From an optimization exercise on the open Yosys and OpenROAD flow, aimed at small area and a short achievable clock period; shortcuts taken in it are not production practice. At most, simulation tests tie the RTL to the original design; equivalence was not proved. Some runs may be left out. An edit can pass the tests and still lose a function that they never use. For runs 2 to 4, only the layout was checked, not whether the RTL still works. Power figures rest on the tool's default switching activity, not on a simulated workload.

## flow/design.v

```verilog
`default_nettype none
`timescale 1ps/1ps
module wbDualPortBRAM #(  
    parameter ADDR_WIDTH = 7,   
    parameter DATA_WIDTH = 32,   
    localparam MEM_SIZE   = (1 << ADDR_WIDTH)  
) (
    input wire                            i_clk,  
    input wire                            i_rst,  
    input wire                            i_wb_cyc,    
    input wire                            i_wb_stb,    
    input wire                            i_wb_we,     
    input wire [ADDR_WIDTH-1:0]           i_wb_adr,    
    input wire [DATA_WIDTH-1:0]           i_wb_dat,    
    input wire [DATA_WIDTH/8-1:0]         i_wb_sel,    
    output reg                            o_wb_ack,    
    output reg [DATA_WIDTH-1:0]           o_wb_dat,    
    output reg                            o_wb_err     
);
    logic [DATA_WIDTH-1:0] mem [MEM_SIZE-1:0];
    logic        _i_wb_cyc_r;
    logic        _i_wb_stb_r;
    logic        _i_wb_we_r;
    logic [ADDR_WIDTH-1:0] _i_wb_adr_r;
    logic [DATA_WIDTH-1:0] _i_wb_dat_r;
    logic [DATA_WIDTH/8-1:0] _i_wb_sel_r;
    logic        _o_wb_ack_next;
    assign o_wb_err = 1'b0;
    always_ff @(posedge i_clk or posedge i_rst) begin
        if (i_rst) begin
            _i_wb_cyc_r <= 1'b0;
            _i_wb_stb_r <= 1'b0;
            _i_wb_we_r  <= 1'b0;
            _i_wb_adr_r <= '0;
            _i_wb_dat_r <= '0;
            _i_wb_sel_r <= '0;
            o_wb_ack    <= 1'b0;
            o_wb_dat    <= '0;
            _o_wb_ack_next <= 1'b0;
        end else begin
            _i_wb_cyc_r <= i_wb_cyc;
            _i_wb_stb_r <= i_wb_stb;
            _i_wb_we_r  <= i_wb_we;
            _i_wb_adr_r <= i_wb_adr;
            _i_wb_dat_r <= i_wb_dat;
            _i_wb_sel_r <= i_wb_sel;
            _o_wb_ack_next <= i_wb_stb && i_wb_cyc;
            if (_i_wb_stb_r && _i_wb_cyc_r && _i_wb_we_r) begin
                for (int i = 0; i < DATA_WIDTH/8; i++) begin
                    if (_i_wb_sel_r[i]) begin
                        mem[_i_wb_adr_r][(i*8) +: 8] <= _i_wb_dat_r[(i*8) +: 8];
                    end
                end
            end
            if (_i_wb_stb_r && _i_wb_cyc_r && !_i_wb_we_r) begin
                o_wb_dat <= mem[_i_wb_adr_r];
            end else if (!(_i_wb_stb_r && _i_wb_cyc_r)) begin
                o_wb_dat <= '0;
            end
            o_wb_ack <= _o_wb_ack_next;
        end
    end
endmodule
```

## flow/run.sh

```bash
#!/bin/bash
# synth_recipe.tcl (not shown) runs the flow's synth.tcl, then flattens the netlist and writes it again
# the make line also repeats each setting of config.mk as NAME=value (left out here)
make -C /OpenROAD-flow-scripts/flow DESIGN_CONFIG=/design/flow/config.mk WORK_HOME=/design/flow/orfs CLKGATE_MAP_FILE= SYNTH_SCRIPT=/design/flow/synth_recipe.tcl finish
```

## flow/constraint.sdc

```tcl
create_clock -name core_clock -period 6.5 [get_ports {i_clk}]
set_input_delay 1.3000 -clock core_clock [delete_from_list [all_inputs] [get_ports {i_clk}]]
set_output_delay 1.3000 -clock core_clock [all_outputs]
set_load 0.01 [all_outputs]
```

## flow/config.mk

```make
export PLATFORM = sky130hd
export DESIGN_NAME = wbDualPortBRAM
export DESIGN_NICKNAME = wbDualPortBRAM
export VERILOG_FILES = /design/flow/design.v
export SDC_FILE = /design/flow/constraint.sdc
export NUM_CORES = 4
export LEC_CHECK = 0
export CAP_MARGIN = 20
export CELL_PAD_IN_SITES_DETAIL_PLACEMENT = 1
export CELL_PAD_IN_SITES_GLOBAL_PLACEMENT = 2
export CORE_MARGIN = 2
export CORE_UTILIZATION = 30
export PLACE_DENSITY = 0.5
export SLEW_MARGIN = 20
```

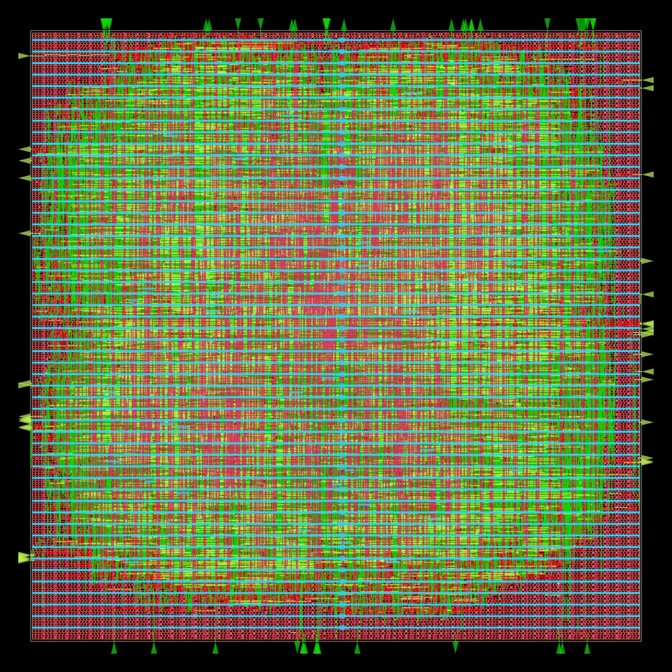
Fig. 1. Final layout (run 1).
cell area after layout: 187,000 sq um
number of rows in the core area: 263
fin cells: 17,200
sum of routed wire length over all layers: 1,100,000 microns

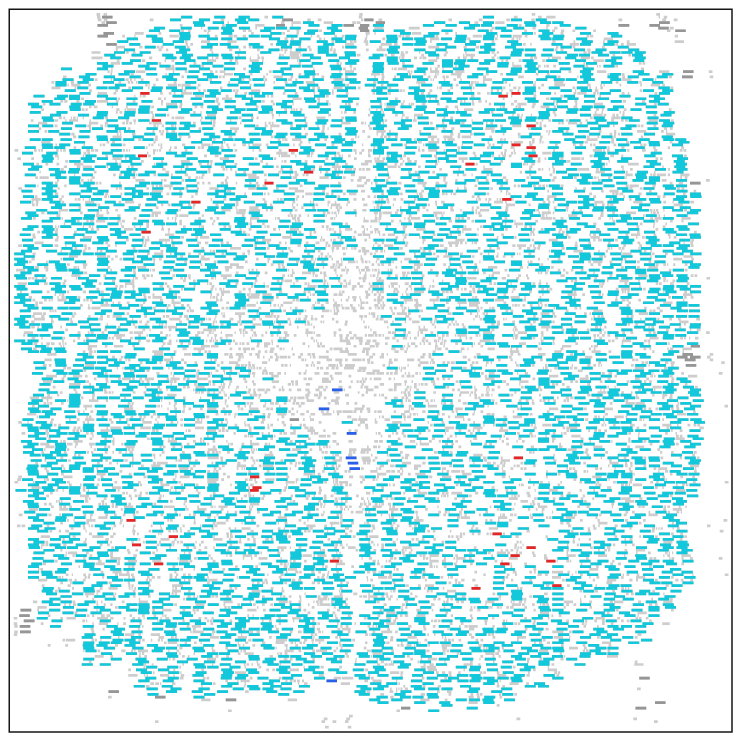
Fig. 2. Register map, names as in the netlist (run 1).
Scale: 1 px per micron. Other sequential cells in the stronger gray, the rest of the logic in the fainter gray.
| color | netlist name | flops |
|---|---|---|
| red | o_wb_dat | 32 |
| cyan | mem | 4,096 |
| blue | _i_wb_adr_r | 7 |
not colored: 41
Register Area: 125,000 sq um
utilization after layout: 0.364

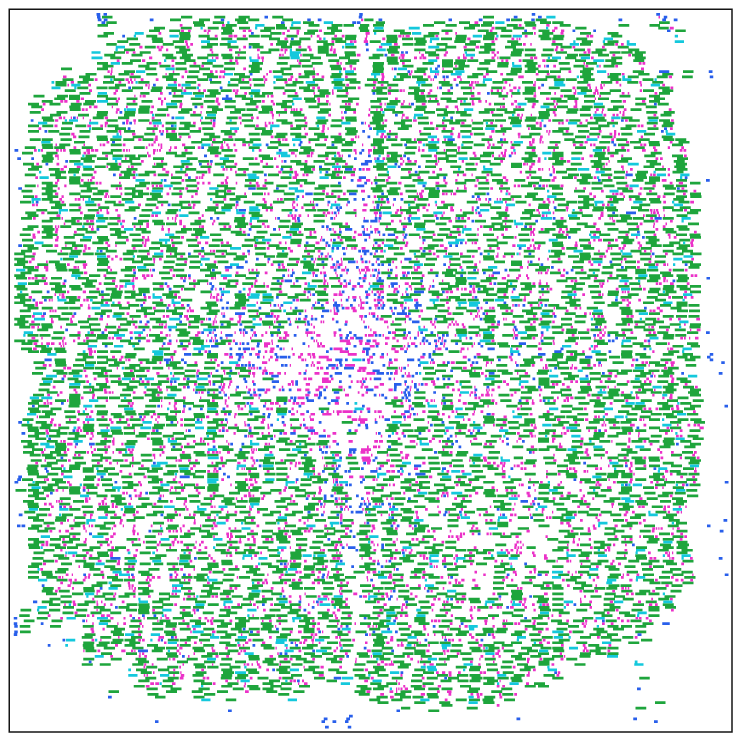
Fig. 3. Cell classes on the final placement (run 1).
Scale: 1 px per micron.
| color | class | cells | share of their area |
|---|---|---|---|
| blue | remaining buffers and delay cells | 1,064 | 5.3% |
| magenta | remaining logic cells | 4,183 | 16% |
| green | registers | 4,176 | 70% |
| cyan | clock drivers and dummy loads | 869 | 8.5% |
area of the core: 513,000 sq um
fraction of area in registers: 0.670

==> tab_implementation.tex, run 1 <==
\begin{tabular}{lr}
\hline
Metric & Value \\
\hline
\multicolumn{2}{l}{\textbf{Run status}} \\
Run status & finished clean \\
\multicolumn{2}{l}{\textbf{Routing}} \\
Detail-routed net length per standard cell & 64.0 microns \\
Met1 wire length & 405,000 microns \\
DRC marker count from the first detailed-route iteration & 29,200 \\
Routed length on met3 & 152,000 microns \\
Uppermost metal layer occupied by signal nets & met5 \\
Routed met2 length & 452,000 microns \\
Routed via count divided by cell count & 6.89 \\
Residual DRC & 0 \\
Antenna-violating nets left & 0 \\
\multicolumn{2}{l}{\textbf{STA}} \\
Total negative slack for setup checks & 0 ps \\
Final Hold Viols & 0 \\
Setup repair after global routing missed its margin & no \\
Clock Skew & 78.5 ps \\
Maximum clock frequency & 170 MHz \\
Final-report setup violation count & 0 \\
Period utilization & 0.903 \\
Final worst path period need & 5870 ps \\
Final worst-path setup slack & 632 ps \\
Worst slew margin & 0.0847 \\
Max-slew violations & 0 \\
\multicolumn{2}{l}{\textbf{Power}} \\
Power dissipated in the clock network & 27.1 mW \\
Total power consumption of the routed design & 59.3 mW \\
Logic power comb & 2.25 mW \\
Clock share of power & 0.458 \\
Ratio of total power to cell area & 317 nW/um\^{}2 \\
Net switching fraction of the power & 0.240 \\
Internal power component & 45.1 mW \\
Static Leakage & 58.4 nW \\
P\_seq & 29.9 mW \\
Flop pwr share & 0.504 \\
Top power group & registers \\
\multicolumn{2}{l}{\textbf{Floorplan}} \\
Full die area & 520,000 sq um \\
Overall die width & 721 microns \\
Die boundary height & 721 microns \\
Initial Utilization & 0.301 \\
N\_taps & 6,757 \\
\multicolumn{2}{l}{\textbf{Clock tree}} \\
Clock transition at the registers of the reported paths & 60 ps \\
Clock buffers created by TritonCTS & 465 \\
\# Post-CTS Setup Buffers & 0 \\
Buffer depth of the longest clock path & 4 \\
Hold-fix buffers, CTS & 0 \\
Root Buffer & clkbuf\_16 \\
Clock Sinks & 4,176 \\
Post-CTS Resized & 0 \\
TritonCTS clock tree & yes \\
H-tree levels & 5 \\
\multicolumn{2}{l}{\textbf{Final layout}} \\
Antenna diode instance count & 172 \\
Share of cell area taken by multi-input logic gates & 0.151 \\
Area taken by multi-input logic gates & 28,200 sq um \\
Total of plain and repair buffers excluding clock buffers & 1,064 \\
\# clk buffers & 574 \\
Cell kind with the greatest summed area & flip-flops and latches \\
Fill cell instance count of the final layout & 50,900 \\
Layout-stage area growth over the synthesis result & 21.0\% \\
Largest registers ranked by flip-flop count & mem (4096), \_i\_wb\_dat\_r (32), o\_wb\_dat (32) \\
Multi-input combinational gate total & 4,177 \\
Sequential cell count & 4,176 \\
Fraction of final layout cells sized beyond drive strength 1 & 0.192 \\
ClkCell Share & 0.0813 \\
\multicolumn{2}{l}{\textbf{Placed design}} \\
Setup Slack @ Placement & 1030 ps \\
Placed instance area & 171,000 sq um \\
Port bufs & 80 \\
Cells after DPL & 16,200 \\
\multicolumn{2}{l}{\textbf{Global route}} \\
Vias in the first global route & 105,000 \\
Antenna violations before repair & 233 \\
Met1 usage & 0.530 \\
Overall routing resource usage & 0.412 \\
Gr busiest metal & met2 \\
Met3 Use GR & 0.148 \\
Grt ovf & 0 \\
Met2 Resource Use GR & 0.573 \\
\multicolumn{2}{l}{\textbf{Synthesis}} \\
Post-synthesis cell type with the largest combined area & edfxtp\_1 \\
Most instantiated library cell after synthesis & edfxtp\_1 \\
Top cells by count, synth & 4,096 x edfxtp\_1, 1,526 x a22oi\_1, 705 x nor2\_1 \\
Top-area cell type share of the netlist area & 0.797 \\
Fraction of synthesized area in multiplexers & 0.00547 \\
Syn Area/Cell & 17.3 sq um \\
Simple-gate share of the synthesized area & 0.0536 \\
Main combinational cell family by area after synthesis & compound AO/OA/AOI/OAI gates \\
Register bit total from synthesis & 4,176 \\
Share of synthesized flip-flops with an asynchronous set or reset & 0.0192 \\
Number of different library cells in the post-synthesis netlist & 85 \\
Synth Area in Compound Gates & 0.114 \\
\multicolumn{2}{l}{\textbf{Setup path}} \\
Sort of element at the start of the critical path & flop \\
Required arrival time at the worst endpoint & 7450 ps \\
Worst setup endpoint & o\_wb\_dat[19] \\
Family of cells with the greatest summed delay on the critical path & simple AND/OR/NAND/NOR gates \\
Worst path max stage delay & 1010 ps \\
Register-to-register setup slack & 630 ps \\
Critical Path Fanout Max & 36 \\
\multicolumn{2}{l}{\textbf{Min path}} \\
Launch point of the worst hold path & \_o\_wb\_ack\_next \\
\hline
\end{tabular}
Fig. 4: run 1, wires at chosen ports, followed through buffers
Scale: 1 px per micron.
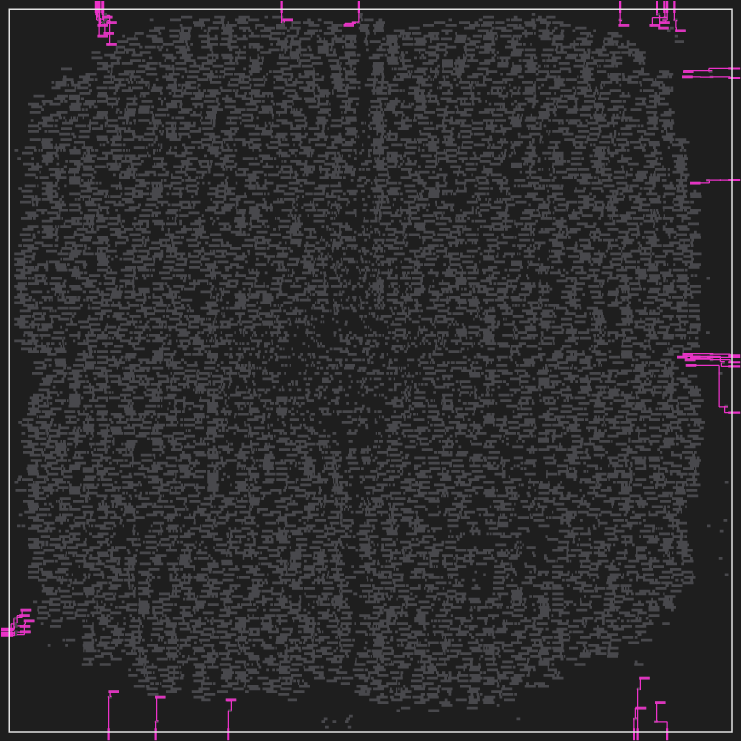

==> run 2: changes to the inputs <==
==> flow/design.v (replaced) <==
`default_nettype none
`timescale 1ps/1ps
module wbDualPortBRAM #(
    parameter ADDR_WIDTH = 7,
    parameter DATA_WIDTH = 32,
    localparam MEM_SIZE   = (1 << ADDR_WIDTH)
) (
    input wire                            i_clk,
    input wire                            i_rst,
    input wire                            i_wb_cyc,
    input wire                            i_wb_stb,
    input wire                            i_wb_we,
    input wire [ADDR_WIDTH-1:0]           i_wb_adr,
    input wire [DATA_WIDTH-1:0]           i_wb_dat,
    input wire [DATA_WIDTH/8-1:0]         i_wb_sel,
    output reg                            o_wb_ack,
    output reg [DATA_WIDTH-1:0]           o_wb_dat,
    output reg                            o_wb_err
);
    localparam NB = DATA_WIDTH/8;
    logic [DATA_WIDTH-1:0] mem [MEM_SIZE-1:0];
    logic                  ack_q;
    logic [NB-1:0]         wbe_q;       
    logic [ADDR_WIDTH-1:0] wadr_q;
    logic [DATA_WIDTH-1:0] wdat_q;
    logic [MEM_SIZE-1:0]   rsel_q;      
    assign o_wb_err = 1'b0;
    wire req = i_wb_stb && i_wb_cyc;
    always_ff @(posedge i_clk or posedge i_rst) begin
        if (i_rst) begin
            ack_q    <= 1'b0;
            o_wb_ack <= 1'b0;
            wbe_q    <= '0;
        end else begin
            ack_q    <= req;
            o_wb_ack <= ack_q;
            wbe_q    <= (req && i_wb_we) ? i_wb_sel : '0;
        end
    end
    always_ff @(posedge i_clk) begin
        wadr_q <= i_wb_adr;
        wdat_q <= i_wb_dat;
        for (int w = 0; w < MEM_SIZE; w++)
            rsel_q[w] <= (i_wb_adr == w);
    end
    always_ff @(posedge i_clk) begin
        for (int w = 0; w < MEM_SIZE; w++)
            for (int b = 0; b < NB; b++)
                if (wbe_q[b] && wadr_q == w)
                    mem[w][b*8 +: 8] <= wdat_q[b*8 +: 8];
    end
    logic [DATA_WIDTH-1:0] rd;
    always_comb begin
        rd = '0;
        for (int w = 0; w < MEM_SIZE; w++)
            rd = rd | (mem[w] & {DATA_WIDTH{rsel_q[w]}});
    end
    always_ff @(posedge i_clk)
        o_wb_dat <= rd;
endmodule
--- a/flow/config.mk
+++ b/flow/config.mk
@@ -11,4 +11,5 @@
 export CORE_MARGIN = 2
-export CORE_UTILIZATION = 30
-export PLACE_DENSITY = 0.5
+export CORE_UTILIZATION = 60
+export PLACE_DENSITY = 0.7
+export SETUP_SLACK_MARGIN = 3.5
 export SLEW_MARGIN = 20
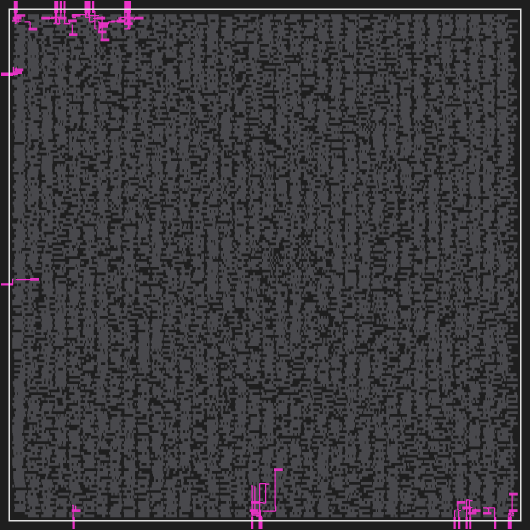
Fig. 5. Wires at chosen ports, followed through buffers (run 2).
Scale: 1 px per micron.
| color | port | direction | edge | end cells | buffers | wire |
|---|---|---|---|---|---|---|
| magenta | i_wb_dat | input | 17 north, 12 south, 3 west | 32 | 32 | 906 microns |
port bufs: 80
num ports: 82

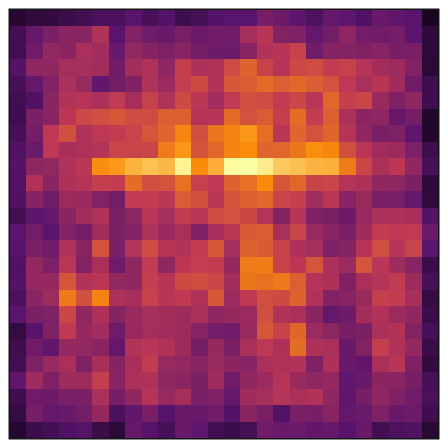
Fig. 6. Routed metal per tile (run 2).
The die is cut into 26 by 26 equal tiles; black is low, pale yellow is high, scaled to the fullest tile. Values are wire area over tile area, all layers added.
mean over tiles: 0.34
densest ninth of the die: center
fullest tile: 0.81
tiles over half the peak: 26%
overall routing resource usage: 0.388
vias: 88,500
sum of routed wire length over all layers: 509,000 microns

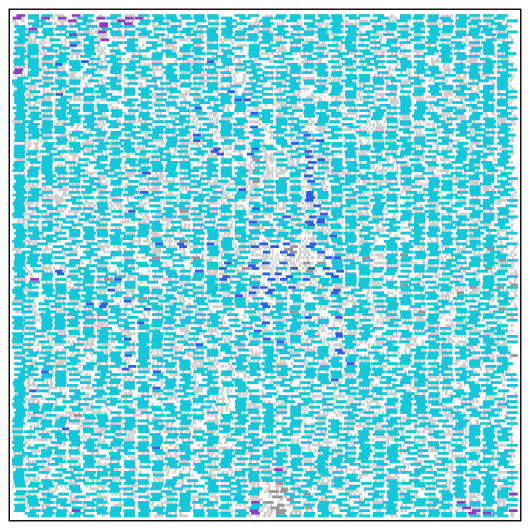
Fig. 7. Register map, names as in the netlist (run 2).
Scale: 1 px per micron. Other sequential cells in the stronger gray, the rest of the logic in the fainter gray.
| color | netlist name | flops | where |
|---|---|---|---|
| blue | rsel_q | 128 | center |
| cyan | mem | 4,096 | all over the die |
| purple | wdat_q | 32 | all over the die |
not colored: 45
P_seq: 30.8 mW
utilization after layout: 0.688
Register Area: 127,000 sq um

==> run 2 against run 1 <==
  * Fmax is 77% higher
  * Clock-buffer cell count fell by 28
  * Die area decreased by 50%
  * Largest power group unchanged
  * Still clean
  * Design area fell by 6.2%
  * Register-to-register slack gained 2600 ps
  * Highest routed layer unchanged
  * Synthesized cell count is 9.0% lower
  * Hold slack worse by 2.8 ps
  * Wire length down 54%
  * Global-route usage is 2.4 points lower
  * Clock power fell by 8.9%
==> tab_implementation.tex, run 2 <==
\begin{tabular}{lr}
\hline
Metric & Value \\
\hline
\multicolumn{2}{l}{\textbf{STA}} \\
Setup repair after global routing missed its margin & yes (was no) \\
Final Hold Viols & 0 (unchanged) \\
Clock Skew & 65.1 ps (was 78.5 ps) \\
Final-report setup violation count & 0 (unchanged) \\
Final worst path period need & 3310 ps (was 5870 ps) \\
Total negative slack for setup checks & 0 ps (unchanged) \\
Period utilization & 0.509 (was 0.903) \\
Max-slew violations & 0 (unchanged) \\
\multicolumn{2}{l}{\textbf{Final layout}} \\
Cell kind with the greatest summed area & flip-flops and latches (unchanged) \\
Multi-input combinational gate total & 3,368 (was 4,177) \\
Fraction of final layout cells sized beyond drive strength 1 & 0.146 (was 0.192) \\
Area taken by multi-input logic gates & 26,200 sq um (was 28,200 sq um) \\
Cell area after layout & 175,000 sq um (was 187,000 sq um) \\
Fin cells & 12,200 (was 17,200) \\
Total of plain and repair buffers excluding clock buffers & 343 (was 1,064) \\
Antenna diode instance count & 46 (was 172) \\
Sequential cell count & 4,301 (was 4,176) \\
Share of cell area taken by multi-input logic gates & 0.149 (was 0.151) \\
Fraction of area in registers & 0.728 (was 0.670) \\
Largest registers ranked by flip-flop count & mem (4096), rsel\_q (128) (was mem (4096), \_i\_wb\_dat\_r (32), o\_wb\_dat (32)) \\
Layout-stage area growth over the synthesis result & 14.0\% (was 21.0\%) \\
\multicolumn{2}{l}{\textbf{Placed design}} \\
Placed instance area & 159,000 sq um (was 171,000 sq um) \\
Setup Slack @ Placement & 2670 ps (was 1030 ps) \\
Cells after DPL & 11,300 (was 16,200) \\
\multicolumn{2}{l}{\textbf{Floorplan}} \\
Initial Utilization & 0.604 (was 0.301) \\
Area of the core & 254,000 sq um (was 513,000 sq um) \\
Number of rows in the core area & 185 (was 263) \\
N\_taps & 3,366 (was 6,757) \\
Full die area & 260,000 sq um (was 520,000 sq um) \\
Overall die width & 510 microns (was 721 microns) \\
\multicolumn{2}{l}{\textbf{Clock tree}} \\
Post-CTS Resized & 266 (was 0) \\
Root Buffer & clkbuf\_16 (unchanged) \\
H-tree levels & 5 (unchanged) \\
Buffer depth of the longest clock path & 4 (unchanged) \\
Clock Sinks & 4,301 (was 4,176) \\
Hold-fix buffers, CTS & 0 (unchanged) \\
Clock transition at the registers of the reported paths & 60 ps (about the same) \\
Clock buffers created by TritonCTS & 429 (was 465) \\
\# Post-CTS Setup Buffers & 14 (was 0) \\
\multicolumn{2}{l}{\textbf{Synthesis}} \\
Fraction of synthesized area in multiplexers & 0 (was 0.00547) \\
Post-synthesis cell type with the largest combined area & edfxtp\_1 (unchanged) \\
Most instantiated library cell after synthesis & edfxtp\_1 (unchanged) \\
Synth Area in Compound Gates & 0.112 (was 0.114) \\
Main combinational cell family by area after synthesis & compound AO/OA/AOI/OAI gates (unchanged) \\
Number of different library cells in the post-synthesis netlist & 29 (was 85) \\
Simple-gate share of the synthesized area & 0.0481 (was 0.0536) \\
Top cells by count, synth & 4,096 x edfxtp\_1, 704 x a221oi\_1, 690 x a22o\_1 (was 4,096 x edfxtp\_1, 1,526 x a22oi\_1, 705 x nor2\_1) \\
\multicolumn{2}{l}{\textbf{Routing}} \\
Detail-routed net length per standard cell & 41.7 microns (was 64.0 microns) \\
Uppermost metal layer occupied by signal nets & met5 (unchanged) \\
Antenna-violating nets left & 0 (unchanged) \\
Routed met2 length & 234,000 microns (was 452,000 microns) \\
Residual DRC & 0 (unchanged) \\
Met1 wire length & 189,000 microns (was 405,000 microns) \\
Routed via count divided by cell count & 7.25 (was 6.89) \\
Routed length on met3 & 60,600 microns (was 152,000 microns) \\
\multicolumn{2}{l}{\textbf{Power}} \\
Logic power comb & 1.27 mW (was 2.25 mW) \\
Clock share of power & 0.435 (was 0.458) \\
Total power consumption of the routed design & 56.7 mW (was 59.3 mW) \\
Net switching fraction of the power & 0.208 (was 0.240) \\
Ratio of total power to cell area & 324 nW/um\^{}2 (was 317 nW/um\^{}2) \\
Power dissipated in the clock network & 24.7 mW (was 27.1 mW) \\
Top power group & registers (unchanged) \\
Internal power component & 44.9 mW (was 45.1 mW) \\
\multicolumn{2}{l}{\textbf{Global route}} \\
Met1 usage & 0.540 (was 0.530) \\
Met2 Resource Use GR & 0.591 (was 0.573) \\
Gr busiest metal & met2 (unchanged) \\
\multicolumn{2}{l}{\textbf{Setup path}} \\
Register-to-register setup slack & 3190 ps (was 630 ps) \\
Sort of element at the start of the critical path & flop (unchanged) \\
Worst path max stage delay & 800 ps (was 1010 ps) \\
Critical Path Fanout Max & 8 (was 36) \\
Family of cells with the greatest summed delay on the critical path & simple AND/OR/NAND/NOR gates (unchanged) \\
Required arrival time at the worst endpoint & 7140 ps (was 7450 ps) \\
\multicolumn{2}{l}{\textbf{Min path}} \\
Launch point of the worst hold path & ack\_q (was \_o\_wb\_ack\_next) \\
\multicolumn{2}{l}{\textbf{Run status}} \\
Run status & finished clean (unchanged) \\
\hline
\end{tabular}
==> run 3: changes to the inputs <==
--- a/flow/design.v
+++ b/flow/design.v
@@ -20,8 +20,5 @@
     localparam NB = DATA_WIDTH/8;
-    logic [DATA_WIDTH-1:0] mem [MEM_SIZE-1:0];
+    logic [MEM_SIZE-1:0][DATA_WIDTH-1:0] mem;
     logic                  ack_q;
-    logic [NB-1:0]         wbe_q;       
-    logic [ADDR_WIDTH-1:0] wadr_q;
-    logic [DATA_WIDTH-1:0] wdat_q;
-    logic [MEM_SIZE-1:0]   rsel_q;      
+    logic [DATA_WIDTH-1:0] rdat_q;
     assign o_wb_err = 1'b0;
@@ -32,3 +29,2 @@
             o_wb_ack <= 1'b0;
-            wbe_q    <= '0;
         end else begin
@@ -36,16 +32,19 @@
             o_wb_ack <= ack_q;
-            wbe_q    <= (req && i_wb_we) ? i_wb_sel : '0;
         end
     end
-    always_ff @(posedge i_clk) begin
-        wadr_q <= i_wb_adr;
-        wdat_q <= i_wb_dat;
-        for (int w = 0; w < MEM_SIZE; w++)
-            rsel_q[w] <= (i_wb_adr == w);
+    logic [MEM_SIZE-1:0] dec;
+    for (genvar w = 0; w < MEM_SIZE; w++) begin : g_dec
+        assign dec[w] = (i_wb_adr == w);
     end
-    always_ff @(posedge i_clk) begin
-        for (int w = 0; w < MEM_SIZE; w++)
-            for (int b = 0; b < NB; b++)
-                if (wbe_q[b] && wadr_q == w)
-                    mem[w][b*8 +: 8] <= wdat_q[b*8 +: 8];
+    wire [NB-1:0] wbe = i_wb_sel & {NB{req && i_wb_we && !i_rst}};
+    for (genvar w = 0; w < MEM_SIZE; w++) begin : g_word
+        for (genvar b = 0; b < NB; b++) begin : g_byte
+            always_ff @(posedge i_clk)
+                if (wbe[b] && dec[w])
+                    mem[w][b*8 +: 8] <= i_wb_dat[b*8 +: 8];
+        end
+    end
+    logic [MEM_SIZE-1:0][DATA_WIDTH-1:0] sel_w;
+    for (genvar w = 0; w < MEM_SIZE; w++) begin : g_rd
+        assign sel_w[w] = mem[w] & {DATA_WIDTH{dec[w]}};
     end
@@ -55,6 +54,8 @@
         for (int w = 0; w < MEM_SIZE; w++)
-            rd = rd | (mem[w] & {DATA_WIDTH{rsel_q[w]}});
+            rd = rd | sel_w[w];
     end
-    always_ff @(posedge i_clk)
-        o_wb_dat <= rd;
+    always_ff @(posedge i_clk) begin
+        rdat_q   <= rd;
+        o_wb_dat <= rdat_q;
+    end
 endmodule
--- a/flow/config.mk
+++ b/flow/config.mk
@@ -12,4 +12,7 @@
 export CORE_UTILIZATION = 60
+export CTS_BUF_LIST = sky130_fd_sc_hd__clkbuf_8
+export CTS_CLUSTER_DIAMETER = 60
+export CTS_CLUSTER_SIZE = 40
 export PLACE_DENSITY = 0.7
-export SETUP_SLACK_MARGIN = 3.5
+export SETUP_SLACK_MARGIN = 4.0
 export SLEW_MARGIN = 20
==> run 3 against run 2 <==
  * The run now fails in global routing
  * Synthesized area grew 1.1%
  * Synthesized cell count increased by 11%
==> tab_implementation.tex, run 3 <==
\begin{tabular}{lr}
\hline
Metric & Value \\
\hline
\multicolumn{2}{l}{\textbf{Run status}} \\
Run status & aborted with a tool error (was finished clean) \\
Failing step & global routing \\
Tool Error & [ERROR GRT-0116] Global routing finished with congestion. Check the congestion regions in the DRC Viewer. \\
\multicolumn{2}{l}{\textbf{Synthesis}} \\
Cells taking the most area after synthesis & edfxtp\_1 79\%, a22oi\_1 5.3\%, nor2\_1 1.6\%, mux2i\_1 1.2\%, nand4\_1 0.99\% (was edfxtp\_1 80\%, a221oi\_1 4.0\%, a22o\_1 3.9\%, a22oi\_1 3.1\%, dfxtp\_1 2.6\%) \\
Most instantiated library cell after synthesis & edfxtp\_1 (unchanged) \\
Post-Syn Nets & 9,088 (was 8,189) \\
Share of synthesized flip-flops with an asynchronous set or reset & 0.000481 (was 0.00140) \\
Cell count after synthesis & 9,040 (was 8,141) \\
Main combinational cell family by area after synthesis & compound AO/OA/AOI/OAI gates (unchanged) \\
Top-area cell type share of the netlist area & 0.792 (was 0.800) \\
Sequential fraction of the synthesis area & 0.801 (was 0.827) \\
Post-synthesis cell type with the largest combined area & edfxtp\_1 (unchanged) \\
Top cells by count, synth & 4,096 x edfxtp\_1, 1,088 x a22oi\_1, 663 x nor2\_1 (was 4,096 x edfxtp\_1, 704 x a221oi\_1, 690 x a22o\_1) \\
Register bit total from synthesis & 4,162 (was 4,301) \\
Fraction of synthesized area in multiplexers & 0.0198 (was 0) \\
Syn Area/Cell & 17.2 sq um (was 18.9 sq um) \\
Number of flops mapped to enable cells by yosys & 4,096 (unchanged) \\
Area of the mapped netlist & 155,000 sq um (was 154,000 sq um) \\
XOR/XNOR Fraction of Synth Area & 0 (unchanged) \\
Count of yosys warnings during synthesis & 2 (was 3) \\
Adder-cell share of the synthesized area & 0 (unchanged) \\
Top FF cell, synth & edfxtp\_1 (unchanged) \\
Number of different library cells in the post-synthesis netlist & 78 (was 29) \\
Synth Area in Compound Gates & 0.100 (was 0.112) \\
Simple-gate share of the synthesized area & 0.0621 (was 0.0481) \\
\multicolumn{2}{l}{\textbf{Placed design}} \\
Global placer's final weighted congestion & 1.15 (was 0.915) \\
Port bufs & 80 (unchanged) \\
Half-perimeter wire length after detailed placement & 577,000 microns (was 317,000 microns) \\
Cells after DPL & 12,400 (was 11,300) \\
Placed instance area & 169,000 sq um (was 159,000 sq um) \\
Setup Slack @ Placement & 713 ps (was 2670 ps) \\
\multicolumn{2}{l}{\textbf{Floorplan}} \\
Initial Utilization & 0.604 (about the same) \\
Overall die width & 513 microns (was 510 microns) \\
Number of rows in the core area & 186 (was 185) \\
Die boundary height & 513 microns (was 510 microns) \\
Num ports & 82 (unchanged) \\
\multicolumn{2}{l}{\textbf{Global route}} \\
Met1 usage & 0.898 \\
Grt ovf & 1,557 \\
Gr busiest metal & met2 \\
First-pass GRT wire length & 1,550,000 microns \\
Overall routing resource usage & 0.883 \\
Met3 Use GR & 0.821 \\
Vias in the first global route & 145,000 \\
Met2 Resource Use GR & 0.957 \\
Maximum number of pins on one net before global-route repair & 90 \\
\multicolumn{2}{l}{\textbf{Clock tree}} \\
\# Post-CTS Setup Buffers & 1,004 (was 14) \\
Root Buffer & clkbuf\_8 (was clkbuf\_16) \\
Clock Sinks & 4,162 (was 4,301) \\
Post-CTS Resized & 1,271 (was 266) \\
H-tree levels & 4 (was 5) \\
Clock buffers created by TritonCTS & 213 (was 429) \\
Buffer depth of the longest clock path & 3 (was 4) \\
Hold-fix buffers, CTS & 0 (unchanged) \\
\hline
\end{tabular}
==> run 4: changes to the inputs <==
--- a/flow/design.v
+++ b/flow/design.v
@@ -22,3 +22,3 @@
     logic                  ack_q;
-    logic [DATA_WIDTH-1:0] rdat_q;
+    logic [ADDR_WIDTH-1:0] radr_q;
     assign o_wb_err = 1'b0;
@@ -34,11 +34,8 @@
     end
-    logic [MEM_SIZE-1:0] dec;
-    for (genvar w = 0; w < MEM_SIZE; w++) begin : g_dec
-        assign dec[w] = (i_wb_adr == w);
-    end
     wire [NB-1:0] wbe = i_wb_sel & {NB{req && i_wb_we && !i_rst}};
     for (genvar w = 0; w < MEM_SIZE; w++) begin : g_word
+        wire hit = (i_wb_adr == w);
         for (genvar b = 0; b < NB; b++) begin : g_byte
             always_ff @(posedge i_clk)
-                if (wbe[b] && dec[w])
+                if (wbe[b] && hit)
                     mem[w][b*8 +: 8] <= i_wb_dat[b*8 +: 8];
@@ -46,5 +43,7 @@
     end
+    always_ff @(posedge i_clk)
+        radr_q <= i_wb_adr;
     logic [MEM_SIZE-1:0][DATA_WIDTH-1:0] sel_w;
     for (genvar w = 0; w < MEM_SIZE; w++) begin : g_rd
-        assign sel_w[w] = mem[w] & {DATA_WIDTH{dec[w]}};
+        assign sel_w[w] = mem[w] & {DATA_WIDTH{radr_q == w}};
     end
@@ -56,6 +55,4 @@
     end
-    always_ff @(posedge i_clk) begin
-        rdat_q   <= rd;
-        o_wb_dat <= rdat_q;
-    end
+    always_ff @(posedge i_clk)
+        o_wb_dat <= rd;
 endmodule
--- a/flow/config.mk
+++ b/flow/config.mk
@@ -16,3 +16,3 @@
 export PLACE_DENSITY = 0.7
-export SETUP_SLACK_MARGIN = 4.0
+export SETUP_SLACK_MARGIN = 4.1
 export SLEW_MARGIN = 20
==> run 4 against run 3 <==
  * The flow again stops in global routing
  * Synthesized area about the same
  * Synthesized cell count up 1.4%
==> tab_implementation.tex, run 4 <==
\begin{tabular}{lr}
\hline
Metric & Value \\
\hline
\multicolumn{2}{l}{\textbf{Run status}} \\
Run status & aborted with a tool error (unchanged) \\
Failing step & global routing (unchanged) \\
Tool Error & [ERROR GRT-0116] Global routing finished with congestion. Check the congestion regions in the DRC Viewer. (unchanged) \\
\multicolumn{2}{l}{\textbf{Placed design}} \\
Half-perimeter wire length after detailed placement & 601,000 microns (was 577,000 microns) \\
Port bufs & 80 (unchanged) \\
Cells after DPL & 12,500 (was 12,400) \\
Setup Slack @ Placement & 1200 ps (was 713 ps) \\
Placed instance area & 167,000 sq um (was 169,000 sq um) \\
Global placer's final weighted congestion & 1.17 (was 1.15) \\
\multicolumn{2}{l}{\textbf{Global route}} \\
Vias in the first global route & 141,000 \\
Met3 Use GR & 0.799 \\
Met2 Resource Use GR & 0.939 \\
Overall routing resource usage & 0.861 \\
Grt ovf & 672 \\
Met1 usage & 0.882 \\
First-pass GRT wire length & 1,500,000 microns \\
Gr busiest metal & met2 \\
Maximum number of pins on one net before global-route repair & 87 \\
\multicolumn{2}{l}{\textbf{Synthesis}} \\
Top cells by count, synth & 4,096 x edfxtp\_1, 1,013 x a22oi\_1, 684 x nor2\_1 (was 4,096 x edfxtp\_1, 1,088 x a22oi\_1, 663 x nor2\_1) \\
Adder-cell share of the synthesized area & 0 (unchanged) \\
Share of synthesized flip-flops with an asynchronous set or reset & 0.000483 (was 0.000481) \\
Area of the mapped netlist & 155,000 sq um (about the same) \\
Syn Area/Cell & 16.9 sq um (was 17.2 sq um) \\
Cell count after synthesis & 9,169 (was 9,040) \\
Top-area cell type share of the netlist area & 0.792 (about the same) \\
Cells taking the most area after synthesis & edfxtp\_1 79\%, a22oi\_1 4.9\%, nand3\_1 1.9\%, nor2\_1 1.7\%, nand4\_1 1.1\% (was edfxtp\_1 79\%, a22oi\_1 5.3\%, nor2\_1 1.6\%, mux2i\_1 1.2\%, nand4\_1 0.99\%) \\
Post-Syn Nets & 9,217 (was 9,088) \\
Count of yosys warnings during synthesis & 2 (unchanged) \\
Main combinational cell family by area after synthesis & compound AO/OA/AOI/OAI gates (unchanged) \\
Simple-gate share of the synthesized area & 0.0740 (was 0.0621) \\
Synth Area in Compound Gates & 0.0943 (was 0.100) \\
Sequential fraction of the synthesis area & 0.797 (was 0.801) \\
Number of flops mapped to enable cells by yosys & 4,096 (unchanged) \\
Register bit total from synthesis & 4,137 (was 4,162) \\
Post-synthesis cell type with the largest combined area & edfxtp\_1 (unchanged) \\
Most instantiated library cell after synthesis & edfxtp\_1 (unchanged) \\
Top FF cell, synth & edfxtp\_1 (unchanged) \\
XOR/XNOR Fraction of Synth Area & 0 (unchanged) \\
Number of different library cells in the post-synthesis netlist & 85 (was 78) \\
Fraction of synthesized area in multiplexers & 0.0167 (was 0.0198) \\
\multicolumn{2}{l}{\textbf{Clock tree}} \\
Root Buffer & clkbuf\_8 (unchanged) \\
\# Post-CTS Setup Buffers & 838 (was 1,004) \\
Buffer depth of the longest clock path & 3 (unchanged) \\
Clock Sinks & 4,137 (was 4,162) \\
H-tree levels & 4 (unchanged) \\
Hold-fix buffers, CTS & 0 (unchanged) \\
Clock buffers created by TritonCTS & 226 (was 213) \\
Post-CTS Resized & 1,389 (was 1,271) \\
\multicolumn{2}{l}{\textbf{Floorplan}} \\
Overall die width & 513 microns (about the same) \\
Number of rows in the core area & 186 (unchanged) \\
Die boundary height & 513 microns (about the same) \\
Initial Utilization & 0.604 (about the same) \\
Num ports & 82 (unchanged) \\
\hline
\end{tabular}
## Run 5: files that changed since run 4, shown whole
removed: flow/run.sh
==> flow/design.v <==
`default_nettype none
`timescale 1ps/1ps
module wbbram_ao22 (input wire a1, a2, b1, b2, output wire y);
    assign y = (a1 & a2) | (b1 & b2);
endmodule
module wbbram_aoi222 (input wire a1, a2, b1, b2, c1, c2, output wire y);
    assign y = ~((a1 & a2) | (b1 & b2) | (c1 & c2));
endmodule
module wbbram_aoi22 (input wire a1, a2, b1, b2, output wire y);
    assign y = ~((a1 & a2) | (b1 & b2));
endmodule
module wbbram_nand2 (input wire a, b, output wire y);
    assign y = ~(a & b);
endmodule
module wbbram_nor2 (input wire a, b, output wire y);
    assign y = ~(a | b);
endmodule
module wbbram_nand4 (input wire a, b, c, d, output wire y);
    assign y = ~(a & b & c & d);
endmodule
module wbbram_nand3 (input wire a, b, c, output wire y);
    assign y = ~(a & b & c);
endmodule
module wbbram_nor4 (input wire a, b, c, d, output wire y);
    assign y = ~(a | b | c | d);
endmodule
module wbbram_nor3 (input wire a, b, c, output wire y);
    assign y = ~(a | b | c);
endmodule
module wbbram_rdbit (
    input  wire [127:0] sel,
    input  wire [127:0] bits,
    output wire         y
);
    wire [42:0] g_n;
    for (genvar g = 0; g < 42; g++) begin : g_l1
        wbbram_aoi222 u (.a1(sel[3*g]), .a2(bits[3*g]), .b1(sel[3*g+1]), .b2(bits[3*g+1]),
                         .c1(sel[3*g+2]), .c2(bits[3*g+2]), .y(g_n[g]));
    end
    wbbram_aoi22 u_l1_last (.a1(sel[126]), .a2(bits[126]), .b1(sel[127]), .b2(bits[127]), .y(g_n[42]));
    wire [10:0] h;
    for (genvar g = 0; g < 10; g++) begin : g_l2
        wbbram_nand4 u (.a(g_n[4*g]), .b(g_n[4*g+1]), .c(g_n[4*g+2]), .d(g_n[4*g+3]), .y(h[g]));
    end
    wbbram_nand3 u_l2_last (.a(g_n[40]), .b(g_n[41]), .c(g_n[42]), .y(h[10]));
    wire [2:0] j_n;
    wbbram_nor4 u_l3_0 (.a(h[0]), .b(h[1]), .c(h[2]),  .d(h[3]), .y(j_n[0]));
    wbbram_nor4 u_l3_1 (.a(h[4]), .b(h[5]), .c(h[6]),  .d(h[7]), .y(j_n[1]));
    wbbram_nor3 u_l3_2 (.a(h[8]), .b(h[9]), .c(h[10]), .y(j_n[2]));
    wbbram_nand3 u_l4 (.a(j_n[0]), .b(j_n[1]), .c(j_n[2]), .y(y));
endmodule
module wbDualPortBRAM #(
    parameter ADDR_WIDTH = 7,
    parameter DATA_WIDTH = 32,
    localparam MEM_SIZE   = (1 << ADDR_WIDTH)
) (
    input wire                            i_clk,
    input wire                            i_rst,
    input wire                            i_wb_cyc,
    input wire                            i_wb_stb,
    input wire                            i_wb_we,
    input wire [ADDR_WIDTH-1:0]           i_wb_adr,
    input wire [DATA_WIDTH-1:0]           i_wb_dat,
    input wire [DATA_WIDTH/8-1:0]         i_wb_sel,
    output reg                            o_wb_ack,
    output reg [DATA_WIDTH-1:0]           o_wb_dat,
    output reg                            o_wb_err
);
    localparam NB = DATA_WIDTH/8;
    logic [MEM_SIZE-1:0][DATA_WIDTH-1:0] mem;
    logic                  ack_q;
    logic [MEM_SIZE-1:0]   rsel_q;      
    assign o_wb_err = 1'b0;
    wire req = i_wb_stb && i_wb_cyc;
    always_ff @(posedge i_clk or posedge i_rst) begin
        if (i_rst) begin
            ack_q    <= 1'b0;
            o_wb_ack <= 1'b0;
        end else begin
            ack_q    <= req;
            o_wb_ack <= ack_q;
        end
    end
    wire [NB-1:0] wbe = i_wb_sel & {NB{req && i_wb_we && !i_rst}};
    wire [15:0] hi, hi_n;
    wire [7:0]  lo_n;
    for (genvar h = 0; h < 16; h++) begin : g_hi
        assign hi[h]   = (i_wb_adr[6:3] == h);
        assign hi_n[h] = ~hi[h];
    end
    wire [7:0][NB-1:0] lob, lob_n;
    for (genvar l = 0; l < 8; l++) begin : g_lo
        assign lo_n[l] = ~(i_wb_adr[2:0] == l);
        for (genvar b = 0; b < NB; b++) begin : g_b
            assign lob[l][b]   = (i_wb_adr[2:0] == l) & wbe[b];
            assign lob_n[l][b] = ~lob[l][b];
        end
    end
    logic [MEM_SIZE-1:0][DATA_WIDTH-1:0] mem_d;
    logic [MEM_SIZE-1:0] dec;           
    for (genvar w = 0; w < MEM_SIZE; w++) begin : g_word
        wbbram_nor2 u_dec (.a(hi_n[w/8]), .b(lo_n[w%8]), .y(dec[w]));
        for (genvar b = 0; b < NB; b++) begin : g_byte
            wire load, keep;
            wbbram_nor2  u_ld (.a(hi_n[w/8]), .b(lob_n[w%8][b]), .y(load));
            wbbram_nand2 u_kp (.a(hi[w/8]),   .b(lob[w%8][b]),   .y(keep));
            for (genvar i = 0; i < 8; i++) begin : g_bit
                wbbram_ao22 u_nx (.a1(mem[w][b*8+i]), .a2(keep), .b1(i_wb_dat[b*8+i]), .b2(load),
                                  .y(mem_d[w][b*8+i]));
            end
        end
    end
    always_ff @(posedge i_clk)
        mem <= mem_d;
    always_ff @(posedge i_clk)
        rsel_q <= dec;
    logic [DATA_WIDTH-1:0] rd;
    for (genvar i = 0; i < DATA_WIDTH; i++) begin : g_rd
        wire [MEM_SIZE-1:0] col;
        for (genvar w = 0; w < MEM_SIZE; w++) begin : g_col
            assign col[w] = mem[w][i];
        end
        wbbram_rdbit u_rd (.sel(rsel_q), .bits(col), .y(rd[i]));
    end
    always_ff @(posedge i_clk)
        o_wb_dat <= rd;
endmodule
==> flow/flow/run.sh <==
#!/bin/bash
set -euo pipefail
MARGIN=$(cat flow/setup_margin.txt)
bash standard.sh SETUP_SLACK_MARGIN=0 synth floorplan > flow_1_synth_floorplan.log 2>&1
bash standard.sh SETUP_SLACK_MARGIN="$MARGIN" finish > flow_2_place_to_finish.log 2>&1
==> flow/flow/setup_margin.txt <==
3.7
==> flow/standard.sh <==
#!/bin/bash
# synth_recipe.tcl (not shown) runs the flow's synth.tcl, then flattens the netlist and writes it again
# the make line also repeats each setting of config.mk as NAME=value (left out here)
make -C /OpenROAD-flow-scripts/flow DESIGN_CONFIG=/design/flow/config.mk WORK_HOME=/design/flow/orfs CLKGATE_MAP_FILE= SYNTH_SCRIPT=/design/flow/synth_recipe.tcl "${@:-finish}"
==> flow/config.mk <==
export PLATFORM = sky130hd
export DESIGN_NAME = wbDualPortBRAM
export DESIGN_NICKNAME = wbDualPortBRAM
export VERILOG_FILES = /design/flow/design.v
export SDC_FILE = /design/flow/constraint.sdc
export NUM_CORES = 4
export LEC_CHECK = 0
export CAP_MARGIN = 20
export CELL_PAD_IN_SITES_DETAIL_PLACEMENT = 1
export CELL_PAD_IN_SITES_GLOBAL_PLACEMENT = 2
export CORE_MARGIN = 2
export CORE_UTILIZATION = 62
export CTS_BUF_LIST = sky130_fd_sc_hd__clkbuf_16
export CTS_CLUSTER_DIAMETER = 60
export CTS_CLUSTER_SIZE = 30
export PLACE_DENSITY = 0.75
export SLEW_MARGIN = 20
export SYNTH_HIERARCHICAL = 1
==> run 5 against run 4 <==
  * The flow stops in global placement without I/O
  * Synthesized area is 7.5% lower
  * Synthesized cell count is 26% higher
==> tab_implementation.tex, run 5 <==
\begin{tabular}{lr}
\hline
Metric & Value \\
\hline
\multicolumn{2}{l}{\textbf{Synthesis}} \\
Syn Area/Cell & 12.5 sq um (was 16.9 sq um) \\
Most instantiated library cell after synthesis & dfxtp\_1 (was edfxtp\_1) \\
Cells taking the most area after synthesis & dfxtp\_1 59\%, a22o\_1 25\%, a222oi\_1 9.4\%, nor2\_1 1.7\%, nand4\_1 1.4\% (was edfxtp\_1 79\%, a22oi\_1 4.9\%, nand3\_1 1.9\%, nor2\_1 1.7\%, nand4\_1 1.1\%) \\
Number of different library cells in the post-synthesis netlist & 29 (was 85) \\
Sequential fraction of the synthesis area & 0.593 (was 0.797) \\
Post-Syn Nets & 11,600 (was 9,217) \\
Synth Area in Compound Gates & 0.346 (was 0.0943) \\
Count of yosys warnings during synthesis & 8 (was 2) \\
Register bit total from synthesis & 4,258 (was 4,137) \\
Cell count after synthesis & 11,500 (was 9,169) \\
Main combinational cell family by area after synthesis & compound AO/OA/AOI/OAI gates (unchanged) \\
XOR/XNOR Fraction of Synth Area & 0 (unchanged) \\
Top-area cell type share of the netlist area & 0.593 (was 0.792) \\
Number of flops mapped to enable cells by yosys & 0 (was 4,096) \\
Top cells by count, synth & 4,256 x dfxtp\_1, 4,096 x a22o\_1, 1,344 x a222oi\_1 (was 4,096 x edfxtp\_1, 1,013 x a22oi\_1, 684 x nor2\_1) \\
Top FF cell, synth & dfxtp\_1 (was edfxtp\_1) \\
Adder-cell share of the synthesized area & 0 (unchanged) \\
Area of the mapped netlist & 144,000 sq um (was 155,000 sq um) \\
Simple-gate share of the synthesized area & 0.0595 (was 0.0740) \\
Post-synthesis cell type with the largest combined area & dfxtp\_1 (was edfxtp\_1) \\
Share of synthesized flip-flops with an asynchronous set or reset & 0.000470 (was 0.000483) \\
Fraction of synthesized area in multiplexers & 0 (was 0.0167) \\
\multicolumn{2}{l}{\textbf{Floorplan}} \\
Overall die width & 485 microns (was 513 microns) \\
Die boundary height & 485 microns (was 513 microns) \\
Initial Utilization & 0.624 (was 0.604) \\
Number of rows in the core area & 176 (was 186) \\
\multicolumn{2}{l}{\textbf{Run status}} \\
Failing step & global placement without I/O (was global routing) \\
Run status & aborted with a tool error (unchanged) \\
Tool Error & [ERROR GPL-0301] Utilization 102.224 \% exceeds 100\%. (was [ERROR GRT-0116] Global routing finished with congestion. Check the congestion regions in the DRC Viewer.) \\
\hline
\end{tabular}
==> run 6: changes to the inputs <==
--- a/flow/design.v
+++ b/flow/design.v
@@ -4,5 +4,2 @@
     assign y = (a1 & a2) | (b1 & b2);
-endmodule
-module wbbram_aoi222 (input wire a1, a2, b1, b2, c1, c2, output wire y);
-    assign y = ~((a1 & a2) | (b1 & b2) | (c1 & c2));
 endmodule
@@ -20,10 +17,4 @@
 endmodule
-module wbbram_nand3 (input wire a, b, c, output wire y);
-    assign y = ~(a & b & c);
-endmodule
 module wbbram_nor4 (input wire a, b, c, d, output wire y);
     assign y = ~(a | b | c | d);
-endmodule
-module wbbram_nor3 (input wire a, b, c, output wire y);
-    assign y = ~(a | b | c);
 endmodule
@@ -34,18 +25,16 @@
 );
-    wire [42:0] g_n;
-    for (genvar g = 0; g < 42; g++) begin : g_l1
-        wbbram_aoi222 u (.a1(sel[3*g]), .a2(bits[3*g]), .b1(sel[3*g+1]), .b2(bits[3*g+1]),
-                         .c1(sel[3*g+2]), .c2(bits[3*g+2]), .y(g_n[g]));
+    wire [63:0] g_n;
+    for (genvar g = 0; g < 64; g++) begin : g_l1
+        wbbram_aoi22 u (.a1(sel[2*g]), .a2(bits[2*g]), .b1(sel[2*g+1]), .b2(bits[2*g+1]),
+                        .y(g_n[g]));
     end
-    wbbram_aoi22 u_l1_last (.a1(sel[126]), .a2(bits[126]), .b1(sel[127]), .b2(bits[127]), .y(g_n[42]));
-    wire [10:0] h;
-    for (genvar g = 0; g < 10; g++) begin : g_l2
+    wire [15:0] h;
+    for (genvar g = 0; g < 16; g++) begin : g_l2
         wbbram_nand4 u (.a(g_n[4*g]), .b(g_n[4*g+1]), .c(g_n[4*g+2]), .d(g_n[4*g+3]), .y(h[g]));
     end
-    wbbram_nand3 u_l2_last (.a(g_n[40]), .b(g_n[41]), .c(g_n[42]), .y(h[10]));
-    wire [2:0] j_n;
-    wbbram_nor4 u_l3_0 (.a(h[0]), .b(h[1]), .c(h[2]),  .d(h[3]), .y(j_n[0]));
-    wbbram_nor4 u_l3_1 (.a(h[4]), .b(h[5]), .c(h[6]),  .d(h[7]), .y(j_n[1]));
-    wbbram_nor3 u_l3_2 (.a(h[8]), .b(h[9]), .c(h[10]), .y(j_n[2]));
-    wbbram_nand3 u_l4 (.a(j_n[0]), .b(j_n[1]), .c(j_n[2]), .y(y));
+    wire [3:0] j_n;
+    for (genvar g = 0; g < 4; g++) begin : g_l3
+        wbbram_nor4 u (.a(h[4*g]), .b(h[4*g+1]), .c(h[4*g+2]), .d(h[4*g+3]), .y(j_n[g]));
+    end
+    wbbram_nand4 u_l4 (.a(j_n[0]), .b(j_n[1]), .c(j_n[2]), .d(j_n[3]), .y(y));
 endmodule
==> flow/flow/run.sh (replaced) <==
#!/bin/bash
set -euo pipefail
MARGIN=$(cat flow/setup_margin.txt)
bash standard.sh ABC_LOAD_IN_FF=1 SETUP_SLACK_MARGIN=0 synth floorplan > flow_1_synth_floorplan.log 2>&1
bash standard.sh SETUP_SLACK_MARGIN="$MARGIN" finish > flow_2_place_to_finish.log 2>&1
==> flow/flow/setup_margin.txt (replaced) <==
3.75
--- a/flow/config.mk
+++ b/flow/config.mk
@@ -9,5 +9,5 @@
 export CELL_PAD_IN_SITES_DETAIL_PLACEMENT = 1
-export CELL_PAD_IN_SITES_GLOBAL_PLACEMENT = 2
+export CELL_PAD_IN_SITES_GLOBAL_PLACEMENT = 1
 export CORE_MARGIN = 2
-export CORE_UTILIZATION = 62
+export CORE_UTILIZATION = 56
 export CTS_BUF_LIST = sky130_fd_sc_hd__clkbuf_16
@@ -15,3 +15,3 @@
 export CTS_CLUSTER_SIZE = 30
-export PLACE_DENSITY = 0.75
+export PLACE_DENSITY = 0.7
 export SLEW_MARGIN = 20
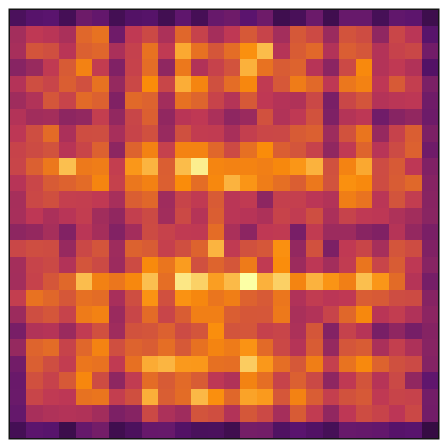
Fig. 8. Routed metal per tile (run 6).
The die is cut into 26 by 26 equal tiles; black is low, pale yellow is high, scaled to the fullest tile. Values are wire area over tile area, all layers added.
tiles over half the peak: 64%
fullest tile: 0.73
mean over tiles: 0.39
overall routing resource usage: 0.433
detail-routed net length per standard cell: 35.9 microns
sum of routed wire length over all layers: 600,000 microns
vias: 127,000

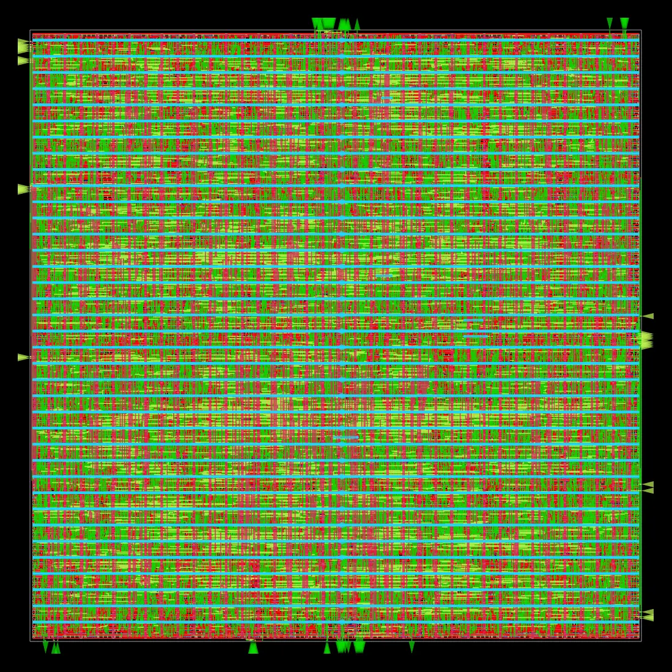
Fig. 9. Final layout (run 6).
utilization after layout: 0.637
fin cells: 16,700
cell area after layout: 165,000 sq um
die boundary height: 514 microns

==> run 6 against run 5 <==
  * Now clean on timing, DRC and antenna
  * Synthesized cell count up 7.5%
  * Synthesized area up 1.6%
==> tab_implementation.tex, run 6 <==
\begin{tabular}{lr}
\hline
Metric & Value \\
\hline
\multicolumn{2}{l}{\textbf{Routing}} \\
Residual DRC & 0 \\
Met1 wire length & 234,000 microns \\
Routed via count divided by cell count & 7.61 \\
Routed met2 length & 269,000 microns \\
Detailed Routing Iterations Pass 1 & 9 \\
Antenna-violating nets left & 0 \\
Uppermost metal layer occupied by signal nets & met5 \\
DRC marker count from the first detailed-route iteration & 16,400 \\
Routed length on met3 & 61,600 microns \\
\multicolumn{2}{l}{\textbf{Setup path}} \\
Family of cells with the greatest summed delay on the critical path & simple AND/OR/NAND/NOR gates \\
Buffering stage count on the worst path with inverters included & 1 \\
Worst path max stage delay & 960 ps \\
Worst setup path start & rsel\_q[123] \\
Worst setup endpoint & o\_wb\_dat[15] \\
Required arrival time at the worst endpoint & 7220 ps \\
Cell count of the worst reg-to-reg path & 5 \\
Launch point of the worst reg-to-reg path & rsel\_q[123] \\
Crit-path slowest cell & nor4\_1 \\
Sort of element at the start of the critical path & flop \\
Critical Path End Type & flop \\
Critical Setup Path Class & reg2reg \\
Register-to-register setup slack & 3500 ps \\
Crit path arrival time & 3720 ps \\
End of the worst register-to-register path & o\_wb\_dat[15] \\
Critical Path Fanout Max & 17 \\
Cell with the most instances on the worst path & nand4\_1 \\
Logic depth of the worst setup path including buffers & 5 \\
Cells traversed along the worst timing path & buf\_4 > a22oi\_1 > nand4\_1 > nor4\_1 > nand4\_1 \\
\multicolumn{2}{l}{\textbf{Power}} \\
Total power consumption of the routed design & 46.1 mW \\
Power dissipated in the clock network & 18.4 mW \\
Power spent charging and discharging nets & 11.6 mW \\
Internal power component & 34.5 mW \\
Static Leakage & 59.7 nW \\
Peak VDD IR & 269 uV \\
Net switching fraction of the power & 0.252 \\
Clock share of power & 0.399 \\
Logic power comb & 1.31 mW \\
Comb power frac & 0.028 \\
Ratio of total power to cell area & 279 nW/um\^{}2 \\
Top power group & registers \\
Flop pwr share & 0.573 \\
\multicolumn{2}{l}{\textbf{Clock tree}} \\
Post-CTS Resized & 581 \\
H-tree levels & 4 \\
Root Buffer & clkbuf\_16 \\
Clock Sinks & 4,258 \\
Buffer depth of the longest clock path & 4 \\
Clk Latency, worst-skew pair & 980 ps \\
\# Post-CTS Setup Buffers & 42 \\
Clock buffers created by TritonCTS & 241 \\
Hold-fix buffers, CTS & 0 \\
TritonCTS clock tree & yes \\
Clock transition at the registers of the reported paths & 120 ps \\
\multicolumn{2}{l}{\textbf{STA}} \\
Final Hold Viols & 0 \\
Maximum clock frequency & 333 MHz \\
Final worst-path setup slack & 3500 ps \\
Final worst path period need & 3000 ps \\
Setup repair after global routing missed its margin & yes \\
Max-slew violations & 0 \\
Worst slack on hold paths & 361 ps \\
Period utilization & 0.462 \\
Worst slew margin & 0.148 \\
Clock Skew & 34.9 ps \\
Total negative slack for setup checks & 0 ps \\
Worst slew pin tran & 1280 ps \\
Final-report setup violation count & 0 \\
\multicolumn{2}{l}{\textbf{Final layout}} \\
Fraction of final layout cells sized beyond drive strength 1 & 0.110 \\
Non-clock inverter total of the final layout & 3 \\
ClkCell Share & 0.0534 \\
Total of plain and repair buffers excluding clock buffers & 479 \\
Cell kind with the greatest summed area & flip-flops and latches \\
Layout-stage area growth over the synthesis result & 13.3\% \\
Commonest non-fill, non-tap cell in the layout & dfxtp\_1 \\
Share of cell area taken by multi-input logic gates & 0.378 \\
Net count reported at finish & 13,100 \\
Area taken by multi-input logic gates & 62,500 sq um \\
Multi-input combinational gate total & 8,109 \\
Commonest non-fill, non-tap cells in the layout & 4,236 x dfxtp\_1, 4,096 x a22o\_1, 2,048 x a22oi\_1, 553 x nand4\_1, 494 x nand2\_1 \\
Largest registers ranked by flip-flop count & mem (4096), rsel\_q (128), o\_wb\_dat (32) \\
Max FFs per register & 4,096 \\
Antenna diode instance count & 29 \\
\# clk buffers & 243 \\
Biggest register & mem \\
Fill cell instance count of the final layout & 25,700 \\
Sequential cell count & 4,258 \\
Buffer share of cell area & 0.0259 \\
\multicolumn{2}{l}{\textbf{Synthesis}} \\
Register bit total from synthesis & 4,258 (unchanged) \\
Top-area cell type share of the netlist area & 0.584 (was 0.593) \\
Syn Area/Cell & 11.8 sq um (was 12.5 sq um) \\
XOR/XNOR Fraction of Synth Area & 0 (unchanged) \\
Most instantiated library cell after synthesis & dfxtp\_1 (unchanged) \\
Sequential fraction of the synthesis area & 0.584 (was 0.593) \\
Synth Area in Compound Gates & 0.351 (was 0.346) \\
Post-Syn Nets & 12,400 (was 11,600) \\
Cells taking the most area after synthesis & dfxtp\_1 58\%, a22o\_1 25\%, a22oi\_1 11\%, nand4\_1 2.4\%, nor2\_1 1.7\% (was dfxtp\_1 59\%, a22o\_1 25\%, a222oi\_1 9.4\%, nor2\_1 1.7\%, nand4\_1 1.4\%) \\
Area of the mapped netlist & 146,000 sq um (was 144,000 sq um) \\
Post-synthesis cell type with the largest combined area & dfxtp\_1 (unchanged) \\
Top FF cell, synth & dfxtp\_1 (unchanged) \\
Number of different library cells in the post-synthesis netlist & 27 (was 29) \\
Top cells by count, synth & 4,256 x dfxtp\_1, 4,096 x a22o\_1, 2,048 x a22oi\_1 (was 4,256 x dfxtp\_1, 4,096 x a22o\_1, 1,344 x a222oi\_1) \\
Share of synthesized flip-flops with an asynchronous set or reset & 0.000470 (unchanged) \\
Number of flops mapped to enable cells by yosys & 0 (unchanged) \\
Simple-gate share of the synthesized area & 0.0636 (was 0.0595) \\
Fraction of synthesized area in multiplexers & 0 (unchanged) \\
Adder-cell share of the synthesized area & 0 (unchanged) \\
Main combinational cell family by area after synthesis & compound AO/OA/AOI/OAI gates (unchanged) \\
Count of yosys warnings during synthesis & 8 (unchanged) \\
Cell count after synthesis & 12,400 (was 11,500) \\
\multicolumn{2}{l}{\textbf{Run status}} \\
Run status & finished clean (was aborted with a tool error) \\
\multicolumn{2}{l}{\textbf{Global route}} \\
Vias in the first global route & 125,000 \\
Antenna violations before repair & 37 \\
Grt ovf & 0 \\
Met2 Resource Use GR & 0.670 \\
Maximum number of pins on one net before global-route repair & 119 \\
First-pass GRT wire length & 867,000 microns \\
Met1 usage & 0.560 \\
Gr busiest metal & met2 \\
Met3 Use GR & 0.102 \\
\multicolumn{2}{l}{\textbf{Min path}} \\
Class of the tightest hold or removal check & reg2reg \\
Cells on Worst Hold Path & 0 \\
Launch point of the worst hold path & ack\_q \\
Worst hold endpoint & o\_wb\_ack \\
\multicolumn{2}{l}{\textbf{Placed design}} \\
Port bufs & 80 \\
Placed instance area & 154,000 sq um \\
Cells after DPL & 16,200 \\
Setup Slack @ Placement & 1760 ps \\
Global placer's final weighted congestion & 0.977 \\
Half-perimeter wire length after detailed placement & 394,000 microns \\
\multicolumn{2}{l}{\textbf{Floorplan}} \\
N\_taps & 3,402 \\
Area of the core & 259,000 sq um \\
Full die area & 265,000 sq um \\
Number of rows in the core area & 187 (was 176) \\
Initial Utilization & 0.562 (was 0.624) \\
Overall die width & 514 microns (was 485 microns) \\
Num ports & 82 \\
\multicolumn{2}{l}{\textbf{Flow run}} \\
\# Max-Cap Violations & 0 \\
\hline
\end{tabular}
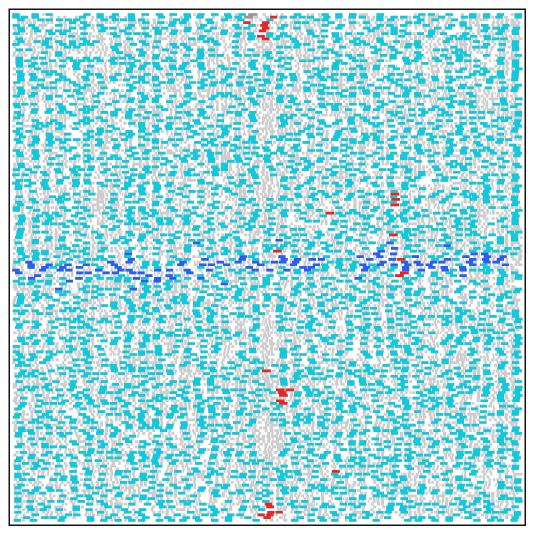
Fig. 10. Register map, names as in the netlist (run 6).
Scale: 1 px per micron. Other sequential cells in the stronger gray, the rest of the logic in the fainter gray.
| color | netlist name | flops |
|---|---|---|
| cyan | mem | 4,096 |
| blue | rsel_q | 128 |
| red | o_wb_dat | 32 |
fraction of area in registers: 0.516
Register Area: 85,300 sq um
P_seq: 26.4 mW

Fig. 11: run 6, cell classes on the final placement
Scale: 1 px per micron.
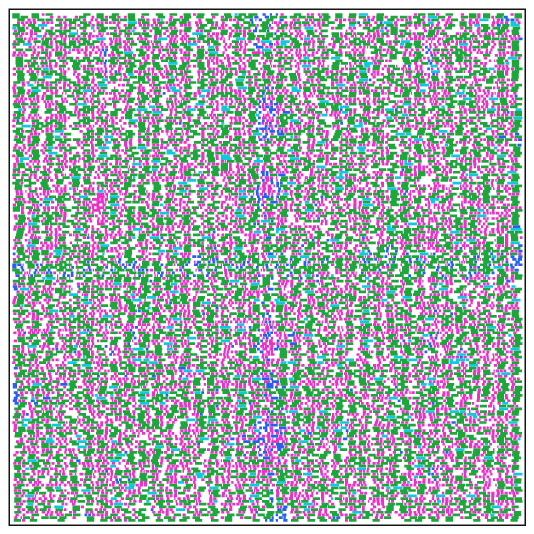

==> run 7: changes to the inputs <==
--- a/flow/design.v
+++ b/flow/design.v
@@ -17,5 +17,2 @@
 endmodule
-module wbbram_nor4 (input wire a, b, c, d, output wire y);
-    assign y = ~(a | b | c | d);
-endmodule
 module wbbram_rdbit (
@@ -23,3 +20,3 @@
     input  wire [127:0] bits,
-    output wire         y
+    output wire         y_n
 );
@@ -34,7 +31,11 @@
     end
-    wire [3:0] j_n;
-    for (genvar g = 0; g < 4; g++) begin : g_l3
-        wbbram_nor4 u (.a(h[4*g]), .b(h[4*g+1]), .c(h[4*g+2]), .d(h[4*g+3]), .y(j_n[g]));
+    wire [7:0] j_n;
+    for (genvar g = 0; g < 8; g++) begin : g_l3
+        wbbram_nor2 u (.a(h[2*g]), .b(h[2*g+1]), .y(j_n[g]));
     end
-    wbbram_nand4 u_l4 (.a(j_n[0]), .b(j_n[1]), .c(j_n[2]), .d(j_n[3]), .y(y));
+    wire [1:0] k;
+    for (genvar g = 0; g < 2; g++) begin : g_l4
+        wbbram_nand4 u (.a(j_n[4*g]), .b(j_n[4*g+1]), .c(j_n[4*g+2]), .d(j_n[4*g+3]), .y(k[g]));
+    end
+    wbbram_nor2 u_l5 (.a(k[0]), .b(k[1]), .y(y_n));
 endmodule
@@ -105,3 +106,3 @@
         rsel_q <= dec;
-    logic [DATA_WIDTH-1:0] rd;
+    logic [DATA_WIDTH-1:0] rd_n;
     for (genvar i = 0; i < DATA_WIDTH; i++) begin : g_rd
@@ -111,6 +112,6 @@
         end
-        wbbram_rdbit u_rd (.sel(rsel_q), .bits(col), .y(rd[i]));
+        wbbram_rdbit u_rd (.sel(rsel_q), .bits(col), .y_n(rd_n[i]));
     end
     always_ff @(posedge i_clk)
-        o_wb_dat <= rd;
+        o_wb_dat <= ~rd_n;
 endmodule
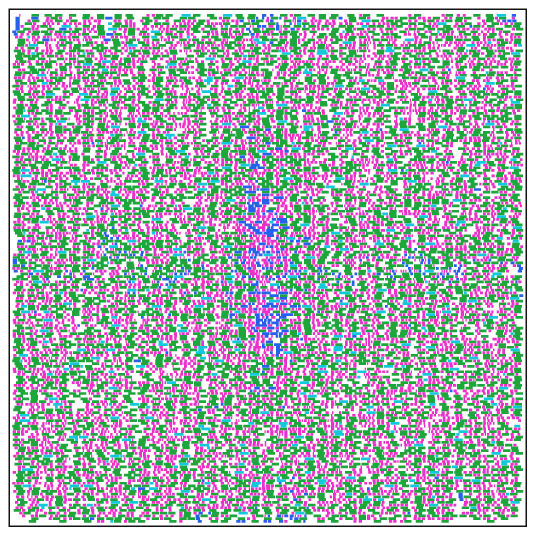
Fig. 12. Cell classes on the final placement (run 7).
Scale: 1 px per micron.
| color | class | cells | share of their area |
|---|---|---|---|
| green | registers | 4,258 | 52% |
| magenta | remaining logic cells | 8,331 | 40% |
| cyan | clock drivers and dummy loads | 435 | 5.2% |
| blue | remaining buffers and delay cells | 413 | 2.8% |
cell area after layout: 167,000 sq um
fraction of area in registers: 0.511
area of the core: 260,000 sq um

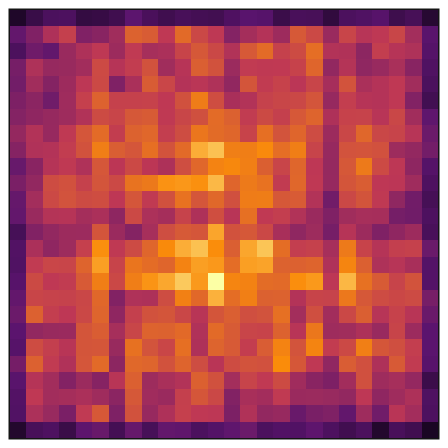
Fig. 13. Routed metal per tile (run 7).
The die is cut into 26 by 26 equal tiles; black is low, pale yellow is high, scaled to the fullest tile. Values are wire area over tile area, all layers added.
fullest tile: 0.87
densest ninth of the die: center
tiles over half the peak: 52%
mean over tiles: 0.43
vias: 130,000
detail-routed net length per standard cell: 37.5 microns
sum of routed wire length over all layers: 636,000 microns
overall routing resource usage: 0.448

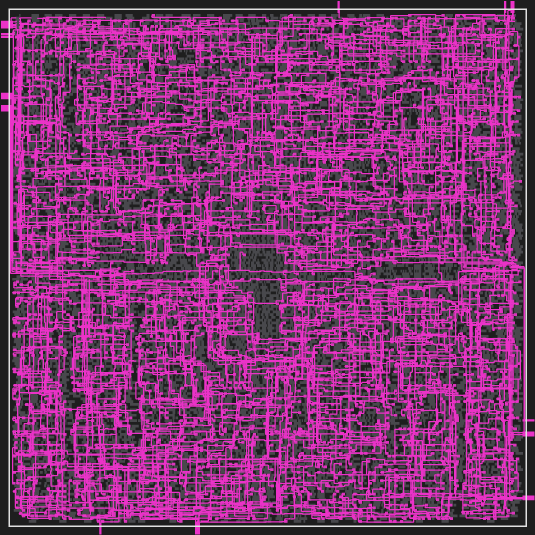
Fig. 14. Wires at chosen ports, followed through buffers (run 7).
Scale: 1 px per micron.
| color | port | direction | edge | end cells | buffers | wire |
|---|---|---|---|---|---|---|
| magenta | i_wb_dat | input | 15 west, 7 east, 5 north, 5 south | 4,096 | 75 | 93.1 mm |

==> run 7 against run 6 <==
  * Global-route usage increased by 1.5 points
  * Clock power decreased by 2%
  * Non-clock buffer count decreased by 66
  * Clock skew increased by 7.7 ps
  * Critical path depth decreased by 4
  * Register-to-register slack about the same
  * Largest cell class unchanged
  * Largest power group unchanged
==> tab_implementation.tex, run 7 <==
\begin{tabular}{lr}
\hline
Metric & Value \\
\hline
\multicolumn{2}{l}{\textbf{Run status}} \\
Run status & finished clean (unchanged) \\
\multicolumn{2}{l}{\textbf{Routing}} \\
Routed met2 length & 273,000 microns (was 269,000 microns) \\
Residual DRC & 0 (unchanged) \\
DRC marker count from the first detailed-route iteration & 17,500 (was 16,400) \\
Detailed Routing Iterations Pass 1 & 7 (was 9) \\
Met1 wire length & 238,000 microns (was 234,000 microns) \\
\multicolumn{2}{l}{\textbf{Floorplan}} \\
Full die area & 266,000 sq um (was 265,000 sq um) \\
Initial Utilization & 0.563 (was 0.562) \\
N\_taps & 3,496 (was 3,402) \\
Die boundary height & 515 microns (was 514 microns) \\
Number of rows in the core area & 187 (unchanged) \\
Num ports & 82 (unchanged) \\
Overall die width & 515 microns (was 514 microns) \\
\multicolumn{2}{l}{\textbf{Synthesis}} \\
Most instantiated library cell after synthesis & dfxtp\_1 (unchanged) \\
Simple-gate share of the synthesized area & 0.0665 (was 0.0636) \\
Number of different library cells in the post-synthesis netlist & 29 (was 27) \\
Register bit total from synthesis & 4,258 (unchanged) \\
Syn Area/Cell & 11.6 sq um (was 11.8 sq um) \\
Share of synthesized flip-flops with an asynchronous set or reset & 0.000470 (unchanged) \\
Top-area cell type share of the netlist area & 0.582 (was 0.584) \\
Cell count after synthesis & 12,600 (was 12,400) \\
Cells taking the most area after synthesis & dfxtp\_1 58\%, a22o\_1 24\%, a22oi\_1 10\%, nand4\_1 2.5\%, nor2\_1 2.4\% (was dfxtp\_1 58\%, a22o\_1 25\%, a22oi\_1 11\%, nand4\_1 2.4\%, nor2\_1 1.7\%) \\
Synth Area in Compound Gates & 0.350 (was 0.351) \\
Area of the mapped netlist & 146,000 sq um (about the same) \\
Number of flops mapped to enable cells by yosys & 0 (unchanged) \\
Main combinational cell family by area after synthesis & compound AO/OA/AOI/OAI gates (unchanged) \\
Post-synthesis cell type with the largest combined area & dfxtp\_1 (unchanged) \\
Count of yosys warnings during synthesis & 8 (unchanged) \\
\multicolumn{2}{l}{\textbf{Global route}} \\
Vias in the first global route & 129,000 (was 125,000) \\
Grt ovf & 0 (unchanged) \\
Met3 Use GR & 0.112 (was 0.102) \\
Met2 Resource Use GR & 0.671 (was 0.670) \\
Antenna violations before repair & 47 (was 37) \\
First-pass GRT wire length & 891,000 microns (was 867,000 microns) \\
Gr busiest metal & met2 (unchanged) \\
\multicolumn{2}{l}{\textbf{STA}} \\
Final worst-path setup slack & 3380 ps (was 3500 ps) \\
Final worst path period need & 3120 ps (was 3000 ps) \\
Final-report setup violation count & 0 (unchanged) \\
Worst slack on hold paths & 365 ps (was 361 ps) \\
Worst slew margin & 0.206 (was 0.148) \\
Total negative slack for setup checks & 0 ps (unchanged) \\
Clock Skew & 42.6 ps (was 34.9 ps) \\
Period utilization & 0.480 (was 0.462) \\
\multicolumn{2}{l}{\textbf{Setup path}} \\
Launch point of the worst reg-to-reg path & rsel\_q[13] (was rsel\_q[123]) \\
Critical Path End Type & output port (was flop) \\
Worst path max stage delay & 640 ps (was 960 ps) \\
Register-to-register setup slack & 3510 ps (was 3500 ps) \\
Critical Path Fanout Max & 1 (was 17) \\
Critical Setup Path Class & reg2out (was reg2reg) \\
Required arrival time at the worst endpoint & 5200 ps (was 7220 ps) \\
Family of cells with the greatest summed delay on the critical path & flip-flops (was simple AND/OR/NAND/NOR gates) \\
Worst setup endpoint & o\_wb\_ack (was o\_wb\_dat[15]) \\
Buffering stage count on the worst path with inverters included & 1 (unchanged) \\
Crit path arrival time & 1820 ps (was 3720 ps) \\
Worst setup path start & o\_wb\_ack (was rsel\_q[123]) \\
Cells traversed along the worst timing path & buf\_6 (was buf\_4 > a22oi\_1 > nand4\_1 > nor4\_1 > nand4\_1) \\
Sort of element at the start of the critical path & flop (unchanged) \\
\multicolumn{2}{l}{\textbf{Clock tree}} \\
Clk Latency, worst-skew pair & 1010 ps (was 980 ps) \\
Root Buffer & clkbuf\_16 (unchanged) \\
TritonCTS clock tree & yes (unchanged) \\
\# Post-CTS Setup Buffers & 13 (was 42) \\
H-tree levels & 4 (unchanged) \\
Buffer depth of the longest clock path & 4 (unchanged) \\
\multicolumn{2}{l}{\textbf{Final layout}} \\
\# clk buffers & 238 (was 243) \\
Utilization after layout & 0.643 (was 0.637) \\
Cell kind with the greatest summed area & flip-flops and latches (unchanged) \\
Multi-input combinational gate total & 8,296 (was 8,109) \\
Commonest non-fill, non-tap cell in the layout & dfxtp\_1 (unchanged) \\
Total of plain and repair buffers excluding clock buffers & 413 (was 479) \\
Biggest register & mem (unchanged) \\
Net count reported at finish & 13,300 (was 13,100) \\
Sequential cell count & 4,258 (unchanged) \\
ClkCell Share & 0.0505 (was 0.0534) \\
Register Area & 85,300 sq um (about the same) \\
Share of cell area taken by multi-input logic gates & 0.384 (was 0.378) \\
Layout-stage area growth over the synthesis result & 14.1\% (was 13.3\%) \\
Fin cells & 17,000 (was 16,700) \\
Largest registers ranked by flip-flop count & mem (4096), rsel\_q (128), o\_wb\_dat (32) (unchanged) \\
Fraction of final layout cells sized beyond drive strength 1 & 0.117 (was 0.110) \\
Buffer share of cell area & 0.0275 (was 0.0259) \\
Area taken by multi-input logic gates & 64,200 sq um (was 62,500 sq um) \\
\multicolumn{2}{l}{\textbf{Power}} \\
Net switching fraction of the power & 0.250 (was 0.252) \\
Static Leakage & 60.2 nW (was 59.7 nW) \\
Logic power comb & 1.34 mW (was 1.31 mW) \\
Total power consumption of the routed design & 45.7 mW (was 46.1 mW) \\
Top power group & registers (unchanged) \\
Flop pwr share & 0.578 (was 0.573) \\
Power dissipated in the clock network & 18.0 mW (was 18.4 mW) \\
Internal power component & 34.3 mW (was 34.5 mW) \\
\multicolumn{2}{l}{\textbf{Placed design}} \\
Global placer's final weighted congestion & 0.959 (was 0.977) \\
Half-perimeter wire length after detailed placement & 399,000 microns (was 394,000 microns) \\
Setup Slack @ Placement & 1640 ps (was 1760 ps) \\
Placed instance area & 154,000 sq um (about the same) \\
\multicolumn{2}{l}{\textbf{Min path}} \\
Class of the tightest hold or removal check & reg2reg (unchanged) \\
Cells on Worst Hold Path & 0 (unchanged) \\
\hline
\end{tabular}

## port drivers added, routing unchanged
Ports are ideal in the flow. The routed layouts listed here were re-timed in OpenROAD.
Step 1 (the two cells are an assumption about what drives the block):
set clk [get_ports {i_clk}]
set_driving_cell -lib_cell sky130_fd_sc_hd__clkbuf_16 $clk
set_driving_cell -lib_cell sky130_fd_sc_hd__buf_2 [delete_from_list [all_inputs] $clk]
Step 2 also shifts input and output timing later by t, the mid clock arrival at the registers, as if the neighbouring blocks saw the same clock.
Three values: ideal, step 1, step 2; two values: the first two.
run	t (ns)	setup WS [ns]	latest minus earliest clock arrival (ns)	worst slew at a driven data input, ns	pins driven straight from the clock port
run 1	1.244	0.632 / 0.632 / 0.632	0.090 / 0.089	0.04	1
run 2	1.087	3.191 / 3.191 / 2.321	0.072 / 0.072	0.45	1
run 6	1.062	3.500 / 3.476 / 2.413	0.051 / 0.051	0.40	1
run 7	1.099	3.381 / 3.269 / 2.321	0.050 / 0.050	0.36	1
After both steps setup and hold are still met in every run listed. For run 6, which loses most, drivers alone change the setup slack by -0.024 ns; drivers and shift together by -1.087 ns.
